This design comes from an exercise in tuning for small area and a short achievable clock period on the open sky130 flow, not from production work.
RTL that was checked went through simulation tests only; none was proved equivalent to the original.
Some runs may be left out. An edit can pass the tests and still lose a function that they never use.
The RTL of runs 2 to 6 was laid out without a check of its function.

## flow/run.sh

```bash
#!/bin/bash
# synth_recipe.tcl (not shown) runs the flow's synth.tcl, then flattens the netlist and writes it again
# the make line also repeats each setting of config.mk as NAME=value (left out here)
make -C /OpenROAD-flow-scripts/flow DESIGN_CONFIG=/design/flow/config.mk WORK_HOME=/design/flow/orfs CLKGATE_MAP_FILE= SYNTH_SCRIPT=/design/flow/synth_recipe.tcl finish
```

## flow/constraint.sdc

```tcl
create_clock -name core_clock -period 7.5 [get_ports {clk_i}]
set_input_delay 1.5000 -clock core_clock [delete_from_list [all_inputs] [get_ports {clk_i}]]
set_output_delay 1.5000 -clock core_clock [all_outputs]
set_load 0.01 [all_outputs]
```

## flow/design.v

```verilog
module stream_fifo #(
    parameter DATA_WIDTH = 32,
    parameter FIFO_LEN = 16
) (
    input logic ACLK,
    input logic ARESETn,
    input logic [DATA_WIDTH-1:0] data_i,
    input logic valid_i,
    output logic ready_o,
    output logic [DATA_WIDTH-1:0]  data_o,
    output logic valid_o,
    input logic ready_i
);
    localparam ADDR_WIDTH = $clog2(FIFO_LEN);
    logic [DATA_WIDTH-1:0] fifo_mem [FIFO_LEN];
    logic [ADDR_WIDTH-1:0] read_ptr, read_ptr_reg;
    logic [ADDR_WIDTH-1:0] write_ptr;
    logic [ADDR_WIDTH:0] count;
    assign data_o = fifo_mem[read_ptr];
    assign valid_o = (count > 0);
    assign ready_o = !(count == FIFO_LEN);
    always_ff @(posedge ACLK or negedge ARESETn) begin
        if (!ARESETn) begin
            read_ptr <= 0;
            write_ptr <= 0;
            count <= 0;
        end
        else begin
            if (valid_i && ready_o) begin
                write_ptr <= (write_ptr == (FIFO_LEN - 1)) ? 0 : write_ptr + 1;
            end
            if (valid_o && ready_i) begin
                read_ptr <= (read_ptr == (FIFO_LEN - 1)) ? 0 : read_ptr + 1;
            end
            if (valid_i && ready_o && !(valid_o && ready_i)) begin
                count <= count + 1;
            end
            else if (!(valid_i && ready_o) && (valid_o && ready_i)) begin
                count <= count - 1;
            end
        end
    end
    always @(posedge ACLK) begin
        if (valid_i && ready_o) begin
            fifo_mem[write_ptr] <= data_i;
        end
    end
endmodule
module algorithm_selector_XY #(
    parameter MAX_ROUTERS_X = 4,
    parameter MAX_ROUTERS_X_WIDTH
    = $clog2(MAX_ROUTERS_X),
    parameter MAX_ROUTERS_Y = 4,
    parameter MAX_ROUTERS_Y_WIDTH
    = $clog2(MAX_ROUTERS_Y),
    parameter ROUTER_X = 0,
    parameter ROUTER_Y = 0,
    parameter CHANNEL_NUMBER = 5
) (
    input  logic [MAX_ROUTERS_X_WIDTH-1:0] target_x_i,
    input  logic [MAX_ROUTERS_Y_WIDTH-1:0] target_y_i,
    output logic [CHANNEL_NUMBER-1:0]      selector_o
);
    assign selector_o[0] = ((target_x_i == ROUTER_X) && (target_y_i == ROUTER_Y));
    assign selector_o[1] = (target_y_i < ROUTER_Y);
    assign selector_o[2] = (target_x_i > ROUTER_X);
    assign selector_o[3] = (target_y_i > ROUTER_Y);
    assign selector_o[4] = (target_x_i < ROUTER_X);
endmodule
module arbiter #(
    parameter AXIS_DATA_WIDTH = 40,
    parameter ID_WIDTH = 4,
    parameter CHANNEL_NUMBER = 5,
    parameter CHANNEL_NUMBER_WIDTH
    = $clog2(CHANNEL_NUMBER),
    parameter MAX_ROUTERS_X = 4,
    parameter MAX_ROUTERS_X_WIDTH
    = $clog2(MAX_ROUTERS_X),
    parameter MAX_ROUTERS_Y = 4,
    parameter MAX_ROUTERS_Y_WIDTH
    = $clog2(MAX_ROUTERS_Y),
    parameter FLIT_WIDTH = AXIS_DATA_WIDTH + 2*(AXIS_DATA_WIDTH/8) + 1 + ID_WIDTH
) (
    input clk_i, rst_n_i,
    input  logic [CHANNEL_NUMBER*FLIT_WIDTH-1:0] in_data_i,
    input  logic [CHANNEL_NUMBER-1:0]            in_valid_i,
    output logic [CHANNEL_NUMBER-1:0]            in_ready_o,
    output logic [FLIT_WIDTH-1:0]                out_data_o,
    output logic                                 out_valid_o,
    input  logic                                 out_ready_i,
    output logic [CHANNEL_NUMBER_WIDTH-1:0] current_grant_o,
    output logic [MAX_ROUTERS_X_WIDTH-1:0] target_x_o,
    output logic [MAX_ROUTERS_Y_WIDTH-1:0] target_y_o
);
    localparam [ID_WIDTH-1:0] ROUTING_HEADER = '0;
    logic [MAX_ROUTERS_X_WIDTH-1:0] target_x_reg [CHANNEL_NUMBER];
    logic [MAX_ROUTERS_Y_WIDTH-1:0] target_y_reg [CHANNEL_NUMBER];
    logic [CHANNEL_NUMBER_WIDTH-1:0] next_grant;
    logic [CHANNEL_NUMBER_WIDTH-1:0] increment;
    logic [CHANNEL_NUMBER-1:0] valid_i;
    logic [CHANNEL_NUMBER*2 - 1:0] shifted_valid_i;
    logic [7:0] packages_left [CHANNEL_NUMBER];
    logic [ID_WIDTH-1:0] out_tid;
    logic [AXIS_DATA_WIDTH-1:0] out_tdata;
    logic out_is_header;
    assign out_tid   = out_data_o[ID_WIDTH-1:0];
    assign out_tdata = out_data_o[FLIT_WIDTH-1 -: AXIS_DATA_WIDTH];
    assign out_is_header = out_valid_o && (out_tid == ROUTING_HEADER);
    assign target_x_o = out_is_header ?
                        out_tdata[
                            MAX_ROUTERS_X_WIDTH+MAX_ROUTERS_Y_WIDTH-1:
                            MAX_ROUTERS_X_WIDTH
                        ] : target_x_reg[current_grant_o];
    assign target_y_o = out_is_header ?
                        out_tdata[
                            MAX_ROUTERS_X_WIDTH-1:0
                        ] : target_y_reg[current_grant_o];
    assign valid_i = in_valid_i;
    assign shifted_valid_i = {valid_i, valid_i} >> current_grant_o;
    always_ff @(posedge clk_i or negedge rst_n_i) begin
        if (!rst_n_i) begin
            current_grant_o <= '0;
            for (int i = 0; i < CHANNEL_NUMBER; i++) begin
                packages_left[i] <= '0;
                target_x_reg[i]  <= '0;
                target_y_reg[i]  <= '0;
            end
        end
        else begin
            if (out_is_header) begin
                packages_left[current_grant_o] <= out_tdata[
                    (MAX_ROUTERS_X_WIDTH+MAX_ROUTERS_Y_WIDTH) * 2
                    +8-1:
                    (MAX_ROUTERS_X_WIDTH+MAX_ROUTERS_Y_WIDTH) * 2
                ];
                target_y_reg[current_grant_o] <= out_tdata[
                    MAX_ROUTERS_X_WIDTH-1:0
                ];
                target_x_reg[current_grant_o] <= out_tdata[
                    MAX_ROUTERS_X_WIDTH+MAX_ROUTERS_Y_WIDTH-1:
                    MAX_ROUTERS_X_WIDTH
                ];
            end
            else begin
                packages_left[current_grant_o] <= packages_left[current_grant_o] - {7'd0, (in_ready_o[current_grant_o] & out_valid_o)};
            end
            if (!in_ready_o[current_grant_o] || !out_valid_o || (packages_left[current_grant_o] == 1 && out_valid_o && in_ready_o[current_grant_o])) begin
                current_grant_o <= next_grant;
            end
        end
    end
    always_comb begin
        next_grant = current_grant_o;
        increment = 0;
        for (int i = CHANNEL_NUMBER-1; i > 0; i--) begin
            if (shifted_valid_i[i]) begin
                increment = i;
            end
        end
        next_grant = ({29'd0, next_grant} + {29'd0, increment}) >= CHANNEL_NUMBER ?
        (next_grant + increment - CHANNEL_NUMBER):
        (next_grant + increment);
    end
    always_comb begin
        in_ready_o = '0;
        out_data_o  = in_data_i[current_grant_o*FLIT_WIDTH +: FLIT_WIDTH];
        out_valid_o = in_valid_i[current_grant_o];
        in_ready_o[current_grant_o] = out_ready_i;
    end
endmodule
module algorithm #(
    parameter AXIS_DATA_WIDTH = 40,
    parameter ID_WIDTH = 4,
    parameter CHANNEL_NUMBER = 5,
    parameter CHANNEL_NUMBER_WIDTH
    = $clog2(CHANNEL_NUMBER),
    parameter MAX_ROUTERS_X = 4,
    parameter MAX_ROUTERS_X_WIDTH
    = $clog2(MAX_ROUTERS_X),
    parameter MAX_ROUTERS_Y = 4,
    parameter MAX_ROUTERS_Y_WIDTH
    = $clog2(MAX_ROUTERS_Y),
    parameter ROUTER_X = 0,
    parameter ROUTER_Y = 0,
    parameter FLIT_WIDTH = AXIS_DATA_WIDTH + 2*(AXIS_DATA_WIDTH/8) + 1 + ID_WIDTH
) (
    input clk_i, rst_n_i,
    input  logic [FLIT_WIDTH-1:0]                in_data_i,
    input  logic                                 in_valid_i,
    output logic                                 in_ready_o,
    output logic [CHANNEL_NUMBER*FLIT_WIDTH-1:0] out_data_o,
    output logic [CHANNEL_NUMBER-1:0]            out_valid_o,
    input  logic [CHANNEL_NUMBER-1:0]            out_ready_i,
    input logic [MAX_ROUTERS_X_WIDTH-1:0] target_x_i,
    input logic [MAX_ROUTERS_Y_WIDTH-1:0] target_y_i
);
    localparam [ID_WIDTH-1:0] ROUTING_HEADER = '0;
    logic [CHANNEL_NUMBER_WIDTH-1:0] ctrl;
    logic [CHANNEL_NUMBER-1:0] selector;
    logic [CHANNEL_NUMBER-1:0] busy;
    logic [CHANNEL_NUMBER-1:0] busy_next;
    logic in_is_header;
    logic in_tlast;
    logic pass;
    assign in_is_header = (in_data_i[ID_WIDTH-1:0] == ROUTING_HEADER);
    assign in_tlast     = in_data_i[ID_WIDTH];
    algorithm_selector_XY #(
       .MAX_ROUTERS_X(MAX_ROUTERS_X),
       .MAX_ROUTERS_Y(MAX_ROUTERS_Y),
       .ROUTER_X(ROUTER_X),
       .ROUTER_Y(ROUTER_Y),
       .CHANNEL_NUMBER(CHANNEL_NUMBER)
    ) algorithm_selector (
        .target_x_i(target_x_i),
        .target_y_i(target_y_i),
        .selector_o(selector)
    );
    always_comb begin
        ctrl = '0;
        for (int i = 0; i < CHANNEL_NUMBER; i++) begin
            if(selector[CHANNEL_NUMBER - 1 - i]) begin
                ctrl = CHANNEL_NUMBER - 1 - i;
            end
        end
    end
    assign pass = !in_is_header || !busy[ctrl];
    always_comb begin
        out_data_o  = '0;
        out_valid_o = '0;
        in_ready_o  = pass ? out_ready_i[ctrl] : 1'b0;
        out_data_o[ctrl*FLIT_WIDTH +: FLIT_WIDTH] = pass ? in_data_i : '0;
        out_valid_o[ctrl] = pass ? in_valid_i : 1'b0;
    end
    always_ff @(posedge clk_i or negedge rst_n_i) begin
        if(!rst_n_i) begin
            busy <= '0;
        end else begin
            busy <= busy_next;
        end
    end
    always_comb begin
        busy_next = busy;
        if (in_valid_i && in_is_header) begin
            busy_next[ctrl] = out_ready_i[ctrl] ? 1'b1 : busy[ctrl];
        end
        else if (in_valid_i) begin
            if (in_tlast && out_ready_i[ctrl]) begin
                busy_next[ctrl] = 1'b0;
            end
        end
    end
endmodule
module router #(
    parameter AXIS_DATA_WIDTH = 40,
    parameter ID_WIDTH = 4,
    parameter CHANNEL_NUMBER = 5,
    parameter BUFFER_LENGTH = 8,
    parameter MAX_ROUTERS_X = 4,
    parameter MAX_ROUTERS_X_WIDTH
    = $clog2(MAX_ROUTERS_X),
    parameter MAX_ROUTERS_Y = 4,
    parameter MAX_ROUTERS_Y_WIDTH
    = $clog2(MAX_ROUTERS_Y),
    parameter ROUTER_X = 1,
    parameter ROUTER_Y = 2,
    parameter STRB_WIDTH = AXIS_DATA_WIDTH/8
)(
    input  clk_i, rst_n_i,
    input  logic [CHANNEL_NUMBER*AXIS_DATA_WIDTH-1:0] in_tdata_i,
    input  logic [CHANNEL_NUMBER*STRB_WIDTH-1:0]      in_tstrb_i,
    input  logic [CHANNEL_NUMBER*STRB_WIDTH-1:0]      in_tkeep_i,
    input  logic [CHANNEL_NUMBER-1:0]                 in_tlast_i,
    input  logic [CHANNEL_NUMBER*ID_WIDTH-1:0]        in_tid_i,
    input  logic [CHANNEL_NUMBER-1:0]                 in_tvalid_i,
    output logic [CHANNEL_NUMBER-1:0]                 in_tready_o,
    output logic [CHANNEL_NUMBER*AXIS_DATA_WIDTH-1:0] out_tdata_o,
    output logic [CHANNEL_NUMBER*STRB_WIDTH-1:0]      out_tstrb_o,
    output logic [CHANNEL_NUMBER*STRB_WIDTH-1:0]      out_tkeep_o,
    output logic [CHANNEL_NUMBER-1:0]                 out_tlast_o,
    output logic [CHANNEL_NUMBER*ID_WIDTH-1:0]        out_tid_o,
    output logic [CHANNEL_NUMBER-1:0]                 out_tvalid_o,
    input  logic [CHANNEL_NUMBER-1:0]                 out_tready_i
);
    localparam FLIT_WIDTH = AXIS_DATA_WIDTH + 2*STRB_WIDTH + 1 + ID_WIDTH;
    logic [CHANNEL_NUMBER*FLIT_WIDTH-1:0] in_flit;
    logic [CHANNEL_NUMBER*FLIT_WIDTH-1:0] queue_o_data;
    logic [CHANNEL_NUMBER-1:0]            queue_o_valid;
    logic [CHANNEL_NUMBER-1:0]            queue_o_ready;
    logic [FLIT_WIDTH-1:0] arbiter_o_data;
    logic                  arbiter_o_valid;
    logic                  arbiter_o_ready;
    logic [CHANNEL_NUMBER*FLIT_WIDTH-1:0] out_flit;
    logic [MAX_ROUTERS_X_WIDTH-1:0] target_x;
    logic [MAX_ROUTERS_Y_WIDTH-1:0] target_y;
    generate
        genvar i;
        for (i = 0; i < CHANNEL_NUMBER; i++) begin : gen_fifos
            assign in_flit[i*FLIT_WIDTH +: FLIT_WIDTH] = {
                in_tdata_i[i*AXIS_DATA_WIDTH +: AXIS_DATA_WIDTH],
                in_tstrb_i[i*STRB_WIDTH +: STRB_WIDTH],
                in_tkeep_i[i*STRB_WIDTH +: STRB_WIDTH],
                in_tlast_i[i],
                in_tid_i[i*ID_WIDTH +: ID_WIDTH]
            };
            assign {
                out_tdata_o[i*AXIS_DATA_WIDTH +: AXIS_DATA_WIDTH],
                out_tstrb_o[i*STRB_WIDTH +: STRB_WIDTH],
                out_tkeep_o[i*STRB_WIDTH +: STRB_WIDTH],
                out_tlast_o[i],
                out_tid_o[i*ID_WIDTH +: ID_WIDTH]
            } = out_flit[i*FLIT_WIDTH +: FLIT_WIDTH];
            stream_fifo #(
                .DATA_WIDTH(FLIT_WIDTH),
                .FIFO_LEN(BUFFER_LENGTH)
            ) q (
                .ACLK(clk_i),
                .ARESETn(rst_n_i),
                .data_i(in_flit[i*FLIT_WIDTH +: FLIT_WIDTH]),
                .valid_i(in_tvalid_i[i]),
                .ready_o(in_tready_o[i]),
                .data_o(queue_o_data[i*FLIT_WIDTH +: FLIT_WIDTH]),
                .valid_o(queue_o_valid[i]),
                .ready_i(queue_o_ready[i])
            );
        end
    endgenerate
    arbiter #(
        .AXIS_DATA_WIDTH(AXIS_DATA_WIDTH),
        .ID_WIDTH(ID_WIDTH),
        .CHANNEL_NUMBER(CHANNEL_NUMBER),
        .MAX_ROUTERS_X(MAX_ROUTERS_X),
        .MAX_ROUTERS_Y(MAX_ROUTERS_Y)
    ) arb (
        .clk_i(clk_i), .rst_n_i(rst_n_i),
        .in_data_i(queue_o_data),
        .in_valid_i(queue_o_valid),
        .in_ready_o(queue_o_ready),
        .out_data_o(arbiter_o_data),
        .out_valid_o(arbiter_o_valid),
        .out_ready_i(arbiter_o_ready),
        .current_grant_o(),
        .target_x_o(target_x),
        .target_y_o(target_y)
    );
    algorithm #(
        .AXIS_DATA_WIDTH(AXIS_DATA_WIDTH),
        .ID_WIDTH(ID_WIDTH),
        .CHANNEL_NUMBER(CHANNEL_NUMBER),
        .MAX_ROUTERS_X(MAX_ROUTERS_X),
        .MAX_ROUTERS_Y(MAX_ROUTERS_Y),
        .ROUTER_X(ROUTER_X),
        .ROUTER_Y(ROUTER_Y)
    ) alg (
        .clk_i(clk_i), .rst_n_i(rst_n_i),
        .in_data_i(arbiter_o_data),
        .in_valid_i(arbiter_o_valid),
        .in_ready_o(arbiter_o_ready),
        .out_data_o(out_flit),
        .out_valid_o(out_tvalid_o),
        .out_ready_i(out_tready_i),
        .target_x_i(target_x),
        .target_y_i(target_y)
    );
endmodule
```

## flow/config.mk

```make
export PLATFORM = sky130hd
export DESIGN_NAME = router
export DESIGN_NICKNAME = router
export VERILOG_FILES = /design/flow/design.v
export SDC_FILE = /design/flow/constraint.sdc
export NUM_CORES = 4
export LEC_CHECK = 0
export CAP_MARGIN = 20
export CORE_MARGIN = 2
export CORE_UTILIZATION = 45
export PLACE_DENSITY = 0.6
export SLEW_MARGIN = 20
```

**Run 1: critical path on the layout**

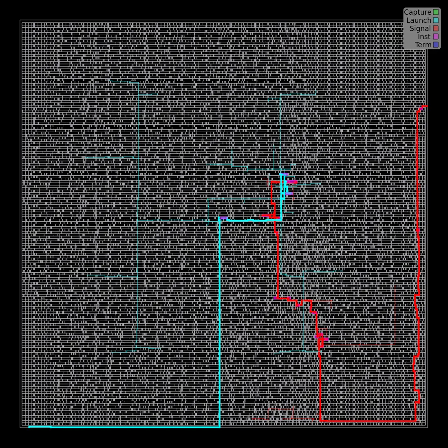
setup TNS: 0 ps
min Tclk post-route: 7430 ps
final core utilization: 0.541
post-route worst setup slack: 71.4 ps
Post-Layout Cell Count: 8246

**Run 1: wiring by layer**

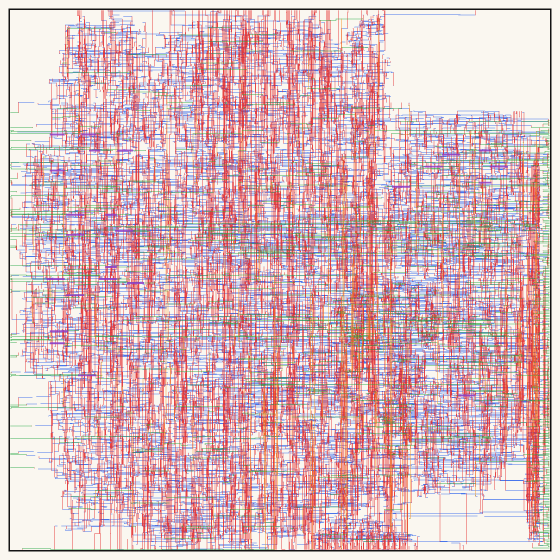
red -> metal 2  # wire length 128 mm
purple -> metal 5  # wire length 291 µm
blue -> metal 1  # wire length 98.0 mm
green -> metal 3  # wire length 17300 µm
orange -> metal 4  # wire length 8900 µm
GRT Total Usage: 0.239
wire per inst: 30.6 µm
WL final: 252 mm

**Run 1: hierarchy map of the flops**

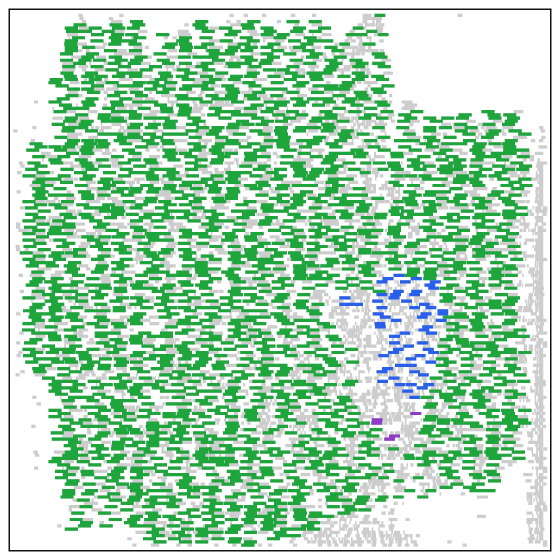
green -> gen_fifos  # placed flops 2250, where widely spread
blue -> arb  # placed flops 63, where middle right
purple -> alg  # placed flops 5
full die area: 209000 µm²

==> impl_metrics.toml, run 1 <==
[run_status]
status = "finished clean"

[critical_path]
path_max_fanout = 57
cpPeakStageDelay_ps = 580
cp-end-kind = "output pin"
cpMostUsedCell = "buf_4"
path_cells = "buf_2 > buf_4 > mux4_2 > o22ai_1 > a311oi_2 > a31o_2 > inv_1 > buf_4 > nor2_1 > mux2i_2 > ha_1 > mux2_4 > or3_2 > buf_8 > nor2_4 > clkdlybuf4s50_1"
timing.rr.start = "gen_fifos[0].q.read_ptr[0]"
cp-start-kind = "flip-flop"
r2r_slack_ps = 1480
crit_slowest_cell = "clkdlybuf4s50_1"
critPathCapture = "out_tdata_o[98]"
startpoint = "gen_fifos[0].q.read_ptr[0]"
crit_required_ps = 6000
r2r_cells = 23

[sta]
slew_viol_final = 0
fin_crit_sh = 0.990
final_hold_viol_count = 0
slew_headroom = 0.258
rsz0062_at_grt = "true"
skew_ps = 80.3
worst_slew_pin_slew_ps = 1110
setup_viol = 0

[placement]
portBuffers = 571
dp_worst_setup_slack_ps = 98.3
gp_congestion = 0.877
hpwl_mm = 160

[clock_network]
numCtsBuffers = 230
clock_latency_ps = 900
cts_buffer_depth = 3
cts.sinks = 2318
hold_buffers = 0
htree_levels = 4
root_buffer = "clkbuf_16"

[yosys]
synth_edf_count = 2200
syn_inst = 4581
ys_async_sr_fraction = 0.0509
yosysMostFrequentCell = "edfxtp_1"
ys_ff_latch = 2318
yosysWarnings = 6
synth_area_leaders = "edfxtp_1 (71%), mux4_2 (14%), mux2i_1 (3.4%)"
syn-mean-instance-area_um2 = 20.2
synth_top_area_cell = "edfxtp_1"
netlist_area_um2 = 92500
yosysUniqueCellTypes = 77
synth_ff_type = "edfxtp_1"
synthesis.nets = 4925

[global_route]
grt_start_max_net_pins = 97
antenna_found_initial = 88
grt_remaining_overflow = 0

[routing]
num_vias = 47500
ant_nets = 0
firstDrtPassIters = 6
first_iter_violations = 4570

[layout]
areaGrowthSynthToFinish_pct = 19.6
multi_input_area_um2 = 22800
top_register = "gen_fifos.q.fifo_mem"
seq_area_um2 = 69100
largest_reg_flops = 2200

[die]
row_count = 166
die_x_um = 457
initial_core_util = 0.453
die_h_um = 457
core-area_um2 = 204000

[worst_hold_path]
hold_path_class = "flip-flop to flip-flop"

[job]
maxCapViolations = 0
-- run 1: placed cells by master, fill, tap and decap left out, types with 51 or more instances in the layout --
master and instances:
buf_4 174, nand2_1 160, edfxtp_1 2200, o22ai_1 62, ha_1 51, mux4_2 563, a21oi_1 57, clkinv_1 66
clkbuf_16 230, clkdlybuf4s50_1 570, o21ai_0 54, nor2_1 324, mux2i_1 301, dfrtp_1 100
-- run 1: worst max-delay path: cells and delay by family, from the launching register on --
kind | cells | cell delay [ps]
buffers and inverters | 6 | 1410
AO/OA/AOI/OAI | 3 | 770
flip-flops | 1 | 490
AND/OR/NAND/NOR | 3 | 780
multiplexers | 3 | 1170
adder cells (fa/ha/maj) | 1 | 320
-- run 1: cell families after synthesis --
logic type | synth area share
flip-flops | 0.746
multiplexers | 0.177
AND/OR/NAND/NOR | 0.0339
buffers and inverters | 0.0130
AO/OA/AOI/OAI | 0.0189
adder cells (fa/ha/maj) | 0.00820
XOR/XNOR | 0.00275
-- run 1: cell type report --
cell class	instances	area share
diodes	18	0.000407
clock inverters	159	0.0153
repair buffers	773	0.0681
flip-flops and latches	2318	0.624
multi-input cells	1977	0.206
clock buffers	272	0.0536
well taps	2688	0.0304
inverters	41	0.00139
-- run 1: per-stage QoR --
step	TNS [ps]	hold WS [ps]	cells	area, µm²
2_1_floorplan	0	449	4581	92500
3_3_place_gp	0	463	7748	102000
3_5_place_dp	0	470	7748	102000
4_1_cts	0	480	8207	110000
5_1_grt	-68.6	510	8238	111000
6_report	0	479	8246	111000
-- run 1: per-layer routing --
metal	part of all wire	up-vias	routed length, µm	track usage
li1	-	20300	-	-
met1	0.39	25000	98000	0.307
met2	0.51	1739	128000	0.405
met3	0.068	451	17300	0.0506
met4	0.035	48	8900	0.0785
met5	0.0011	-	290	0
-- run 1: timing repair --
action | CTS | global route
endpoints found under the setup margin | 280 | 255
cloned | 4 | 0
pin swaps | 5 | 4
resized for setup | 42 | 26
buffers inserted | 24 | 21
-- run 1: worst min-delay path by stage --
stage                                  from                 endpoint  slack (ps)
floorplan           arb.packages_left[1][4]  arb.packages_left[1][4]         450
global placement    arb.packages_left[2][3]  arb.packages_left[2][3]         460
detailed placement  gen_fifos[1].q.count[3]  gen_fifos[1].q.count[3]         470
CTS                 gen_fifos[1].q.count[3]  gen_fifos[1].q.count[3]         480
global route        arb.packages_left[1][6]  arb.packages_left[1][6]         510
finish              gen_fifos[1].q.count[3]  gen_fifos[1].q.count[3]         480
**Run 1: the whole layout, all layers**

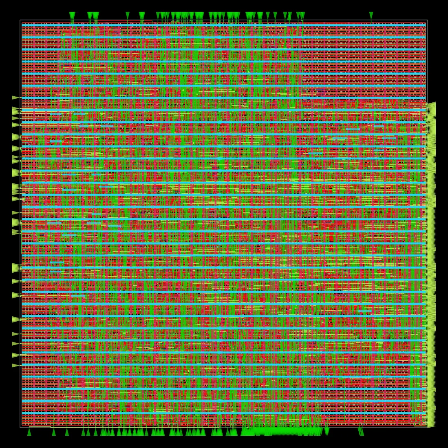

==> run 2: a larger rewrite; changed files in full <==
==> flow/design.v <==
module stream_fifo #(
    parameter DATA_WIDTH = 55,
    parameter FIFO_LEN = 8
) (
    input  logic                  ACLK,
    input  logic                  ARESETn,
    input  logic [DATA_WIDTH-1:0] data_i,
    input  logic                  valid_i,
    output logic                  ready_o,
    output logic [DATA_WIDTH-1:0] data_o,
    output logic                  valid_o,
    input  logic                  ready_i
);
    localparam MEM_LEN = FIFO_LEN - 1;
    localparam CW = $clog2(FIFO_LEN + 1);
    logic [DATA_WIDTH-1:0] head;
    logic [DATA_WIDTH-1:0] mem [MEM_LEN];
    logic [MEM_LEN-1:0]    rptr, wptr;
    logic [CW-1:0]         count;
    logic                  head_valid, not_full;
    logic push, pop, c1, ld_in, ld_mem, wr_mem;
    logic [DATA_WIDTH-1:0] mem_rd;
    assign data_o  = head;
    assign valid_o = head_valid;
    assign ready_o = not_full;
    assign push   = valid_i & not_full;
    assign pop    = ready_i & head_valid;
    assign c1     = (count == 1);
    assign ld_in  = push & (!head_valid | (pop & c1));
    assign ld_mem = pop & !c1;
    assign wr_mem = push & head_valid & !(pop & c1);
    always_comb begin
        mem_rd = '0;
        for (int k = 0; k < MEM_LEN; k++)
            mem_rd = mem_rd | ({DATA_WIDTH{rptr[k]}} & mem[k]);
    end
    always_ff @(posedge ACLK) begin
        if (ld_in)
            head <= data_i;
        else if (ld_mem)
            head <= mem_rd;
    end
    always_ff @(posedge ACLK) begin
        for (int k = 0; k < MEM_LEN; k++)
            if (wr_mem && wptr[k])
                mem[k] <= data_i;
    end
    always_ff @(posedge ACLK or negedge ARESETn) begin
        if (!ARESETn) begin
            rptr       <= 1;
            wptr       <= 1;
            count      <= '0;
            head_valid <= 1'b0;
            not_full   <= 1'b1;
        end else begin
            if (ld_mem)
                rptr <= {rptr[MEM_LEN-2:0], rptr[MEM_LEN-1]};
            if (wr_mem)
                wptr <= {wptr[MEM_LEN-2:0], wptr[MEM_LEN-1]};
            if (push && !pop) begin
                count      <= count + 1'b1;
                head_valid <= 1'b1;
                not_full   <= (count != FIFO_LEN - 1);
            end else if (pop && !push) begin
                count      <= count - 1'b1;
                head_valid <= !c1;
                not_full   <= 1'b1;
            end
        end
    end
endmodule
module algorithm_selector_XY #(
    parameter MAX_ROUTERS_X = 4,
    parameter MAX_ROUTERS_X_WIDTH
    = $clog2(MAX_ROUTERS_X),
    parameter MAX_ROUTERS_Y = 4,
    parameter MAX_ROUTERS_Y_WIDTH
    = $clog2(MAX_ROUTERS_Y),
    parameter ROUTER_X = 0,
    parameter ROUTER_Y = 0,
    parameter CHANNEL_NUMBER = 5
) (
    input  logic [MAX_ROUTERS_X_WIDTH-1:0] target_x_i,
    input  logic [MAX_ROUTERS_Y_WIDTH-1:0] target_y_i,
    output logic [CHANNEL_NUMBER-1:0]      selector_o
);
    logic [CHANNEL_NUMBER-1:0] cand;
    assign cand[0] = ((target_x_i == ROUTER_X) && (target_y_i == ROUTER_Y));
    assign cand[1] = (target_y_i < ROUTER_Y);
    assign cand[2] = (target_x_i > ROUTER_X);
    assign cand[3] = (target_y_i > ROUTER_Y);
    assign cand[4] = (target_x_i < ROUTER_X);
    always_comb begin
        selector_o = '0;
        for (int i = CHANNEL_NUMBER - 1; i >= 0; i--)
            if (cand[i])
                selector_o = CHANNEL_NUMBER'(1) << i;
    end
endmodule
module arbiter #(
    parameter CHANNEL_NUMBER = 5,
    parameter [CHANNEL_NUMBER-1:0] RESET_PORT = 5'b00010
) (
    input  logic clk_i, rst_n_i,
    input  logic [CHANNEL_NUMBER-1:0]   valid_i,      
    input  logic [CHANNEL_NUMBER-1:0]   header_i,     
    input  logic [CHANNEL_NUMBER*8-1:0] count_i,      
    input  logic [CHANNEL_NUMBER*CHANNEL_NUMBER-1:0] port_i,  
    input  logic                        take_i,
    output logic [CHANNEL_NUMBER-1:0]   grant_o,      
    output logic                        valid_o,
    output logic                        header_o,
    output logic [CHANNEL_NUMBER-1:0]   ctrl_o
);
    localparam CN = CHANNEL_NUMBER;
    logic [7:0]    left [CN];
    logic [CN-1:0] stored [CN];
    logic [CN-1:0] next_grant;
    logic          last_one, move;
    always_comb begin
        valid_o  = |(grant_o & valid_i);
        header_o = |(grant_o & header_i);
        ctrl_o   = '0;
        last_one = 1'b0;
        for (int c = 0; c < CN; c++) begin
            if (grant_o[c]) begin
                ctrl_o   = ctrl_o | (header_i[c] ? port_i[c*CN +: CN] : stored[c]);
                last_one = last_one | (left[c] == 8'd1);
            end
        end
    end
    always_comb begin
        next_grant = '0;
        for (int g = 0; g < CN; g++) begin
            logic [CN-1:0] pick;
            pick = CN'(1) << g;
            for (int i = CN - 1; i > 0; i--)
                if (valid_i[(g + i) % CN])
                    pick = CN'(1) << ((g + i) % CN);
            if (grant_o[g])
                next_grant = next_grant | pick;
        end
    end
    assign move = !take_i | last_one;
    always_ff @(posedge clk_i or negedge rst_n_i) begin
        if (!rst_n_i) begin
            grant_o <= 1;
            for (int c = 0; c < CN; c++) begin
                left[c]   <= '0;
                stored[c] <= RESET_PORT;
            end
        end else begin
            for (int c = 0; c < CN; c++) begin
                if (grant_o[c]) begin
                    if (valid_o && header_o) begin
                        left[c]   <= count_i[c*8 +: 8];
                        stored[c] <= port_i[c*CN +: CN];
                    end else if (take_i) begin
                        left[c]   <= left[c] - 8'd1;
                    end
                end
            end
            if (move)
                grant_o <= next_grant;
        end
    end
endmodule
module algorithm #(
    parameter CHANNEL_NUMBER = 5
) (
    input  logic clk_i, rst_n_i,
    input  logic                      valid_i,    
    input  logic                      header_i,   
    input  logic                      tlast_i,    
    input  logic [CHANNEL_NUMBER-1:0] ctrl_i,     
    output logic                      take_o,     
    output logic [CHANNEL_NUMBER-1:0] out_valid_o,
    input  logic [CHANNEL_NUMBER-1:0] out_ready_i
);
    logic [CHANNEL_NUMBER-1:0] busy;
    logic blocked;
    assign blocked     = header_i & |(ctrl_i & busy);
    assign out_valid_o = (valid_i & !blocked) ? ctrl_i : '0;
    assign take_o      = |(out_valid_o & out_ready_i);
    always_ff @(posedge clk_i or negedge rst_n_i) begin
        if (!rst_n_i) begin
            busy <= '0;
        end else begin
            for (int o = 0; o < CHANNEL_NUMBER; o++)
                if (valid_i && ctrl_i[o] && out_ready_i[o])
                    busy[o] <= header_i | (busy[o] & !tlast_i);
        end
    end
endmodule
module router #(
    parameter AXIS_DATA_WIDTH = 40,
    parameter ID_WIDTH = 4,
    parameter CHANNEL_NUMBER = 5,
    parameter BUFFER_LENGTH = 8,
    parameter MAX_ROUTERS_X = 4,
    parameter MAX_ROUTERS_X_WIDTH
    = $clog2(MAX_ROUTERS_X),
    parameter MAX_ROUTERS_Y = 4,
    parameter MAX_ROUTERS_Y_WIDTH
    = $clog2(MAX_ROUTERS_Y),
    parameter ROUTER_X = 1,
    parameter ROUTER_Y = 2,
    parameter STRB_WIDTH = AXIS_DATA_WIDTH/8
)(
    input  clk_i, rst_n_i,
    input  logic [CHANNEL_NUMBER*AXIS_DATA_WIDTH-1:0] in_tdata_i,
    input  logic [CHANNEL_NUMBER*STRB_WIDTH-1:0]      in_tstrb_i,
    input  logic [CHANNEL_NUMBER*STRB_WIDTH-1:0]      in_tkeep_i,
    input  logic [CHANNEL_NUMBER-1:0]                 in_tlast_i,
    input  logic [CHANNEL_NUMBER*ID_WIDTH-1:0]        in_tid_i,
    input  logic [CHANNEL_NUMBER-1:0]                 in_tvalid_i,
    output logic [CHANNEL_NUMBER-1:0]                 in_tready_o,
    output logic [CHANNEL_NUMBER*AXIS_DATA_WIDTH-1:0] out_tdata_o,
    output logic [CHANNEL_NUMBER*STRB_WIDTH-1:0]      out_tstrb_o,
    output logic [CHANNEL_NUMBER*STRB_WIDTH-1:0]      out_tkeep_o,
    output logic [CHANNEL_NUMBER-1:0]                 out_tlast_o,
    output logic [CHANNEL_NUMBER*ID_WIDTH-1:0]        out_tid_o,
    output logic [CHANNEL_NUMBER-1:0]                 out_tvalid_o,
    input  logic [CHANNEL_NUMBER-1:0]                 out_tready_i
);
    localparam CN = CHANNEL_NUMBER;
    localparam FLIT_WIDTH = AXIS_DATA_WIDTH + 2*STRB_WIDTH + 1 + ID_WIDTH;
    localparam DATA_LSB = FLIT_WIDTH - AXIS_DATA_WIDTH;
    localparam XYW = MAX_ROUTERS_X_WIDTH + MAX_ROUTERS_Y_WIDTH;
    function automatic [CN-1:0] port_of_origin();
        port_of_origin = '0;
        for (int i = CN - 1; i >= 0; i--) begin
            if ((i == 0 && ROUTER_X == 0 && ROUTER_Y == 0) ||
                (i == 1 && 0 < ROUTER_Y) || (i == 2 && 0 > ROUTER_X) ||
                (i == 3 && 0 > ROUTER_Y) || (i == 4 && 0 < ROUTER_X))
                port_of_origin = CN'(1) << i;
        end
    endfunction
    logic [FLIT_WIDTH-1:0] head [CN];
    logic [CN-1:0]         head_valid;
    logic [CN-1:0]         head_header;
    logic [CN*8-1:0]       head_count;
    logic [CN*CN-1:0]      head_port;
    logic [CN-1:0]         pop;
    logic [CN-1:0]         grant;
    logic                  g_valid, g_header, take;
    logic [CN-1:0]         g_ctrl;
    logic [FLIT_WIDTH-1:0] g_flit;
    generate
        genvar i;
        for (i = 0; i < CN; i++) begin : gen_in
            logic [FLIT_WIDTH-1:0] flit;
            assign flit = {
                in_tdata_i[i*AXIS_DATA_WIDTH +: AXIS_DATA_WIDTH],
                in_tstrb_i[i*STRB_WIDTH +: STRB_WIDTH],
                in_tkeep_i[i*STRB_WIDTH +: STRB_WIDTH],
                in_tlast_i[i],
                in_tid_i[i*ID_WIDTH +: ID_WIDTH]
            };
            stream_fifo #(
                .DATA_WIDTH(FLIT_WIDTH),
                .FIFO_LEN(BUFFER_LENGTH)
            ) q (
                .ACLK(clk_i),
                .ARESETn(rst_n_i),
                .data_i(flit),
                .valid_i(in_tvalid_i[i]),
                .ready_o(in_tready_o[i]),
                .data_o(head[i]),
                .valid_o(head_valid[i]),
                .ready_i(pop[i])
            );
            assign pop[i]         = take & grant[i];
            assign head_header[i] = (head[i][ID_WIDTH-1:0] == '0);
            assign head_count[i*8 +: 8] = head[i][DATA_LSB + 2*XYW +: 8];
            algorithm_selector_XY #(
               .MAX_ROUTERS_X(MAX_ROUTERS_X),
               .MAX_ROUTERS_Y(MAX_ROUTERS_Y),
               .ROUTER_X(ROUTER_X),
               .ROUTER_Y(ROUTER_Y),
               .CHANNEL_NUMBER(CN)
            ) sel (
                .target_x_i(head[i][DATA_LSB + MAX_ROUTERS_Y_WIDTH +: MAX_ROUTERS_X_WIDTH]),
                .target_y_i(head[i][DATA_LSB +: MAX_ROUTERS_Y_WIDTH]),
                .selector_o(head_port[i*CN +: CN])
            );
            assign {
                out_tdata_o[i*AXIS_DATA_WIDTH +: AXIS_DATA_WIDTH],
                out_tstrb_o[i*STRB_WIDTH +: STRB_WIDTH],
                out_tkeep_o[i*STRB_WIDTH +: STRB_WIDTH],
                out_tlast_o[i],
                out_tid_o[i*ID_WIDTH +: ID_WIDTH]
            } = g_flit;
        end
    endgenerate
    always_comb begin
        g_flit = '0;
        for (int c = 0; c < CN; c++)
            g_flit = g_flit | ({FLIT_WIDTH{grant[c]}} & head[c]);
    end
    arbiter #(
        .CHANNEL_NUMBER(CN),
        .RESET_PORT(port_of_origin())
    ) arb (
        .clk_i(clk_i), .rst_n_i(rst_n_i),
        .valid_i(head_valid),
        .header_i(head_header),
        .count_i(head_count),
        .port_i(head_port),
        .take_i(take),
        .grant_o(grant),
        .valid_o(g_valid),
        .header_o(g_header),
        .ctrl_o(g_ctrl)
    );
    algorithm #(
        .CHANNEL_NUMBER(CN)
    ) alg (
        .clk_i(clk_i), .rst_n_i(rst_n_i),
        .valid_i(g_valid),
        .header_i(g_header),
        .tlast_i(g_flit[ID_WIDTH]),
        .ctrl_i(g_ctrl),
        .take_o(take),
        .out_valid_o(out_tvalid_o),
        .out_ready_i(out_tready_i)
    );
endmodule
**Run 2: the whole layout, all layers**

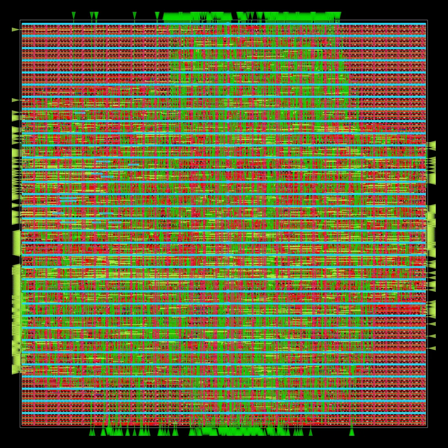
full die area: 208000 µm²
number of placement rows: 165
final core utilization: 0.526
die height: 456 µm

**Run 2: hierarchy map of the flops**

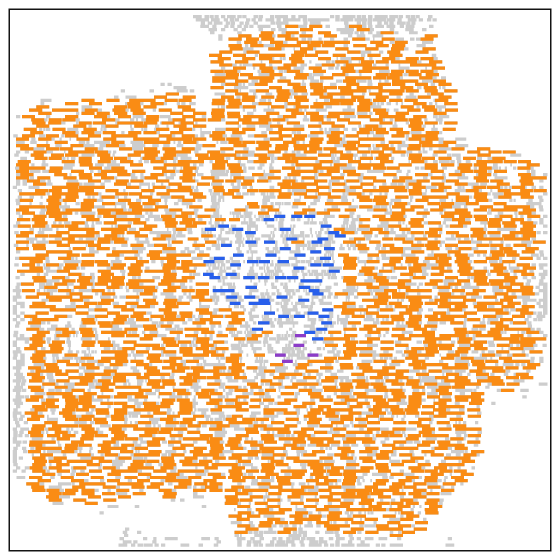
Post-Layout Cell Count: 8411

==> run 2 against run 1 <==
  * Still clean on timing, DRC and antenna
  * First-iteration DRC count grew 59%
  * Sequential cell count grew 57
  * Worst setup slack gained 820 ps
  * Hold slack gained 6.7 ps
  * Wire length grew 2.8%
  * Maximum frequency grew 12%
==> impl_metrics.toml, run 2 <==
[run_status]
status = "finished clean"

[yosys]
synth_top_area_cell = "edfxtp_1"
synth_area_leaders = "edfxtp_1 (72%), a22oi_1 (5.0%), dfrtp_1 (4.2%)"
syn_inst = 5164
synth_edf_count = 2200
yosysMostFrequentCell = "edfxtp_1"
netlist_area_um2 = 91800
ys_top_cells_by_count = "edfxtp_1 (2200), a22oi_1 (612), a222oi_1 (330), nand3_1 (307), clkbuf_1 (234)"
synth_ff_type = "edfxtp_1"
ys_ff_latch = 2375
yosysUniqueCellTypes = 71
yosysWarnings = 9
syn-mean-instance-area_um2 = 17.8
synthesis.nets = 5481
ys_async_sr_fraction = 0.0737

[routing]
avgRoutedWirePerCell_um = 30.8
first_iter_violations = 7286
num_vias = 51200
via_per_inst = 6.09
wirelength_mm = 259
firstDrtPassIters = 9
ant_nets = 0

[global_route]
antenna_found_initial = 22
grt_pass1_vias = 50000
grt_remaining_overflow = 0
grt_pass1_wl_mm = 368
grt_start_max_net_pins = 69
grtUsageTotal = 0.243

[critical_path]
r2r_slack_ps = 1650
cpMostUsedCell = "nand2_1"
crit_family = "compound AO/OA/AOI/OAI gates"
path_cells = "nor4_4 > mux2_2 > a221oi_1 > nand2_1 > a222oi_1 > a21o_1 > nand2_1 > a21oi_1 > clkdlybuf4s50_1"
path_buf_inv = 1
path_max_fanout = 6
cpPeakStageDelay_ps = 670
cp-start-kind = "flip-flop"
timing.rr.start = "gen_in[2].q.head[3]"
crit_slowest_cell = "clkdlybuf4s50_1"
r2r_cells = 10
cp-end-kind = "output pin"
crit_required_ps = 6000
worst-setup-path-type = "flip-flop to output pin"
r2r_end = "gen_in[3].q.mem[0][39]"

[layout]
final_common_cell = "edfxtp_1"
largest_reg_flops = 1925
drive_above_1_share = 0.166
n_fill_cell = 16000
top_register = "gen_in.q.mem"
mostFrequentLayoutCells = "edfxtp_1 (2200), a22oi_1 (612), clkdlybuf4s50_1 (570)"
largestRegisters = "gen_in.q.mem (1925), gen_in.q.head (275), arb.left (40)"
final_area_um2 = 106000
areaGrowthSynthToFinish_pct = 16.0

[clock_network]
clk_pin_slew_ps = 60
cts_resized = 0
htree_levels = 4
clock_latency_ps = 870
root_buffer = "clkbuf_16"
cts_buffer_depth = 3
cts_tree = "done"
cts.sinks = 2375
numCtsBuffers = 229
post-cts-setup-buffers = 0
hold_buffers = 0

[die]
die_x_um = 456
core-area_um2 = 203000
boundaryPins = 572
initial_core_util = 0.453

[worst_hold_path]
hold_path_class = "flip-flop to flip-flop"
min_from = "arb.stored[2][1]"
min_to = "arb.stored[2][1]"
holdPathStages = 2

[placement]
hpwl_mm = 165
dp.cells = 7973
portBuffers = 571
place_area_um2 = 99000
gp_congestion = 0.916

[sta]
period_minus_slack_ps = 6610
fin_crit_sh = 0.881
setup_viol = 0
rsz0062_at_grt = "false"
slew_viol_final = 0
worst_slew_pin_slew_ps = 1270
skew_ps = 52.5
final_hold_viol_count = 0
finalSetupTns_ps = 0
slew_headroom = 0.152

[job]
maxCapViolations = 0

[pwr]
**Run 2: sequential cells colored by netlist name**

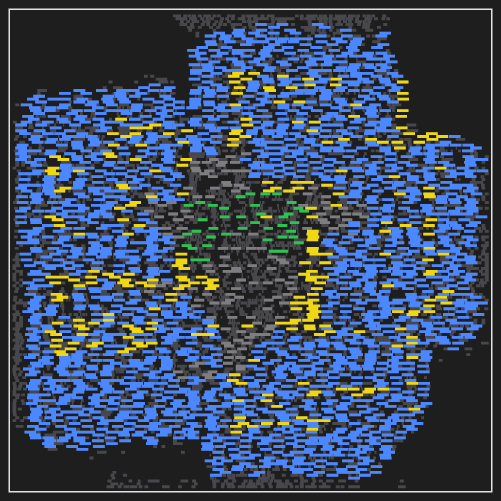
green -> arb.left  # placed flops 40, where center
blue -> gen_in.q.mem  # placed flops 1925, where widely spread
yellow -> gen_in.q.head  # placed flops 275
proportion of cell area occupied by registers: 0.662
storage element area: 70500 µm²

-- run 2: cell types whose count changed after synthesis, sizes merged, moves of 53 or more --
cell / change
buf: +196
mux4: -563
mux2i: -291
nand3: +286
a22oi: +589
nor2: -317
mux2: +324
a222oi: +323
o22ai: -53
clkbuf: +100
-- run 2: kinds of logic (layout without fill, tap and decap cells) --
kind of cell / Yosys count / in the layout / synth area share
flops: 2375 / 2375 / 0.767
compound gates: 1102 / 1102 / 0.0983
simple gates: 651 / 651 / 0.0370
buf+inv: 591 / 1161 / 0.0353
mux: 395 / 395 / 0.0561
fa+ha+maj: 30 / 30 / 0.00409
xor+xnor: 20 / 20 / 0.00191
other cells: 0 / 5 / 0
-- run 2: routing by layer --
| layer | vias to the layer above | wire length, µm | GRT usage |
|---|---|---|---|
| li1 | 22000 | - | - |
| met1 | 26500 | 102000 | 0.323 |
| met2 | 2334 | 127000 | 0.398 |
| met3 | 386 | 19800 | 0.0457 |
| met4 | 24 | 10000 | 0.0913 |
| met5 | - | 152 | 0 |
-- run 2: metrics by stage --
step                hold slack, ps  setup WS [ps]
floorplan                      442           2620
global placement               458           1410
detailed placement             467           1510
CTS                            484            983
global route                   507            826
finish                         485            894
-- run 2: area by class of cell --
class | count | area, µm² | area share
clock buffer | 291 | 6080 | 0.0571
antenna | 5 | 12.5 | 0.000117
inverter | 47 | 176 | 0.00166
multi-input combinational | 2198 | 18200 | 0.171
tap | 2672 | 3340 | 0.0314
sequential | 2375 | 70500 | 0.662
timing repair buffer | 687 | 6780 | 0.0636
clock inverter | 136 | 1360 | 0.0127
-- run 2: worst max-delay path by stage --
stage,from,end,cells past startpoint
3_5_place_dp,out_tready_i[2],gen_in[4].q.mem[6][35],9
2_1_floorplan,gen_in[3].q.head[1],gen_in[4].q.mem[0][0],12
3_3_place_gp,out_tready_i[2],gen_in[4].q.mem[6][42],9
6_report,gen_in[4].q.head[1],out_tvalid_o[4],9
4_1_cts,gen_in[4].q.head[1],out_tvalid_o[4],9
5_1_grt,gen_in[4].q.head[1],out_tvalid_o[0],9
-- run 2: worst register-to-register path, delay by kind of cell, from the launching register on --
kind / cells / cell delay [ps]
compound gates: 3 / 1030
flops: 1 / 430
mux: 1 / 430
buf+inv: 1 / 420
simple gates: 5 / 3230
**Run 2: placed cells, one color a class**

The bar under the picture is 100 µm long. Fill, decap, tap and diode cells in gray.
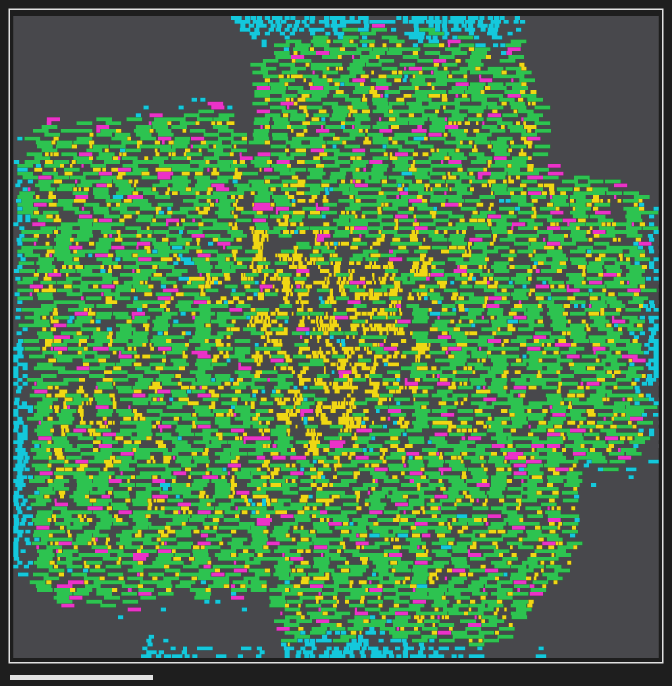

--- run 3 (changed files replaced; the others as in run 2) ---
==> flow/design.v <==
module stream_fifo #(
    parameter DATA_WIDTH = 55,
    parameter FIFO_LEN = 8
) (
    input  logic                  ACLK,
    input  logic                  ARESETn,
    input  logic [DATA_WIDTH-1:0] data_i,
    input  logic                  valid_i,
    output logic                  ready_o,
    output logic [DATA_WIDTH-1:0] data_o,        
    output logic                  valid_o,       
    input  logic                  ready_i,       
    output logic [DATA_WIDTH-1:0] mem_head_o,    
    output logic                  load_in_o,     
    output logic                  load_mem_o,    
    output logic [DATA_WIDTH-1:0] data_next_o,   
    output logic                  valid_next_o   
);
    localparam MEM_LEN = FIFO_LEN - 1;
    localparam CW = $clog2(FIFO_LEN + 1);
    logic [DATA_WIDTH-1:0] head;
    logic [DATA_WIDTH-1:0] mem [MEM_LEN];
    logic [MEM_LEN-1:0]    rptr, wptr;
    logic [CW-1:0]         count;
    logic                  head_valid, not_full;
    logic push, pop, c1, ld_in, ld_mem, wr_mem;
    logic [DATA_WIDTH-1:0] mem_rd;
    assign data_o  = head;
    assign valid_o = head_valid;
    assign ready_o = not_full;
    assign push   = valid_i & not_full;
    assign pop    = ready_i;
    assign c1     = (count == 1);
    assign ld_in  = push & (!head_valid | (pop & c1));
    assign ld_mem = pop & !c1;
    assign wr_mem = push & head_valid & !(pop & c1);
    always_comb begin
        mem_rd = '0;
        for (int k = 0; k < MEM_LEN; k++)
            mem_rd = mem_rd | ({DATA_WIDTH{rptr[k]}} & mem[k]);
    end
    assign mem_head_o   = mem_rd;
    assign load_in_o    = ld_in;
    assign load_mem_o   = ld_mem;
    assign data_next_o  = ld_in ? data_i : (ld_mem ? mem_rd : head);
    assign valid_next_o = push | (head_valid & !(pop & c1));
    always_ff @(posedge ACLK) begin
        head <= data_next_o;
    end
    always_ff @(posedge ACLK) begin
        for (int k = 0; k < MEM_LEN; k++)
            if (wr_mem && wptr[k])
                mem[k] <= data_i;
    end
    always_ff @(posedge ACLK or negedge ARESETn) begin
        if (!ARESETn) begin
            rptr       <= 1;
            wptr       <= 1;
            count      <= '0;
            head_valid <= 1'b0;
            not_full   <= 1'b1;
        end else begin
            if (ld_mem)
                rptr <= {rptr[MEM_LEN-2:0], rptr[MEM_LEN-1]};
            if (wr_mem)
                wptr <= {wptr[MEM_LEN-2:0], wptr[MEM_LEN-1]};
            head_valid <= valid_next_o;
            if (push && !pop) begin
                count    <= count + 1'b1;
                not_full <= (count != FIFO_LEN - 1);
            end else if (pop && !push) begin
                count    <= count - 1'b1;
                not_full <= 1'b1;
            end
        end
    end
endmodule
module algorithm_selector_XY #(
    parameter MAX_ROUTERS_X = 4,
    parameter MAX_ROUTERS_X_WIDTH
    = $clog2(MAX_ROUTERS_X),
    parameter MAX_ROUTERS_Y = 4,
    parameter MAX_ROUTERS_Y_WIDTH
    = $clog2(MAX_ROUTERS_Y),
    parameter ROUTER_X = 0,
    parameter ROUTER_Y = 0,
    parameter CHANNEL_NUMBER = 5
) (
    input  logic [MAX_ROUTERS_X_WIDTH-1:0] target_x_i,
    input  logic [MAX_ROUTERS_Y_WIDTH-1:0] target_y_i,
    output logic [CHANNEL_NUMBER-1:0]      selector_o
);
    logic [CHANNEL_NUMBER-1:0] cand;
    assign cand[0] = ((target_x_i == ROUTER_X) && (target_y_i == ROUTER_Y));
    assign cand[1] = (target_y_i < ROUTER_Y);
    assign cand[2] = (target_x_i > ROUTER_X);
    assign cand[3] = (target_y_i > ROUTER_Y);
    assign cand[4] = (target_x_i < ROUTER_X);
    always_comb begin
        selector_o = '0;
        for (int i = CHANNEL_NUMBER - 1; i >= 0; i--)
            if (cand[i])
                selector_o = CHANNEL_NUMBER'(1) << i;
    end
endmodule
module arbiter #(
    parameter CHANNEL_NUMBER = 5,
    parameter [CHANNEL_NUMBER-1:0] RESET_PORT = 5'b00010
) (
    input  logic clk_i, rst_n_i,
    input  logic [CHANNEL_NUMBER-1:0]   valid_i,         
    input  logic [CHANNEL_NUMBER-1:0]   valid_next_i,    
    input  logic [CHANNEL_NUMBER-1:0]   header_next_i,   
    input  logic [CHANNEL_NUMBER*CHANNEL_NUMBER-1:0] port_next_i,  
    input  logic [7:0]                  count_i,         
    input  logic                        take_i,
    output logic [CHANNEL_NUMBER-1:0]   grant_o,         
    output logic [CHANNEL_NUMBER-1:0]   grant_next_o,
    output logic                        valid_o,         
    output logic                        header_o,
    output logic [CHANNEL_NUMBER-1:0]   ctrl_o,
    output logic                        valid_next_o,    
    output logic                        header_next_o,
    output logic [CHANNEL_NUMBER-1:0]   ctrl_next_o
);
    localparam CN = CHANNEL_NUMBER;
    logic [7:0]    left [CN];
    logic [CN-1:0] stored [CN];
    logic [CN-1:0] stored_next [CN];
    logic [CN-1:0] header;              
    logic [CN-1:0] port [CN];           
    logic [CN-1:0] rr_grant;
    logic          last_one, move;
    always_comb begin
        last_one = 1'b0;
        for (int c = 0; c < CN; c++)
            if (grant_o[c])
                last_one = last_one | (left[c] == 8'd1);
    end
    always_comb begin
        rr_grant = '0;
        for (int g = 0; g < CN; g++) begin
            logic [CN-1:0] pick;
            pick = CN'(1) << g;
            for (int i = CN - 1; i > 0; i--)
                if (valid_i[(g + i) % CN])
                    pick = CN'(1) << ((g + i) % CN);
            if (grant_o[g])
                rr_grant = rr_grant | pick;
        end
    end
    assign move         = !take_i | last_one;
    assign grant_next_o = move ? rr_grant : grant_o;
    always_comb begin
        valid_next_o  = 1'b0;
        header_next_o = 1'b0;
        ctrl_next_o   = '0;
        for (int c = 0; c < CN; c++) begin
            stored_next[c] = (grant_o[c] && valid_o && header_o) ? port[c] : stored[c];
            if (grant_next_o[c]) begin
                valid_next_o  = valid_next_o  | valid_next_i[c];
                header_next_o = header_next_o | header_next_i[c];
                ctrl_next_o   = ctrl_next_o   |
                                (header_next_i[c] ? port_next_i[c*CN +: CN] : stored_next[c]);
            end
        end
    end
    always_ff @(posedge clk_i or negedge rst_n_i) begin
        if (!rst_n_i) begin
            grant_o  <= 1;
            valid_o  <= 1'b0;
            header_o <= 1'b0;
            ctrl_o   <= '0;
            for (int c = 0; c < CN; c++) begin
                left[c]   <= '0;
                stored[c] <= RESET_PORT;
            end
        end else begin
            grant_o  <= grant_next_o;
            valid_o  <= valid_next_o;
            header_o <= header_next_o;
            ctrl_o   <= ctrl_next_o;
            for (int c = 0; c < CN; c++) begin
                stored[c] <= stored_next[c];
                if (grant_o[c]) begin
                    if (valid_o && header_o)
                        left[c] <= count_i;
                    else if (take_i)
                        left[c] <= left[c] - 8'd1;
                end
            end
        end
    end
    always_ff @(posedge clk_i) begin
        for (int c = 0; c < CN; c++) begin
            header[c] <= header_next_i[c];
            port[c]   <= port_next_i[c*CN +: CN];
        end
    end
endmodule
module algorithm #(
    parameter CHANNEL_NUMBER = 5
) (
    input  logic clk_i, rst_n_i,
    input  logic                      valid_i,
    input  logic                      header_i,   
    input  logic                      tlast_i,
    input  logic [CHANNEL_NUMBER-1:0] ctrl_i,     
    input  logic                      valid_next_i,
    input  logic                      header_next_i,
    input  logic [CHANNEL_NUMBER-1:0] ctrl_next_i,
    output logic                      take_o,     
    output logic [CHANNEL_NUMBER-1:0] out_valid_o,
    input  logic [CHANNEL_NUMBER-1:0] out_ready_i
);
    logic [CHANNEL_NUMBER-1:0] busy, busy_next;
    assign take_o = |(out_valid_o & out_ready_i);
    always_comb begin
        for (int o = 0; o < CHANNEL_NUMBER; o++)
            busy_next[o] = (valid_i && ctrl_i[o] && out_ready_i[o]) ?
                           (header_i | (busy[o] & !tlast_i)) : busy[o];
    end
    always_ff @(posedge clk_i or negedge rst_n_i) begin
        if (!rst_n_i) begin
            busy        <= '0;
            out_valid_o <= '0;
        end else begin
            busy        <= busy_next;
            out_valid_o <= (valid_next_i && !(header_next_i && |(ctrl_next_i & busy_next))) ?
                           ctrl_next_i : '0;
        end
    end
endmodule
module router #(
    parameter AXIS_DATA_WIDTH = 40,
    parameter ID_WIDTH = 4,
    parameter CHANNEL_NUMBER = 5,
    parameter BUFFER_LENGTH = 8,
    parameter MAX_ROUTERS_X = 4,
    parameter MAX_ROUTERS_X_WIDTH
    = $clog2(MAX_ROUTERS_X),
    parameter MAX_ROUTERS_Y = 4,
    parameter MAX_ROUTERS_Y_WIDTH
    = $clog2(MAX_ROUTERS_Y),
    parameter ROUTER_X = 1,
    parameter ROUTER_Y = 2,
    parameter STRB_WIDTH = AXIS_DATA_WIDTH/8
)(
    input  clk_i, rst_n_i,
    input  logic [CHANNEL_NUMBER*AXIS_DATA_WIDTH-1:0] in_tdata_i,
    input  logic [CHANNEL_NUMBER*STRB_WIDTH-1:0]      in_tstrb_i,
    input  logic [CHANNEL_NUMBER*STRB_WIDTH-1:0]      in_tkeep_i,
    input  logic [CHANNEL_NUMBER-1:0]                 in_tlast_i,
    input  logic [CHANNEL_NUMBER*ID_WIDTH-1:0]        in_tid_i,
    input  logic [CHANNEL_NUMBER-1:0]                 in_tvalid_i,
    output logic [CHANNEL_NUMBER-1:0]                 in_tready_o,
    output logic [CHANNEL_NUMBER*AXIS_DATA_WIDTH-1:0] out_tdata_o,
    output logic [CHANNEL_NUMBER*STRB_WIDTH-1:0]      out_tstrb_o,
    output logic [CHANNEL_NUMBER*STRB_WIDTH-1:0]      out_tkeep_o,
    output logic [CHANNEL_NUMBER-1:0]                 out_tlast_o,
    output logic [CHANNEL_NUMBER*ID_WIDTH-1:0]        out_tid_o,
    output logic [CHANNEL_NUMBER-1:0]                 out_tvalid_o,
    input  logic [CHANNEL_NUMBER-1:0]                 out_tready_i
);
    localparam CN = CHANNEL_NUMBER;
    localparam FLIT_WIDTH = AXIS_DATA_WIDTH + 2*STRB_WIDTH + 1 + ID_WIDTH;
    localparam DATA_LSB = FLIT_WIDTH - AXIS_DATA_WIDTH;
    localparam XYW = MAX_ROUTERS_X_WIDTH + MAX_ROUTERS_Y_WIDTH;
    function automatic [CN-1:0] port_of_origin();
        port_of_origin = '0;
        for (int i = CN - 1; i >= 0; i--) begin
            if ((i == 0 && ROUTER_X == 0 && ROUTER_Y == 0) ||
                (i == 1 && 0 < ROUTER_Y) || (i == 2 && 0 > ROUTER_X) ||
                (i == 3 && 0 > ROUTER_Y) || (i == 4 && 0 < ROUTER_X))
                port_of_origin = CN'(1) << i;
        end
    endfunction
    logic [FLIT_WIDTH-1:0] head_next [CN];
    logic [FLIT_WIDTH-1:0] mem_head [CN];
    logic [CN-1:0]         head_valid, head_valid_next;
    logic [CN-1:0]         load_in, load_mem;
    logic [CN-1:0]         header_next;
    logic [CN*CN-1:0]      port_next;
    logic [CN-1:0]         pop;
    logic [CN-1:0]         grant, grant_next;
    logic                  g_valid, g_header, take;
    logic [CN-1:0]         g_ctrl;
    logic                  g_valid_next, g_header_next;
    logic [CN-1:0]         g_ctrl_next;
    logic [FLIT_WIDTH-1:0] g_flit, g_flit_next;
    generate
        genvar i;
        for (i = 0; i < CN; i++) begin : gen_in
            logic [FLIT_WIDTH-1:0] flit;
            logic [CN-1:0]         port_in, port_mem, port_head;
            logic                  header_head;
            assign flit = {
                in_tdata_i[i*AXIS_DATA_WIDTH +: AXIS_DATA_WIDTH],
                in_tstrb_i[i*STRB_WIDTH +: STRB_WIDTH],
                in_tkeep_i[i*STRB_WIDTH +: STRB_WIDTH],
                in_tlast_i[i],
                in_tid_i[i*ID_WIDTH +: ID_WIDTH]
            };
            stream_fifo #(
                .DATA_WIDTH(FLIT_WIDTH),
                .FIFO_LEN(BUFFER_LENGTH)
            ) q (
                .ACLK(clk_i),
                .ARESETn(rst_n_i),
                .data_i(flit),
                .valid_i(in_tvalid_i[i]),
                .ready_o(in_tready_o[i]),
                .data_o(),
                .valid_o(head_valid[i]),
                .ready_i(pop[i]),
                .mem_head_o(mem_head[i]),
                .load_in_o(load_in[i]),
                .load_mem_o(load_mem[i]),
                .data_next_o(head_next[i]),
                .valid_next_o(head_valid_next[i])
            );
            assign pop[i] = take & grant[i];
            algorithm_selector_XY #(
               .MAX_ROUTERS_X(MAX_ROUTERS_X), .MAX_ROUTERS_Y(MAX_ROUTERS_Y),
               .ROUTER_X(ROUTER_X), .ROUTER_Y(ROUTER_Y), .CHANNEL_NUMBER(CN)
            ) sel_in (
                .target_x_i(flit[DATA_LSB + MAX_ROUTERS_Y_WIDTH +: MAX_ROUTERS_X_WIDTH]),
                .target_y_i(flit[DATA_LSB +: MAX_ROUTERS_Y_WIDTH]),
                .selector_o(port_in)
            );
            algorithm_selector_XY #(
               .MAX_ROUTERS_X(MAX_ROUTERS_X), .MAX_ROUTERS_Y(MAX_ROUTERS_Y),
               .ROUTER_X(ROUTER_X), .ROUTER_Y(ROUTER_Y), .CHANNEL_NUMBER(CN)
            ) sel_mem (
                .target_x_i(mem_head[i][DATA_LSB + MAX_ROUTERS_Y_WIDTH +: MAX_ROUTERS_X_WIDTH]),
                .target_y_i(mem_head[i][DATA_LSB +: MAX_ROUTERS_Y_WIDTH]),
                .selector_o(port_mem)
            );
            always_ff @(posedge clk_i) begin
                header_head <= header_next[i];
                port_head   <= port_next[i*CN +: CN];
            end
            assign header_next[i] = load_in[i]  ? (flit[ID_WIDTH-1:0] == '0) :
                                    load_mem[i] ? (mem_head[i][ID_WIDTH-1:0] == '0) : header_head;
            assign port_next[i*CN +: CN] = load_in[i]  ? port_in :
                                           load_mem[i] ? port_mem : port_head;
            assign {
                out_tdata_o[i*AXIS_DATA_WIDTH +: AXIS_DATA_WIDTH],
                out_tstrb_o[i*STRB_WIDTH +: STRB_WIDTH],
                out_tkeep_o[i*STRB_WIDTH +: STRB_WIDTH],
                out_tlast_o[i],
                out_tid_o[i*ID_WIDTH +: ID_WIDTH]
            } = g_flit;
        end
    endgenerate
    always_comb begin
        g_flit_next = '0;
        for (int c = 0; c < CN; c++)
            g_flit_next = g_flit_next | ({FLIT_WIDTH{grant_next[c]}} & head_next[c]);
    end
    always_ff @(posedge clk_i) begin
        g_flit <= g_flit_next;
    end
    arbiter #(
        .CHANNEL_NUMBER(CN),
        .RESET_PORT(port_of_origin())
    ) arb (
        .clk_i(clk_i), .rst_n_i(rst_n_i),
        .valid_i(head_valid),
        .valid_next_i(head_valid_next),
        .header_next_i(header_next),
        .port_next_i(port_next),
        .count_i(g_flit[DATA_LSB + 2*XYW +: 8]),
        .take_i(take),
        .grant_o(grant),
        .grant_next_o(grant_next),
        .valid_o(g_valid),
        .header_o(g_header),
        .ctrl_o(g_ctrl),
        .valid_next_o(g_valid_next),
        .header_next_o(g_header_next),
        .ctrl_next_o(g_ctrl_next)
    );
    algorithm #(
        .CHANNEL_NUMBER(CN)
    ) alg (
        .clk_i(clk_i), .rst_n_i(rst_n_i),
        .valid_i(g_valid),
        .header_i(g_header),
        .tlast_i(g_flit[ID_WIDTH]),
        .ctrl_i(g_ctrl),
        .valid_next_i(g_valid_next),
        .header_next_i(g_header_next),
        .ctrl_next_i(g_ctrl_next),
        .take_o(take),
        .out_valid_o(out_tvalid_o),
        .out_ready_i(out_tready_i)
    );
endmodule
**Run 3: placed cells, one color a class**

The bar under the picture is 100 µm long. Fill, decap, tap and diode cells in gray.
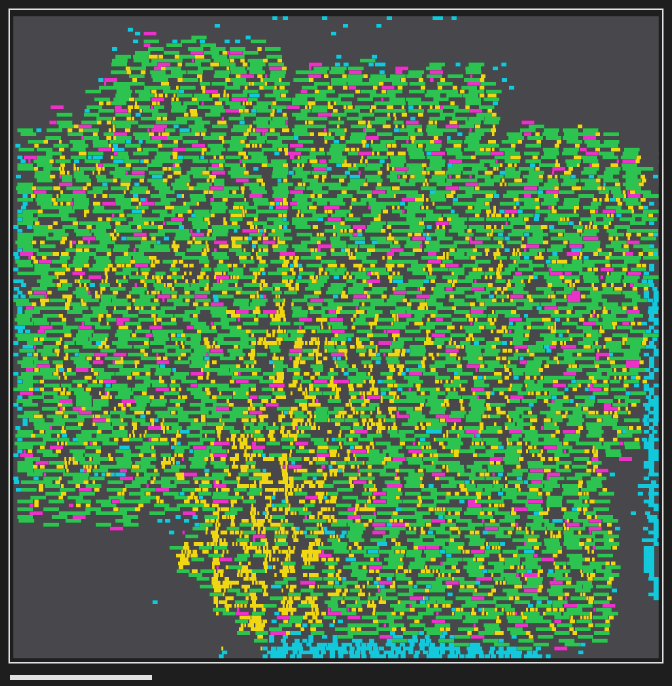
yellow -> combinational and other logic  # cells 3066, share of their area 19%
cyan -> remaining buffers and delay cells  # cells 680, share of their area 6.5%
magenta -> clock drivers and dummy loads  # cells 455, share of their area 7.4%
green -> sequential cells  # cells 2472, share of their area 67%
final core utilization: 0.527
area of the core: 205000 µm²
fin area: 108000 µm²
proportion of cell area occupied by registers: 0.647
number of placement rows: 166

**Run 3: critical path on the layout**

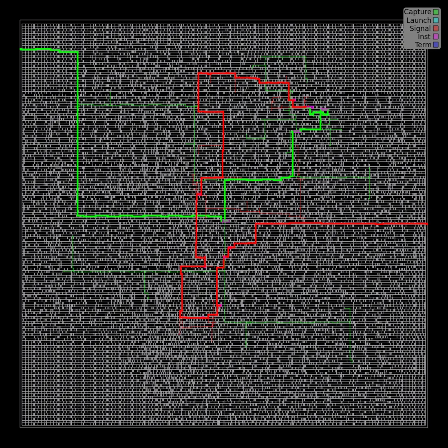
min Tclk post-route: 5380 ps
Post-Layout Cell Count: 9383
post-route worst setup slack: 2120 ps

**Run 3: wiring by layer**

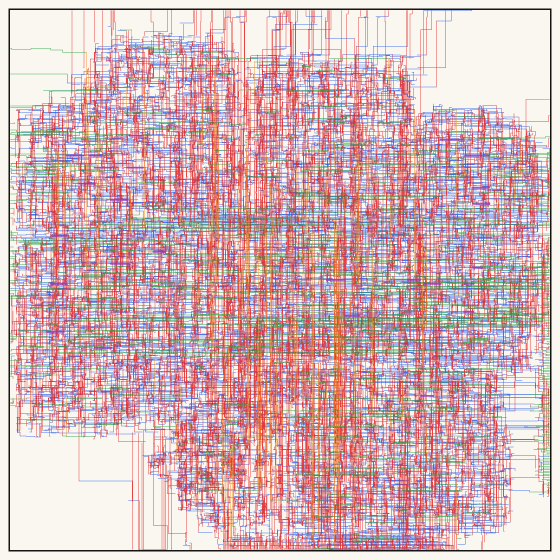
WL final: 286 mm
wire per inst: 30.5 µm
GRT Total Usage: 0.265

==> run 3 against run 2 <==
  * Maximum frequency grew 23%
  * Register-to-register slack gained 920 ps
  * Final area grew 1.4%
  * Worst setup slack gained 1200 ps
  * Global-route usage grew 2.2 points
  * Critical path depth shrank 1
  * Clock skew shrank 7.2 ps
  * Synthesized area grew 1.3%
  * Count of clock-buffer cells in the layout grew 66
  * Wire length grew 10%
  * Critical path type is now input pin to flip-flop
==> impl_metrics.toml, run 3 <==
[sta]
worst_slew_pin_slew_ps = 1300
fin_crit_sh = 0.718
final_hold_viol_count = 0
skew_ps = 45.3
rsz0062_at_grt = "false"
slew_viol_final = 0
setup_viol = 0
fmax_ghz = 0.186
slew_headroom = 0.125
finalSetupTns_ps = 0

[die]
die_h_um = 459
initial_core_util = 0.454
dieArea_um2 = 210000
die_x_um = 459
boundaryPins = 572

[routing]
first_iter_violations = 7862
firstDrtPassIters = 9
num_vias = 57800
ant_nets = 0
route.detailed.drc = 0
via_per_inst = 6.16

[layout]
mostFrequentLayoutCells = "edfxtp_1 (1925), a21oi_1 (598), clkdlybuf4s50_1 (570)"
multi_input_area_um2 = 19800
final_common_cell = "edfxtp_1"
largestRegisters = "gen_in.q.mem (1925), gen_in.q.head (275), g_flit (55)"
finalNetCount = 6774
seq_area_um2 = 69800
areaGrowthSynthToFinish_pct = 16.1
drive_above_1_share = 0.0983
n_fill_cell = 16800
top_register = "gen_in.q.mem"
largest_reg_flops = 1925

[critical_path]
worst-setup-path-type = "input pin to flip-flop"
path_max_fanout = 34
path_cells = "clkdlybuf4s50_1 > a222oi_1 > buf_4 > and2_1 > o21ai_0 > nor2_1 > and2_2 > buf_4"
cpPeakStageDelay_ps = 1020
cpMostUsedCell = "buf_4"
cp.arrival_ps = 5970
cp-end-kind = "flip-flop"
crit_required_ps = 8080
crit_slowest_cell = "and2_2"
cp-start-kind = "input pin"

[global_route]
grt_pass1_vias = 54600
grt_start_max_net_pins = 101
antenna_found_initial = 57
grt_remaining_overflow = 0
grt_pass1_wl_mm = 405

[yosys]
seq_area_frac_synth = 0.750
syn_inst = 6169
synth_edf_count = 1925
ys_top_cells_by_count = "edfxtp_1 (1925), a21oi_1 (600), nand2_1 (438), dfxtp_1 (360), clkbuf_1 (323)"
netlist_area_um2 = 93000
yosysWarnings = 12
synth_top_area_cell = "edfxtp_1"
syn-mean-instance-area_um2 = 15.1
synth_top_area_frac = 0.622
ys_ff_latch = 2472
synth_ff_type = "edfxtp_1"
ys_async_sr_fraction = 0.0756
synthesis.nets = 6486
yosysMostFrequentCell = "edfxtp_1"
synth_area_leaders = "edfxtp_1 (62%), dfxtp_1 (7.7%), dfrtp_1 (4.5%)"
yosysUniqueCellTypes = 88

[clock_network]
hold_buffers = 0
cts_buffer_depth = 3
cts_tree = "done"
root_buffer = "clkbuf_16"
cts_resized = 0
cts.sinks = 2472
numCtsBuffers = 237
post-cts-setup-buffers = 0
clk_pin_slew_ps = 70
clock_latency_ps = 900
htree_levels = 4

[run_status]
status = "finished clean"

[job]
maxCapViolations = 0

[worst_hold_path]
hold_path_class = "flip-flop to flip-flop"

[placement]
dp_worst_setup_slack_ps = 1200
gp_congestion = 0.923
hpwl_mm = 181
portBuffers = 571
-- run 3: worst max-delay path: cells and delay by family --
kind	cells	cell delay (ps)
AOI/OAI and AO/OA	2	840
and+or+nand+nor	3	2440
buffers and inverters	3	1120
-- run 3: final timing paths --
kind | startpoint | endpoint | slack [ps] | cells after the start
setup / recovery | out_tready_i[0] | gen_in[4].q.mem[5][21] | 2120 | 8
hold / removal | alg.busy[4] | alg.busy[4] | 480 | 2
setup reg to reg | alg.out_valid_o[0] | gen_in[4].q.mem[5][21] | 2570 | 7
hold reg to reg | alg.busy[4] | alg.busy[4] | 480 | 2
max in group asynchronous | rst_n_i | gen_in[0].q.rptr[6] | 5670 | 2
min in group asynchronous | rst_n_i | gen_in[1].q.wptr[2] | 630 | 1
-- run 3: final cells by class --
class,count,area share
flip-flops and latches,2472,0.647
repair buffers,680,0.0629
diodes,22,0.000510
clock buffers,357,0.0633
inverters,99,0.00344
well taps,2688,0.0311
clock inverters,98,0.00877
multi-input cells,2967,0.183
-- run 3: per-layer routing --
metal	share of wire	GRT usage	up-vias
met1	0.39	0.351	29600
li1	-	-	25000
met5	0.0011	0	-
met2	0.47	0.422	2647
met4	0.043	0.105	52
met3	0.094	0.0643	520
-- run 3: per-stage QoR --
step | cell area (µm²) | utilization | instances | hold WS, ps
finish | 108000 | 0.527 | 9383 | 481
global route | 108000 | 0.526 | 9364 | 505
CTS | 108000 | 0.526 | 9361 | 477
detailed placement | 100000 | 0.488 | 8906 | 462
global placement | 100000 | 0.488 | 8904 | 462
floorplan | 93000 | - | 6169 | 432
-- run 3: cells by family (layout without fill, tap and decap cells) --
family          after synthesis  in the layout  synth area share
flops                      2472           2472             0.750
compound gates             2010           2010             0.154
simple gates                805            805            0.0394
buf+inv                     730           1234            0.0392
mux                         102            102            0.0119
fa+ha+maj                    30             30           0.00404
xor+xnor                     20             20           0.00188
other cells                   0             22                 0
**Run 3: hierarchy map of the flops**

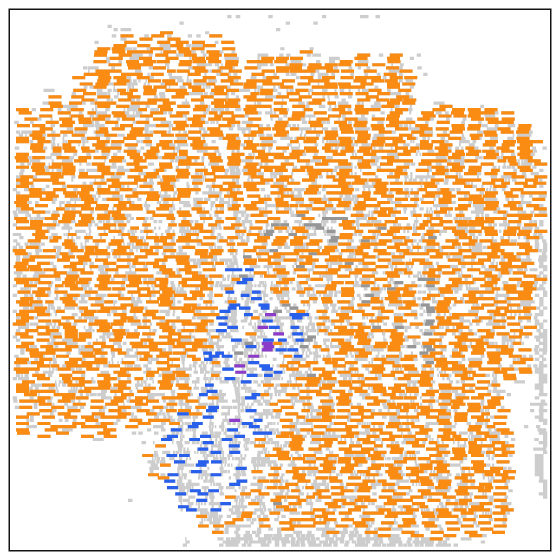

==> inputs of run 4 (changes only) <==
--- a/flow/config.mk
+++ b/flow/config.mk
@@ -5,8 +5,10 @@
 export SDC_FILE = /design/flow/constraint.sdc
 export NUM_CORES = 4
 export LEC_CHECK = 0
+export ABC_CLOCK_PERIOD_IN_PS = 3000
 export CAP_MARGIN = 20
 export CORE_MARGIN = 2
 export CORE_UTILIZATION = 45
 export PLACE_DENSITY = 0.6
+export SETUP_SLACK_MARGIN = 4.5
 export SLEW_MARGIN = 20
**Run 4: hierarchy map of the flops**

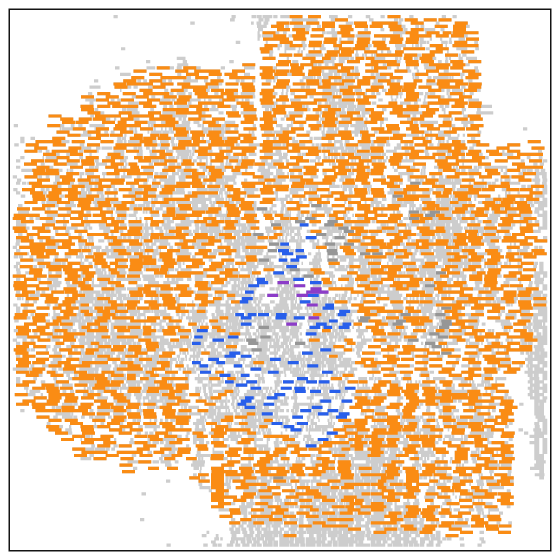
final core utilization: 0.607
full die area: 210000 µm²
Post-Layout Cell Count: 10300

**Run 4: wiring by layer**

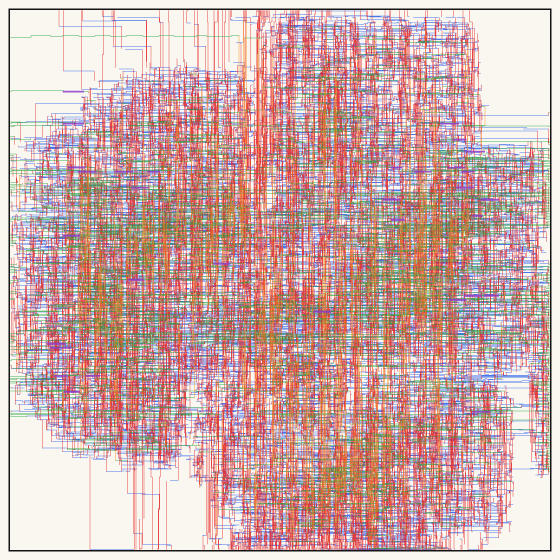
orange -> metal 4  # wire length 27.5 mm
red -> metal 2  # wire length 163 mm
blue -> metal 1  # wire length 129 mm
purple -> metal 5  # wire length 409 µm
green -> metal 3  # wire length 47.0 mm
Via Count: 67700
GRT Total Usage: 0.322
WL final: 366 mm
wire per inst: 35.5 µm

==> run 4 against run 3 <==
  * Synthesized area is the same
  * Hold slack gained 16 ps
  * Sequential share of layout area shrank 8.4 points
  * Sequential cell count is the same
  * Wire length grew 28%
  * Count of clock-buffer cells in the layout grew 28
  * Global-route usage grew 5.6 points
  * Largest cell class unchanged
==> impl_metrics.toml, run 4 <==
[run_status]
status = "finished clean"

[yosys]
syn-mean-instance-area_um2 = 15.1
synth_top_area_frac = 0.622
synth_ff_type = "edfxtp_1"
ys_top_cells_by_count = "edfxtp_1 (1925), a21oi_1 (600), nand2_1 (438), dfxtp_1 (360), clkbuf_1 (323)"
synth_edf_count = 1925
yosysUniqueCellTypes = 88
ys_async_sr_fraction = 0.0756
netlist_area_um2 = 93000
yosysMostFrequentCell = "edfxtp_1"
synthesis.nets = 6486
synth_area_leaders = "edfxtp_1 (62%), dfxtp_1 (7.7%), dfrtp_1 (4.5%)"
synth_top_area_cell = "edfxtp_1"
ys_ff_latch = 2472
seq_area_frac_synth = 0.750
syn_inst = 6169

[critical_path]
r2r_slack_ps = 3810
critPathCapture = "alg.out_valid_o[3]"
path_max_fanout = 18
startpoint = "out_tready_i[0]"
cp.arrival_ps = 4580
cpPeakStageDelay_ps = 410
r2r_end = "alg.out_valid_o[3]"
cp_num_cells = 15
timing.rr.start = "alg.out_valid_o[3]"
worst-setup-path-type = "input pin to flip-flop"
r2r_cells = 14
cp-end-kind = "flip-flop"
cp-start-kind = "input pin"
crit_required_ps = 8340

[die]
core-area_um2 = 205000
initial_core_util = 0.454
row_count = 166

[global_route]
grt_pass1_wl_mm = 479
antenna_found_initial = 68
grt_start_max_net_pins = 68
grt_remaining_overflow = 0
grt_pass1_vias = 60600

[routing]
via_per_inst = 6.56
route.detailed.drc = 0
first_iter_violations = 10800
firstDrtPassIters = 10
ant_nets = 0

[sta]
finalSetupTns_ps = 0
period_minus_slack_ps = 3740
fin_crit_sh = 0.499
hold_ws_ps = 497
final_hold_viol_count = 0
setup_viol = 0
slew_viol_final = 0
skew_ps = 75.4
rsz0062_at_grt = "true"
fmax_ghz = 0.267

[layout]
areaGrowthSynthToFinish_pct = 33.9
n_fill_cell = 14800
mostFrequentLayoutCells = "edfxtp_1 (1925), buf_6 (613), a21oi_1 (505)"
finalNetCount = 7726
drive_above_1_share = 0.308
largestRegisters = "gen_in.q.mem (1925), gen_in.q.head (275), g_flit (55)"
largest_reg_flops = 1925
seq_area_um2 = 70000
top_register = "gen_in.q.mem"
multi_input_area_um2 = 24300

[placement]
dp.cells = 8883
hpwl_mm = 181
portBuffers = 571

[clock_network]
htree_levels = 5
clk_pin_slew_ps = 60
clock_latency_ps = 950
cts.sinks = 2472
numCtsBuffers = 275
hold_buffers = 0
cts_buffer_depth = 4
root_buffer = "clkbuf_16"

[job]
maxCapViolations = 0

[worst_hold_path]
hold_path_class = "flip-flop to flip-flop"
**Run 4: the whole layout, all layers**

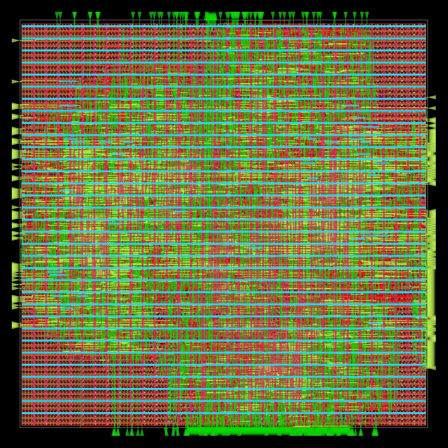
die height: 459 µm
fin area: 125000 µm²
Ports: 572
Die Width: 459 µm

==> run 4: cell families after synthesis <==
logic type	Yosys count	share of synthesized area
adders and majority gates	30	0.00404
AOI/OAI and AO/OA	2010	0.154
and+or+nand+nor	805	0.0394
DFF	2472	0.750
xor gates and xnor gates	20	0.00188
buffers and inverters	730	0.0392
muxes	102	0.0119
==> run 4: worst register-to-register path, delay by kind of cell, from the launching register on <==
family | cells | cell delay, ps
muxes | 1 | 350
DFF | 1 | 590
buffers and inverters | 4 | 590
and+or+nand+nor | 1 | 80
AOI/OAI and AO/OA | 8 | 1990
==> run 4: stage by stage <==
stage	setup WS, ps	area, µm²	utilization
final	3760	125000	0.607
after global routing	3750	125000	0.607
after CTS	3870	119000	0.581
after detailed placement	1550	100000	0.489
after global placement	1550	100000	0.489
after floorplan	3640	94100	-
==> run 4: how the worst min path moves through the flow <==
stage / from / to / slack, ps / cells after the start
floorplan: alg.busy[2] / alg.busy[2] / 430 / 2
finish: arb.stored[1][0] / arb.stored[1][0] / 500 / 1
detailed placement: arb.stored[1][4] / arb.stored[1][4] / 470 / 2
global placement: arb.stored[0][4] / arb.stored[0][4] / 460 / 2
global route: arb.stored[2][3] / arb.stored[2][3] / 510 / 1
CTS: alg.busy[2] / alg.busy[2] / 490 / 2
==> run 4: final cells by class <==
class / count / share of cell area
Clock buffer: 385 / 0.0620
Inverter: 99 / 0.00333
Antenna cell: 25 / 0.000502
Multi-Input combinational cell: 3131 / 0.195
Sequential cell: 2472 / 0.562
Tap cell: 2688 / 0.0270
Timing Repair inverter: 1 / 0.0000904
Timing Repair Buffer: 1429 / 0.142
Clock inverter: 92 / 0.00736
==> run 4: timing repair <==
action / CTS / global route
setup endpoints to repair: 2679 / 2407
pin swaps: 131 / 115
cloned: 165 / 59
resized for setup: 2377 / 571
buffers inserted: 469 / 244
==> run 4: routing by layer <==
layer / up-vias / track usage / routed length, µm
met3: 1144 / 0.0875 / 47000
met1: 34100 / 0.417 / 129000
met5: - / 0 / 409
met2: 5206 / 0.485 / 163000
li1: 27200 / - / -
met4: 64 / 0.191 / 27500
**Run 4: placed cells, one color a class**

The bar under the picture is 100 µm long. Fill, decap, tap and diode cells in gray.
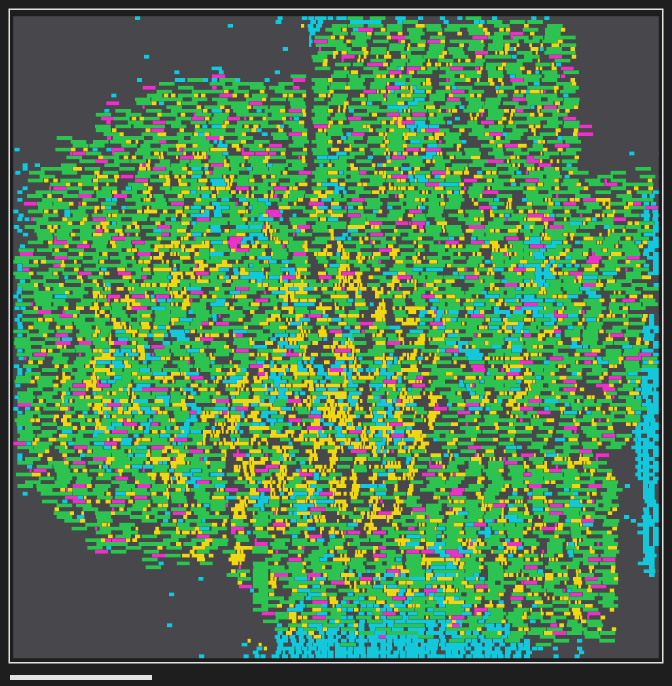

==> inputs of run 5 (changes only) <==
--- a/flow/design.v
+++ b/flow/design.v
@@ -14,7 +14,9 @@
     output logic                  load_in_o,     
     output logic                  load_mem_o,    
     output logic [DATA_WIDTH-1:0] data_next_o,   
-    output logic                  valid_next_o   
+    output logic                  valid_next_o,  
+    output logic                  push_o,        
+    output logic                  single_o       
 );
     localparam MEM_LEN = FIFO_LEN - 1;
     localparam CW = $clog2(FIFO_LEN + 1);
@@ -44,12 +46,14 @@
     assign load_mem_o   = ld_mem;
     assign data_next_o  = ld_in ? data_i : (ld_mem ? mem_rd : head);
     assign valid_next_o = push | (head_valid & !(pop & c1));
+    assign push_o       = push;
+    assign single_o     = c1;
     always_ff @(posedge ACLK) begin
         head <= data_next_o;
     end
     always_ff @(posedge ACLK) begin
         for (int k = 0; k < MEM_LEN; k++)
-            if (wr_mem && wptr[k])
+            if (push && wptr[k])
                 mem[k] <= data_i;
     end
     always_ff @(posedge ACLK or negedge ARESETn) begin
@@ -109,9 +113,14 @@
 ) (
     input  logic clk_i, rst_n_i,
     input  logic [CHANNEL_NUMBER-1:0]   valid_i,         
-    input  logic [CHANNEL_NUMBER-1:0]   valid_next_i,    
-    input  logic [CHANNEL_NUMBER-1:0]   header_next_i,   
-    input  logic [CHANNEL_NUMBER*CHANNEL_NUMBER-1:0] port_next_i,  
+    input  logic [CHANNEL_NUMBER-1:0]   single_i,        
+    input  logic [CHANNEL_NUMBER-1:0]   push_i,          
+    input  logic [CHANNEL_NUMBER-1:0]   header_i,
+    input  logic [CHANNEL_NUMBER*CHANNEL_NUMBER-1:0] port_i,
+    input  logic [CHANNEL_NUMBER-1:0]   header_in_i,
+    input  logic [CHANNEL_NUMBER*CHANNEL_NUMBER-1:0] port_in_i,
+    input  logic [CHANNEL_NUMBER-1:0]   header_mem_i,
+    input  logic [CHANNEL_NUMBER*CHANNEL_NUMBER-1:0] port_mem_i,
     input  logic [7:0]                  count_i,         
     input  logic                        take_i,
     output logic [CHANNEL_NUMBER-1:0]   grant_o,         
@@ -126,16 +135,38 @@
     localparam CN = CHANNEL_NUMBER;
     logic [7:0]    left [CN];
     logic [CN-1:0] stored [CN];
-    logic [CN-1:0] stored_next [CN];
-    logic [CN-1:0] header;              
-    logic [CN-1:0] port [CN];           
     logic [CN-1:0] rr_grant;
-    logic          last_one, move;
+    logic          last_one, other, to_other, stay_pop;
+    logic          g_valid, g_single, g_push, g_hdr, g_hdr_in, g_hdr_mem;
+    logic [CN-1:0] g_port, g_port_in, g_port_mem, g_stored;
+    logic          n_hdr;
+    logic [CN-1:0] n_port, n_stored;
     always_comb begin
-        last_one = 1'b0;
-        for (int c = 0; c < CN; c++)
-            if (grant_o[c])
-                last_one = last_one | (left[c] == 8'd1);
+        last_one  = 1'b0;
+        g_valid   = 1'b0; g_single  = 1'b0; g_push    = 1'b0;
+        g_hdr     = 1'b0; g_hdr_in  = 1'b0; g_hdr_mem = 1'b0;
+        g_port    = '0;   g_port_in = '0;   g_port_mem = '0; g_stored = '0;
+        n_hdr     = 1'b0; n_port    = '0;   n_stored  = '0;
+        for (int c = 0; c < CN; c++) begin
+            if (grant_o[c]) begin
+                last_one   = last_one | (left[c] == 8'd1);
+                g_valid    = g_valid    | valid_i[c];
+                g_single   = g_single   | single_i[c];
+                g_push     = g_push     | push_i[c];
+                g_hdr      = g_hdr      | header_i[c];
+                g_hdr_in   = g_hdr_in   | header_in_i[c];
+                g_hdr_mem  = g_hdr_mem  | header_mem_i[c];
+                g_port     = g_port     | port_i[c*CN +: CN];
+                g_port_in  = g_port_in  | port_in_i[c*CN +: CN];
+                g_port_mem = g_port_mem | port_mem_i[c*CN +: CN];
+                g_stored   = g_stored   | stored[c];
+            end
+            if (rr_grant[c]) begin
+                n_hdr    = n_hdr    | header_i[c];
+                n_port   = n_port   | port_i[c*CN +: CN];
+                n_stored = n_stored | stored[c];
+            end
+        end
     end
     always_comb begin
         rr_grant = '0;
@@ -149,20 +180,47 @@
                 rr_grant = rr_grant | pick;
         end
     end
-    assign move         = !take_i | last_one;
-    assign grant_next_o = move ? rr_grant : grant_o;
+    assign other        = |(valid_i & ~grant_o);
+    assign to_other     = other & (!take_i | last_one);
+    assign stay_pop     = take_i & !to_other;
+    assign grant_next_o = to_other ? rr_grant : grant_o;
+    logic [CN-1:0] g_stored_next;
+    assign g_stored_next = (valid_o && header_o) ? g_port : g_stored;
+    logic          p_valid, p_hdr;       
+    logic [CN-1:0] p_port;
+    logic          s_valid, s_hdr;       
+    logic [CN-1:0] s_port;
     always_comb begin
-        valid_next_o  = 1'b0;
-        header_next_o = 1'b0;
-        ctrl_next_o   = '0;
-        for (int c = 0; c < CN; c++) begin
-            stored_next[c] = (grant_o[c] && valid_o && header_o) ? port[c] : stored[c];
-            if (grant_next_o[c]) begin
-                valid_next_o  = valid_next_o  | valid_next_i[c];
-                header_next_o = header_next_o | header_next_i[c];
-                ctrl_next_o   = ctrl_next_o   |
-                                (header_next_i[c] ? port_next_i[c*CN +: CN] : stored_next[c]);
-            end
+        if (g_single) begin
+            p_valid = g_push;
+            p_hdr   = g_hdr_in;
+            p_port  = g_hdr_in ? g_port_in : g_stored_next;
+        end else begin
+            p_valid = 1'b1;
+            p_hdr   = g_hdr_mem;
+            p_port  = g_hdr_mem ? g_port_mem : g_stored_next;
+        end
+        if (g_valid) begin
+            s_valid = 1'b1;
+            s_hdr   = g_hdr;
+            s_port  = g_hdr ? g_port : g_stored_next;
+        end else begin
+            s_valid = g_push;
+            s_hdr   = g_hdr_in;
+            s_port  = g_hdr_in ? g_port_in : g_stored_next;
+        end
+        if (to_other) begin
+            valid_next_o  = 1'b1;
+            header_next_o = n_hdr;
+            ctrl_next_o   = n_hdr ? n_port : n_stored;
+        end else if (take_i) begin
+            valid_next_o  = p_valid;
+            header_next_o = p_hdr;
+            ctrl_next_o   = p_port;
+        end else begin
+            valid_next_o  = s_valid;
+            header_next_o = s_hdr;
+            ctrl_next_o   = s_port;
         end
     end
     always_ff @(posedge clk_i or negedge rst_n_i) begin
@@ -181,8 +239,8 @@
             header_o <= header_next_o;
             ctrl_o   <= ctrl_next_o;
             for (int c = 0; c < CN; c++) begin
-                stored[c] <= stored_next[c];
                 if (grant_o[c]) begin
+                    stored[c] <= g_stored_next;
                     if (valid_o && header_o)
                         left[c] <= count_i;
                     else if (take_i)
@@ -191,12 +249,6 @@
             end
         end
     end
-    always_ff @(posedge clk_i) begin
-        for (int c = 0; c < CN; c++) begin
-            header[c] <= header_next_i[c];
-            port[c]   <= port_next_i[c*CN +: CN];
-        end
-    end
 endmodule
 module algorithm #(
     parameter CHANNEL_NUMBER = 5
@@ -277,10 +329,11 @@
     endfunction
     logic [FLIT_WIDTH-1:0] head_next [CN];
     logic [FLIT_WIDTH-1:0] mem_head [CN];
-    logic [CN-1:0]         head_valid, head_valid_next;
+    logic [CN-1:0]         head_valid;
     logic [CN-1:0]         load_in, load_mem;
-    logic [CN-1:0]         header_next;
-    logic [CN*CN-1:0]      port_next;
+    logic [CN-1:0]         push, single;
+    logic [CN-1:0]         header_next, header_head, header_in, header_mem;
+    logic [CN*CN-1:0]      port_next, port_head, port_in, port_mem;
     logic [CN-1:0]         pop;
     logic [CN-1:0]         grant, grant_next;
     logic                  g_valid, g_header, take;
@@ -292,8 +345,6 @@
         genvar i;
         for (i = 0; i < CN; i++) begin : gen_in
             logic [FLIT_WIDTH-1:0] flit;
-            logic [CN-1:0]         port_in, port_mem, port_head;
-            logic                  header_head;
             assign flit = {
                 in_tdata_i[i*AXIS_DATA_WIDTH +: AXIS_DATA_WIDTH],
                 in_tstrb_i[i*STRB_WIDTH +: STRB_WIDTH],
@@ -317,7 +368,9 @@
                 .load_in_o(load_in[i]),
                 .load_mem_o(load_mem[i]),
                 .data_next_o(head_next[i]),
-                .valid_next_o(head_valid_next[i])
+                .valid_next_o(),
+                .push_o(push[i]),
+                .single_o(single[i])
             );
             assign pop[i] = take & grant[i];
             algorithm_selector_XY #(
@@ -326,7 +379,7 @@
             ) sel_in (
                 .target_x_i(flit[DATA_LSB + MAX_ROUTERS_Y_WIDTH +: MAX_ROUTERS_X_WIDTH]),
                 .target_y_i(flit[DATA_LSB +: MAX_ROUTERS_Y_WIDTH]),
-                .selector_o(port_in)
+                .selector_o(port_in[i*CN +: CN])
             );
             algorithm_selector_XY #(
                .MAX_ROUTERS_X(MAX_ROUTERS_X), .MAX_ROUTERS_Y(MAX_ROUTERS_Y),
@@ -334,16 +387,19 @@
             ) sel_mem (
                 .target_x_i(mem_head[i][DATA_LSB + MAX_ROUTERS_Y_WIDTH +: MAX_ROUTERS_X_WIDTH]),
                 .target_y_i(mem_head[i][DATA_LSB +: MAX_ROUTERS_Y_WIDTH]),
-                .selector_o(port_mem)
+                .selector_o(port_mem[i*CN +: CN])
             );
             always_ff @(posedge clk_i) begin
-                header_head <= header_next[i];
-                port_head   <= port_next[i*CN +: CN];
+                header_head[i]           <= header_next[i];
+                port_head[i*CN +: CN]    <= port_next[i*CN +: CN];
             end
-            assign header_next[i] = load_in[i]  ? (flit[ID_WIDTH-1:0] == '0) :
-                                    load_mem[i] ? (mem_head[i][ID_WIDTH-1:0] == '0) : header_head;
-            assign port_next[i*CN +: CN] = load_in[i]  ? port_in :
-                                           load_mem[i] ? port_mem : port_head;
+            assign header_in[i]  = (flit[ID_WIDTH-1:0] == '0);
+            assign header_mem[i] = (mem_head[i][ID_WIDTH-1:0] == '0);
+            assign header_next[i] = load_in[i]  ? header_in[i] :
+                                    load_mem[i] ? header_mem[i] : header_head[i];
+            assign port_next[i*CN +: CN] = load_in[i]  ? port_in[i*CN +: CN] :
+                                           load_mem[i] ? port_mem[i*CN +: CN] :
+                                                         port_head[i*CN +: CN];
             assign {
                 out_tdata_o[i*AXIS_DATA_WIDTH +: AXIS_DATA_WIDTH],
                 out_tstrb_o[i*STRB_WIDTH +: STRB_WIDTH],
@@ -367,9 +423,14 @@
     ) arb (
         .clk_i(clk_i), .rst_n_i(rst_n_i),
         .valid_i(head_valid),
-        .valid_next_i(head_valid_next),
-        .header_next_i(header_next),
-        .port_next_i(port_next),
+        .single_i(single),
+        .push_i(push),
+        .header_i(header_head),
+        .port_i(port_head),
+        .header_in_i(header_in),
+        .port_in_i(port_in),
+        .header_mem_i(header_mem),
+        .port_mem_i(port_mem),
         .count_i(g_flit[DATA_LSB + 2*XYW +: 8]),
         .take_i(take),
         .grant_o(grant),
**Run 5: placed cells, one color a class**

The bar under the picture is 100 µm long. Fill, decap, tap and diode cells in gray.
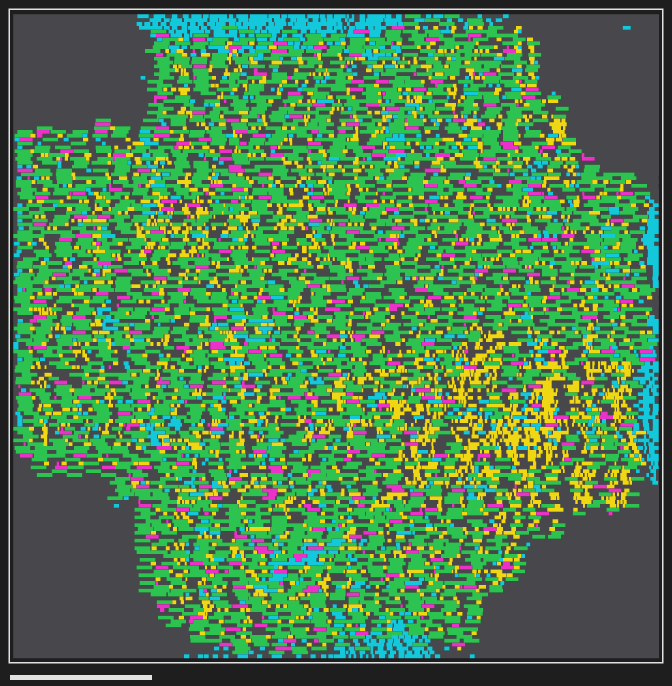
proportion of cell area occupied by registers: 0.595
final core utilization: 0.571
fin area: 118000 µm²
number of placement rows: 167

**Run 5: wiring by layer**

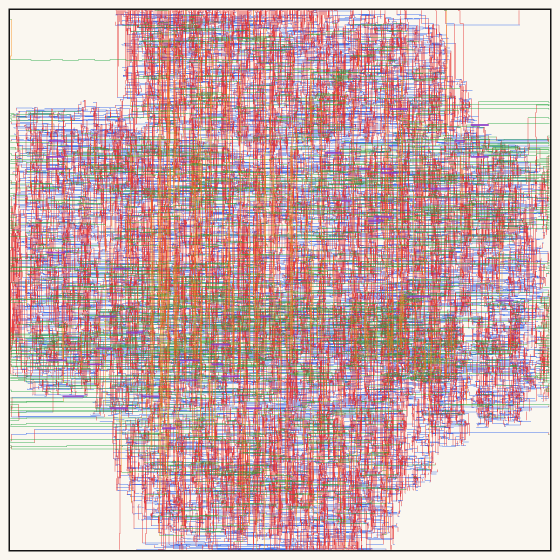
purple -> metal 5  # wire length 441 µm
red -> metal 2  # wire length 155 mm
orange -> metal 4  # wire length 17400 µm
green -> metal 3  # wire length 46.5 mm
blue -> metal 1  # wire length 129 mm
GRT Total Usage: 0.316
WL final: 348 mm
wire per inst: 34.7 µm

==> run 5 against run 4 <==
  * Still clean
  * Non-clock buffer count is 230 lower
  * Worst setup slack better by 190 ps
  * Register-to-register slack better by 140 ps
  * Wire length is 4.8% lower
==> impl_metrics.toml, run 5 <==
[run_status]
status = "finished clean"

[placement]
portBuffers = 571
hpwl_mm = 199
dp.cells = 9014
dp_worst_setup_slack_ps = 2020
gp_congestion = 0.938

[layout]
mostFrequentLayoutCells = "edfxtp_1 (1955), a22oi_1 (608), nand2_1 (444)"
n_fill_cell = 15900
areaGrowthSynthToFinish_pct = 26.3
final_common_cell = "edfxtp_1"
largestRegisters = "gen_in.q.mem (1925), gen_in.q.head (275), g_flit (55)"
top_register = "gen_in.q.mem"
drive_above_1_share = 0.277
finalNetCount = 7375

[critical_path]
cpPeakStageDelay_ps = 650
cpMostUsedCell = "buf_4"
crit_family = "compound AO/OA/AOI/OAI gates"
cp.arrival_ps = 4290
crit_slowest_cell = "buf_4"
cp-end-kind = "flip-flop"
path_max_fanout = 43
worst-setup-path-type = "flip-flop to flip-flop"
path_buf_inv = 2
cp-start-kind = "flip-flop"
path_cells = "buf_4 > a222oi_1 > and3_1 > nor4_2 > a32oi_1 > o211ai_1 > o21ai_1 > a32oi_2 > a221oi_2 > buf_4 > a31oi_4 > nor2b_1"
crit_required_ps = 8240

[worst_hold_path]
hold_path_class = "flip-flop to flip-flop"

[yosys]
synth_area_leaders = "edfxtp_1 (63%), dfxtp_1 (7.1%), a22oi_1 (5.5%)"
ys_ff_latch = 2472
netlist_area_um2 = 93600
syn-mean-instance-area_um2 = 15.0
ys_async_sr_fraction = 0.0756
synth_ff_type = "edfxtp_1"
yosysUniqueCellTypes = 80
synthesis.nets = 6545
ys_top_cells_by_count = "edfxtp_1 (1955), a22oi_1 (685), o21ai_0 (592), nand2_1 (491), dfxtp_1 (330)"
seq_area_frac_synth = 0.748
synth_top_area_frac = 0.627
yosysMostFrequentCell = "edfxtp_1"
synth_edf_count = 1955
syn_inst = 6228
synth_top_area_cell = "edfxtp_1"

[global_route]
antenna_found_initial = 99
grt_pass1_vias = 60000
grt_remaining_overflow = 0
grt_start_max_net_pins = 141
grt_pass1_wl_mm = 473

[routing]
route.detailed.drc = 0
num_vias = 65200
via_per_inst = 6.50
first_iter_violations = 10600
ant_nets = 0
firstDrtPassIters = 10

[clock_network]
cts_tree = "done"
hold_buffers = 0
cts.sinks = 2472
clock_latency_ps = 910
clk_pin_slew_ps = 60
cts_buffer_depth = 3
root_buffer = "clkbuf_16"
htree_levels = 4
numCtsBuffers = 240

[die]
core-area_um2 = 207000
boundaryPins = 572
die_x_um = 460
initial_core_util = 0.452
die_h_um = 460

[sta]
worst_slew_pin_slew_ps = 1120
skew_ps = 65.6
setup_viol = 0
rsz0062_at_grt = "true"
slew_viol_final = 0
slew_headroom = 0.257
fmax_ghz = 0.281
finalSetupTns_ps = 0
setup_ws_ps = 3950
final_hold_viol_count = 0
fin_crit_sh = 0.474
period_minus_slack_ps = 3550

[job]
maxCapViolations = 0
**Run 5: hierarchy map of the flops**

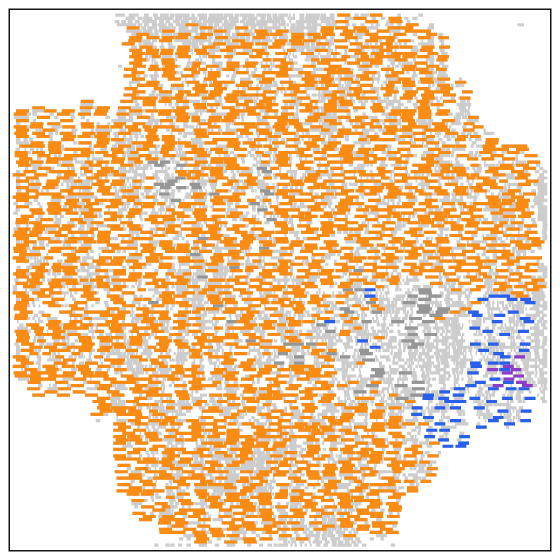
blue -> arb  # placed flops 77
purple -> alg  # placed flops 10
orange -> gen_in  # placed flops 2300, where widely spread
not colored = 85
full die area: 212000 µm²
Post-Layout Cell Count: 10000

-- run 5: cell types whose count changed in the layout (fill, tap and decap cells not counted), sizes merged, moves of 241 or more --
cell / before / now
a21oi: 601 / 49
a22o: 292 / 5
nand4: 23 / 264
a22oi: 100 / 685
a221oi: 285 / 4
o21ai: 332 / 611
-- run 5: metrics by stage --
| step | hold slack, ps | instance area, µm² |
|---|---|---|
| 6_report | 497 | 118000 |
| 3_3_place_gp | 485 | 101000 |
| 5_1_grt | 525 | 118000 |
| 2_1_floorplan | 434 | 94000 |
| 4_1_cts | 505 | 115000 |
| 3_5_place_dp | 483 | 101000 |
-- run 5: logic make-up after synthesis --
logic type | synth area share
AO/OA/AOI/OAI | 0.132
XOR/XNOR | 0.00187
adder cells (fa/ha/maj) | 0.00401
buffers and inverters | 0.0380
flip-flops | 0.748
multiplexers | 0.0158
AND/OR/NAND/NOR | 0.0606
-- run 5: path summary, 6_finish.rpt --
path                                           from             endpoint  slack [ps]  depth (start not counted)
worst max-delay path            gen_in[4].q.rptr[6]   alg.out_valid_o[3]        3950                         12
worst min-delay path               arb.stored[1][1]     arb.stored[1][1]         500                          2
worst max register to register  gen_in[4].q.rptr[6]   alg.out_valid_o[3]        3950                         12
worst min register to register     arb.stored[1][1]     arb.stored[1][1]         500                          2
max in group asynchronous                   rst_n_i  gen_in[2].q.rptr[5]        5570                          2
min in group asynchronous                   rst_n_i  gen_in[0].q.wptr[4]         580                          1
-- run 5: layer usage --
layer	global-route usage	part of all wire	wire length [µm]
met5	0	0.0013	440
met3	0.0843	0.13	46500
met4	0.141	0.050	17400
met2	0.469	0.45	155000
met1	0.437	0.37	129000
-- run 5: timing repair --
action	CTS	global route
resized for setup	2212	510
setup buffers	342	102
endpoints found under the setup margin	1045	384
pin swaps	137	118
gates cloned	52	10
-- run 5: final cells by class --
| type | instances | area (µm²) | share of cell area |
|---|---|---|---|
| multi-input cells | 3099 | 22800 | 0.193 |
| flip-flops and latches | 2472 | 70400 | 0.595 |
| well taps | 2704 | 3380 | 0.0286 |
| diodes | 55 | 138 | 0.00116 |
| repair buffers | 1199 | 13200 | 0.112 |
| inverters | 46 | 188 | 0.00159 |
| clock inverters | 139 | 1410 | 0.0119 |
| clock buffers | 322 | 6710 | 0.0568 |
-- run 5: worst reg2reg max path: stages, from the launching register on --
cell,delay [ps]
dfrtp_4,560
buf_4,660
a222oi_1,170
and3_1,270
nor4_2,350
a32oi_1,180
o211ai_1,190
o21ai_1,140
a32oi_2,310
a221oi_2,120
buf_4,170
a31oi_4,210
nor2b_1,70
**Run 5: sequential cells colored by netlist name**

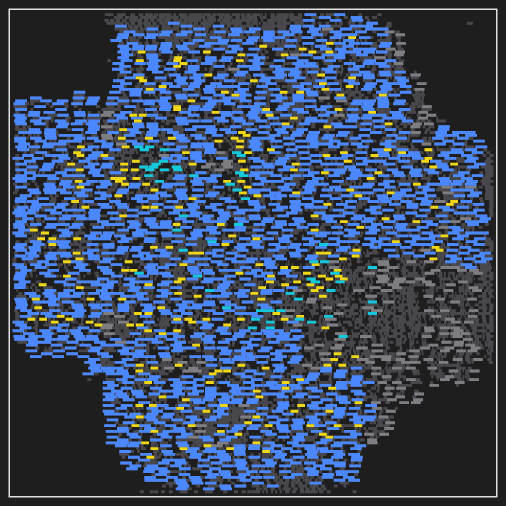

==> inputs of run 6 (changes only) <==
--- a/flow/design.v
+++ b/flow/design.v
@@ -1,6 +1,7 @@
 module stream_fifo #(
     parameter DATA_WIDTH = 55,
-    parameter FIFO_LEN = 8
+    parameter FIFO_LEN = 8,
+    parameter [DATA_WIDTH-1:0] KEY_MASK = '0
 ) (
     input  logic                  ACLK,
     input  logic                  ARESETn,
@@ -11,6 +12,7 @@
     output logic                  valid_o,       
     input  logic                  ready_i,       
     output logic [DATA_WIDTH-1:0] mem_head_o,    
+    output logic [DATA_WIDTH-1:0] mem_key_o,     
     output logic                  load_in_o,     
     output logic                  load_mem_o,    
     output logic [DATA_WIDTH-1:0] data_next_o,   
@@ -26,7 +28,8 @@
     logic [CW-1:0]         count;
     logic                  head_valid, not_full;
     logic push, pop, c1, ld_in, ld_mem, wr_mem;
-    logic [DATA_WIDTH-1:0] mem_rd;
+    logic [DATA_WIDTH-1:0] mem_rd, mem_rd2, mem_key;
+    logic [MEM_LEN-1:0]    rptr_inc;
     assign data_o  = head;
     assign valid_o = head_valid;
     assign ready_o = not_full;
@@ -41,7 +44,20 @@
         for (int k = 0; k < MEM_LEN; k++)
             mem_rd = mem_rd | ({DATA_WIDTH{rptr[k]}} & mem[k]);
     end
+    assign rptr_inc = {rptr[MEM_LEN-2:0], rptr[MEM_LEN-1]};
+    always_comb begin
+        mem_rd2 = '0;
+        for (int k = 0; k < MEM_LEN; k++)
+            mem_rd2 = mem_rd2 | ({DATA_WIDTH{rptr_inc[k]}} & mem[k] & KEY_MASK);
+    end
+    always_ff @(posedge ACLK) begin
+        if (push && (ld_mem ? |(wptr & rptr_inc) : |(wptr & rptr)))
+            mem_key <= data_i & KEY_MASK;
+        else if (ld_mem)
+            mem_key <= mem_rd2;
+    end
     assign mem_head_o   = mem_rd;
+    assign mem_key_o    = mem_key;
     assign load_in_o    = ld_in;
     assign load_mem_o   = ld_mem;
     assign data_next_o  = ld_in ? data_i : (ld_mem ? mem_rd : head);
@@ -65,7 +81,7 @@
             not_full   <= 1'b1;
         end else begin
             if (ld_mem)
-                rptr <= {rptr[MEM_LEN-2:0], rptr[MEM_LEN-1]};
+                rptr <= rptr_inc;
             if (wr_mem)
                 wptr <= {wptr[MEM_LEN-2:0], wptr[MEM_LEN-1]};
             head_valid <= valid_next_o;
@@ -318,6 +334,8 @@
     localparam FLIT_WIDTH = AXIS_DATA_WIDTH + 2*STRB_WIDTH + 1 + ID_WIDTH;
     localparam DATA_LSB = FLIT_WIDTH - AXIS_DATA_WIDTH;
     localparam XYW = MAX_ROUTERS_X_WIDTH + MAX_ROUTERS_Y_WIDTH;
+    localparam [FLIT_WIDTH-1:0] KEY_MASK =
+        {{(FLIT_WIDTH-DATA_LSB-XYW){1'b0}}, {XYW{1'b1}}, {(DATA_LSB-ID_WIDTH){1'b0}}, {ID_WIDTH{1'b1}}};
     function automatic [CN-1:0] port_of_origin();
         port_of_origin = '0;
         for (int i = CN - 1; i >= 0; i--) begin
@@ -329,6 +347,7 @@
     endfunction
     logic [FLIT_WIDTH-1:0] head_next [CN];
     logic [FLIT_WIDTH-1:0] mem_head [CN];
+    logic [FLIT_WIDTH-1:0] mem_key [CN];
     logic [CN-1:0]         head_valid;
     logic [CN-1:0]         load_in, load_mem;
     logic [CN-1:0]         push, single;
@@ -354,7 +373,8 @@
             };
             stream_fifo #(
                 .DATA_WIDTH(FLIT_WIDTH),
-                .FIFO_LEN(BUFFER_LENGTH)
+                .FIFO_LEN(BUFFER_LENGTH),
+                .KEY_MASK(KEY_MASK)
             ) q (
                 .ACLK(clk_i),
                 .ARESETn(rst_n_i),
@@ -365,6 +385,7 @@
                 .valid_o(head_valid[i]),
                 .ready_i(pop[i]),
                 .mem_head_o(mem_head[i]),
+                .mem_key_o(mem_key[i]),
                 .load_in_o(load_in[i]),
                 .load_mem_o(load_mem[i]),
                 .data_next_o(head_next[i]),
@@ -385,8 +406,8 @@
                .MAX_ROUTERS_X(MAX_ROUTERS_X), .MAX_ROUTERS_Y(MAX_ROUTERS_Y),
                .ROUTER_X(ROUTER_X), .ROUTER_Y(ROUTER_Y), .CHANNEL_NUMBER(CN)
             ) sel_mem (
-                .target_x_i(mem_head[i][DATA_LSB + MAX_ROUTERS_Y_WIDTH +: MAX_ROUTERS_X_WIDTH]),
-                .target_y_i(mem_head[i][DATA_LSB +: MAX_ROUTERS_Y_WIDTH]),
+                .target_x_i(mem_key[i][DATA_LSB + MAX_ROUTERS_Y_WIDTH +: MAX_ROUTERS_X_WIDTH]),
+                .target_y_i(mem_key[i][DATA_LSB +: MAX_ROUTERS_Y_WIDTH]),
                 .selector_o(port_mem[i*CN +: CN])
             );
             always_ff @(posedge clk_i) begin
@@ -394,7 +415,7 @@
                 port_head[i*CN +: CN]    <= port_next[i*CN +: CN];
             end
             assign header_in[i]  = (flit[ID_WIDTH-1:0] == '0);
-            assign header_mem[i] = (mem_head[i][ID_WIDTH-1:0] == '0);
+            assign header_mem[i] = (mem_key[i][ID_WIDTH-1:0] == '0);
             assign header_next[i] = load_in[i]  ? header_in[i] :
                                     load_mem[i] ? header_mem[i] : header_head[i];
             assign port_next[i*CN +: CN] = load_in[i]  ? port_in[i*CN +: CN] :
==> flow/flow/run.sh (new file) <==
#!/bin/bash
# The standard layout, with plain buffers (rather than the delay cells
# buffer_ports picks by itself) as the port buffers.
set -uo pipefail
export BUFFER_PORTS_ARGS="-buffer_cell sky130_fd_sc_hd__buf_2"
bash standard.sh > standard.log 2>&1
==> flow/standard.sh (new file) <==
#!/bin/bash
# synth_recipe.tcl (not shown) runs the flow's synth.tcl, then flattens the netlist and writes it again
# the make line also repeats each setting of config.mk as NAME=value (left out here)
make -C /OpenROAD-flow-scripts/flow DESIGN_CONFIG=/design/flow/config.mk WORK_HOME=/design/flow/orfs CLKGATE_MAP_FILE= SYNTH_SCRIPT=/design/flow/synth_recipe.tcl "${@:-finish}"
--- a/flow/config.mk
+++ b/flow/config.mk
@@ -10,5 +10,5 @@
 export CORE_MARGIN = 2
 export CORE_UTILIZATION = 45
 export PLACE_DENSITY = 0.6
-export SETUP_SLACK_MARGIN = 4.5
+export SETUP_SLACK_MARGIN = 4.3
 export SLEW_MARGIN = 20
removed: flow/run.sh
**Run 6: sequential cells colored by netlist name**

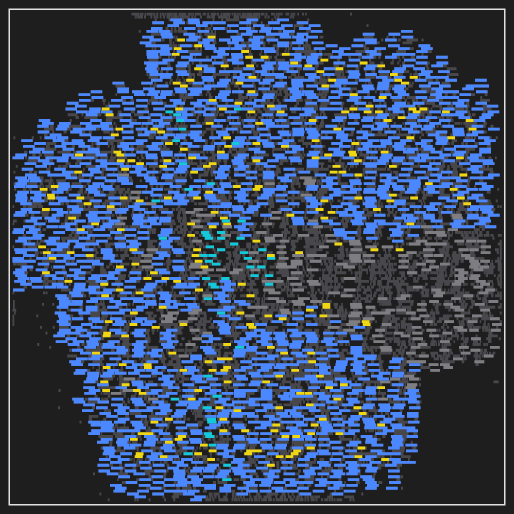
proportion of cell area occupied by registers: 0.618
final core utilization: 0.539
storage element area: 71400 µm²

**Run 6: placed cells, one color a class**

The bar under the picture is 100 µm long. Fill, decap, tap and diode cells in gray.
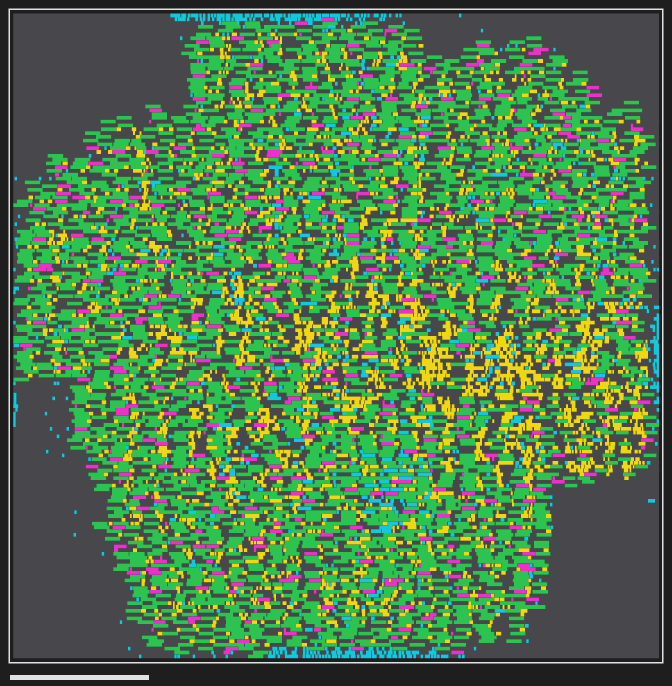
yellow -> combinational and other logic  # cells 3355, share of their area 22%
magenta -> clock drivers and dummy loads  # cells 488, share of their area 7.8%
green -> sequential cells  # cells 2512, share of their area 64%
cyan -> remaining buffers and delay cells  # cells 966, share of their area 6.4%
area of the core: 214000 µm²
fin area: 116000 µm²
number of placement rows: 170

**Run 6: critical path on the layout**

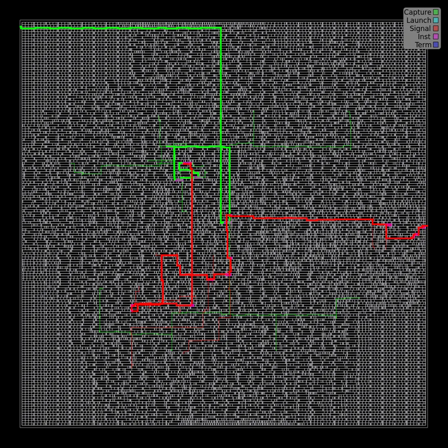
min Tclk post-route: 3470 ps
post-route worst setup slack: 4030 ps

==> run 6 against run 5 <==
  * Maximum frequency grew 2.3%
  * Worst setup slack better by 79 ps
  * Via count is 1.2% higher
  * Global-route usage is 2.3 points lower
  * Final area fell by 2.2%
  * Clock skew grew 29 ps
  * Synthesized area grew 3.4%
  * Synthesized cell count grew 4.8%
  * Sequential cell count rose by 40
  * Critical path type is now input pin to flip-flop
  * Critical endpoint is now g_flit[49]
  * Largest cell class unchanged
==> impl_metrics.toml, run 6 <==
[routing]
route.detailed.drc = 0
wirelength_mm = 334
avgRoutedWirePerCell_um = 32.7

[clock_network]
cts.sinks = 2512
clk_pin_slew_ps = 60
clock_latency_ps = 940
hold_buffers = 0
root_buffer = "clkbuf_16"

[placement]
portBuffers = 571
gp_congestion = 0.970
hpwl_mm = 201

[run_status]
status = "finished clean"

[global_route]
grtUsageTotal = 0.293
grt_pass1_vias = 60500
grt_remaining_overflow = 0

[yosys]
synth_area_leaders = "edfxtp_1 (62%), dfxtp_1 (6.8%), a22oi_1 (5.2%)"
synthesis.nets = 6841
yosysMostFrequentCell = "edfxtp_1"
synth_top_area_frac = 0.619
seq_area_frac_synth = 0.736

[die]
boundaryPins = 572
die_x_um = 468

[sta]
final_hold_viol_count = 0
rsz0062_at_grt = "true"
worst_slew_pin_slew_ps = 1080
fmax_ghz = 0.288
slew_viol_final = 0

[layout]
finalNetCount = 7430
areaGrowthSynthToFinish_pct = 19.4
largest_reg_flops = 1925
largestRegisters = "gen_in.q.mem (1925), gen_in.q.head (275), g_flit (55)"

[critical_path]
crit_family = "compound AO/OA/AOI/OAI gates"
crit_required_ps = 8250
cpMostUsedCell = "buf_4"
path_buf_inv = 5
path_cells = "buf_6 > a222oi_1 > nand2_2 > buf_12 > buf_4 > buf_4 > nand3_4 > buf_8 > a31oi_1 > a21oi_1 > o21ai_1 > a22oi_2 > o211ai_1"
cp-end-kind = "flip-flop"

[job]
maxCapViolations = 0

[worst_hold_path]
hold_path_class = "flip-flop to flip-flop"
-- run 6: changes by cell type after synthesis, sizes merged, moves of 56 or more --
| cell | before | now |
|---|---|---|
| a21oi | 45 | 323 |
| nor2 | 76 | 138 |
| a222oi | 301 | 358 |
| o21ai | 609 | 288 |
| nand4 | 264 | 21 |
| a221oi | 4 | 60 |
| a311oi | 1 | 58 |
| a31oi | 20 | 250 |
| nand2 | 492 | 436 |
| inv | 46 | 111 |
| clkbuf | 310 | 373 |
-- run 6: worst reg2reg max path: stages (launching register included) --
cell      delay (ps)
dfrtp_1          370
buf_4            320
buf_6            370
nand4_1          290
nand2_4          160
o31ai_4           70
buf_12           180
o21ai_4          240
clkinv_8         120
buf_12           170
buf_16           150
a22oi_2          620
o211ai_1         160
-- run 6: cell type report --
class / count / area (µm²)
multi-input combinational: 3240 / 24100
clock buffer: 408 / 7950
antenna: 54 / 135
fill: 17200 / 98700
timing repair buffer: 966 / 7200
clock inverter: 80 / 714
inverter: 112 / 463
tap: 2838 / 3550
sequential: 2512 / 71400
timing repair inverter: 3 / 17.5
-- run 6: cell families (layout without fill, tap and decap cells) --
logic type | after synthesis | count (layout) | share of synthesized area
DFF | 2512 | 2512 | 0.736
AOI/OAI and AO/OA | 2193 | 2193 | 0.164
and+or+nand+nor | 849 | 869 | 0.0397
buffers and inverters | 792 | 1569 | 0.0401
muxes | 128 | 128 | 0.0147
adders and majority gates | 30 | 30 | 0.00388
xor gates and xnor gates | 20 | 20 | 0.00181
other | 0 | 54 | 0
-- run 6: worst paths after layout --
kind,slack (ps),startpoint,endpoint,depth (start not counted)
setup reg to reg,4130,arb.grant_o[3],g_flit[20],12
hold / removal,500,alg.busy[2],alg.busy[2],2
min in group asynchronous,670,rst_n_i,gen_in[3].q.rptr[3],1
max in group asynchronous,5540,rst_n_i,arb.left[3][6],2
setup / recovery,4030,out_tready_i[0],g_flit[49],13
hold reg to reg,500,alg.busy[2],alg.busy[2],2
-- run 6: metal layers --
metal  global-route usage  wire (µm)
met4                0.147      19300
met1                0.407     128000
met3               0.0762      39300
met2                0.427     147000
met5                    0        510
-- run 6: repair_timing --
item / in CTS / in global routing
setup endpoints to repair: 549 / 138
cloned: 29 / 10
pin swaps: 44 / 115
resized for setup: 429 / 317
hold endpoints to repair: 0 / 0
buffers inserted: 90 / 114
-- run 6: per-stage QoR --
stage	hold WS [ps]	utilization	setup slack, ps	cells
4_1_cts	497	0.527	4030	10000
2_1_floorplan	435	-	4060	6524
6_report	501	0.539	4030	10200
3_5_place_dp	486	0.474	1970	9428
3_3_place_gp	470	0.474	1740	9417
5_1_grt	530	0.539	4000	10200

==> gallery <==
The whole layout, all layers.
panel A
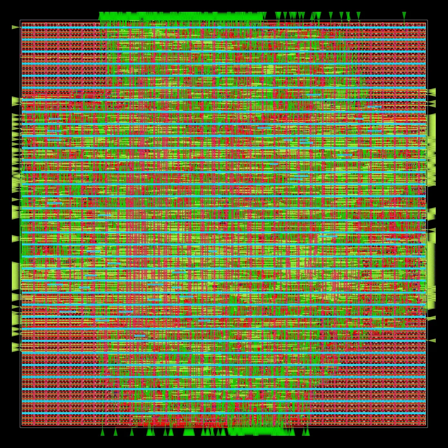
panel B
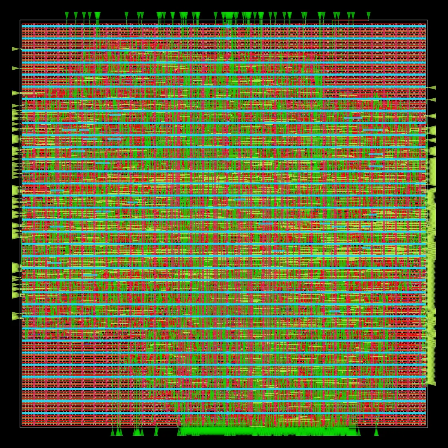
panel C
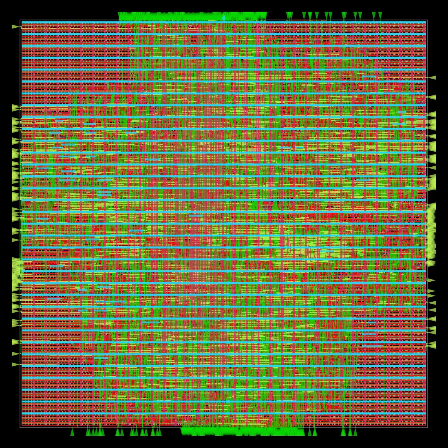
run 5: panel A
run 3: panel B
run 6: panel C


==> screenshots <==
Sequential cells colored by netlist name.
shot_01.png
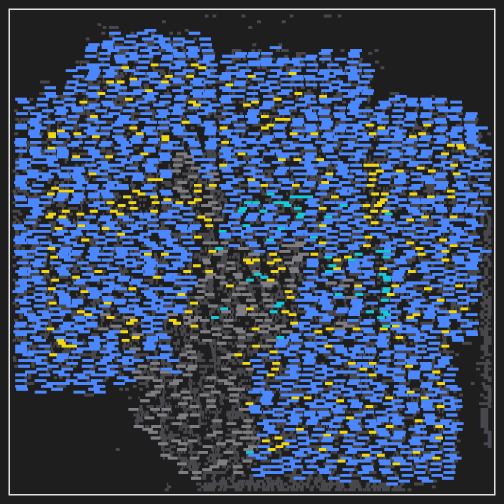
shot_02.png
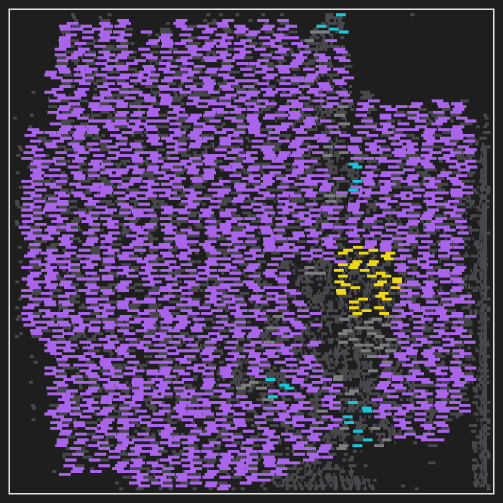
| picture | from |
|---|---|
| shot_02.png | run 1 |
| shot_01.png | run 3 |

Key to shot_01.png:
cyan -> g_flit  # placed flops 55
blue -> gen_in.q.mem  # placed flops 1925, where widely spread
yellow -> gen_in.q.head  # placed flops 275
not colored = 217

-- port drivers added, routing unchanged --
Ports are ideal in the flow. The routed layouts listed here were re-timed in OpenROAD. Step 1 (the two cells are an assumption about what drives the block):
set clk [get_ports {clk_i}]
set_driving_cell -lib_cell sky130_fd_sc_hd__clkbuf_16 $clk
set_driving_cell -lib_cell sky130_fd_sc_hd__buf_2 [delete_from_list [all_inputs] $clk]
Step 2 also shifts input and output timing later by t, the mid clock arrival at the registers, as if the neighbouring blocks saw the same clock. Slacks: no drivers / after step 1 / after step 2; pairs: no drivers / after step 1.
run | shift t [ns] | slack for setup (ns) | worst hold slack (ns) | slew at the worst register clock pin (ns) | pins driven straight from the clock port
run 1 | 0.957 | 0.071 / -0.023 / 0.934 | 0.479 / 0.479 / 0.479 | 0.07 / 0.07 | 1
run 2 | 0.940 | 0.894 / 0.803 / 1.468 | 0.485 / 0.485 / 0.485 | 0.07 / 0.07 | 1
run 3 | 0.964 | 2.118 / 2.049 / 1.085 | 0.481 / 0.481 / 0.481 | 0.07 / 0.07 | 1
run 4 | 1.007 | 3.759 / 3.661 / 2.654 | 0.497 / 0.497 / 0.497 | 0.07 / 0.07 | 1
run 5 | 0.978 | 3.947 / 3.947 / 3.030 | 0.497 / 0.497 / 0.497 | 0.07 / 0.07 | 1
run 6 | 0.984 | 4.026 / 4.087 / 3.103 | 0.501 / 0.501 / 0.501 | 0.06 / 0.06 | 1
After both steps every run listed still meets setup and hold. The setup slack of run 4, which loses most, moves by -0.098 ns with the drivers and by -1.105 ns with both steps.
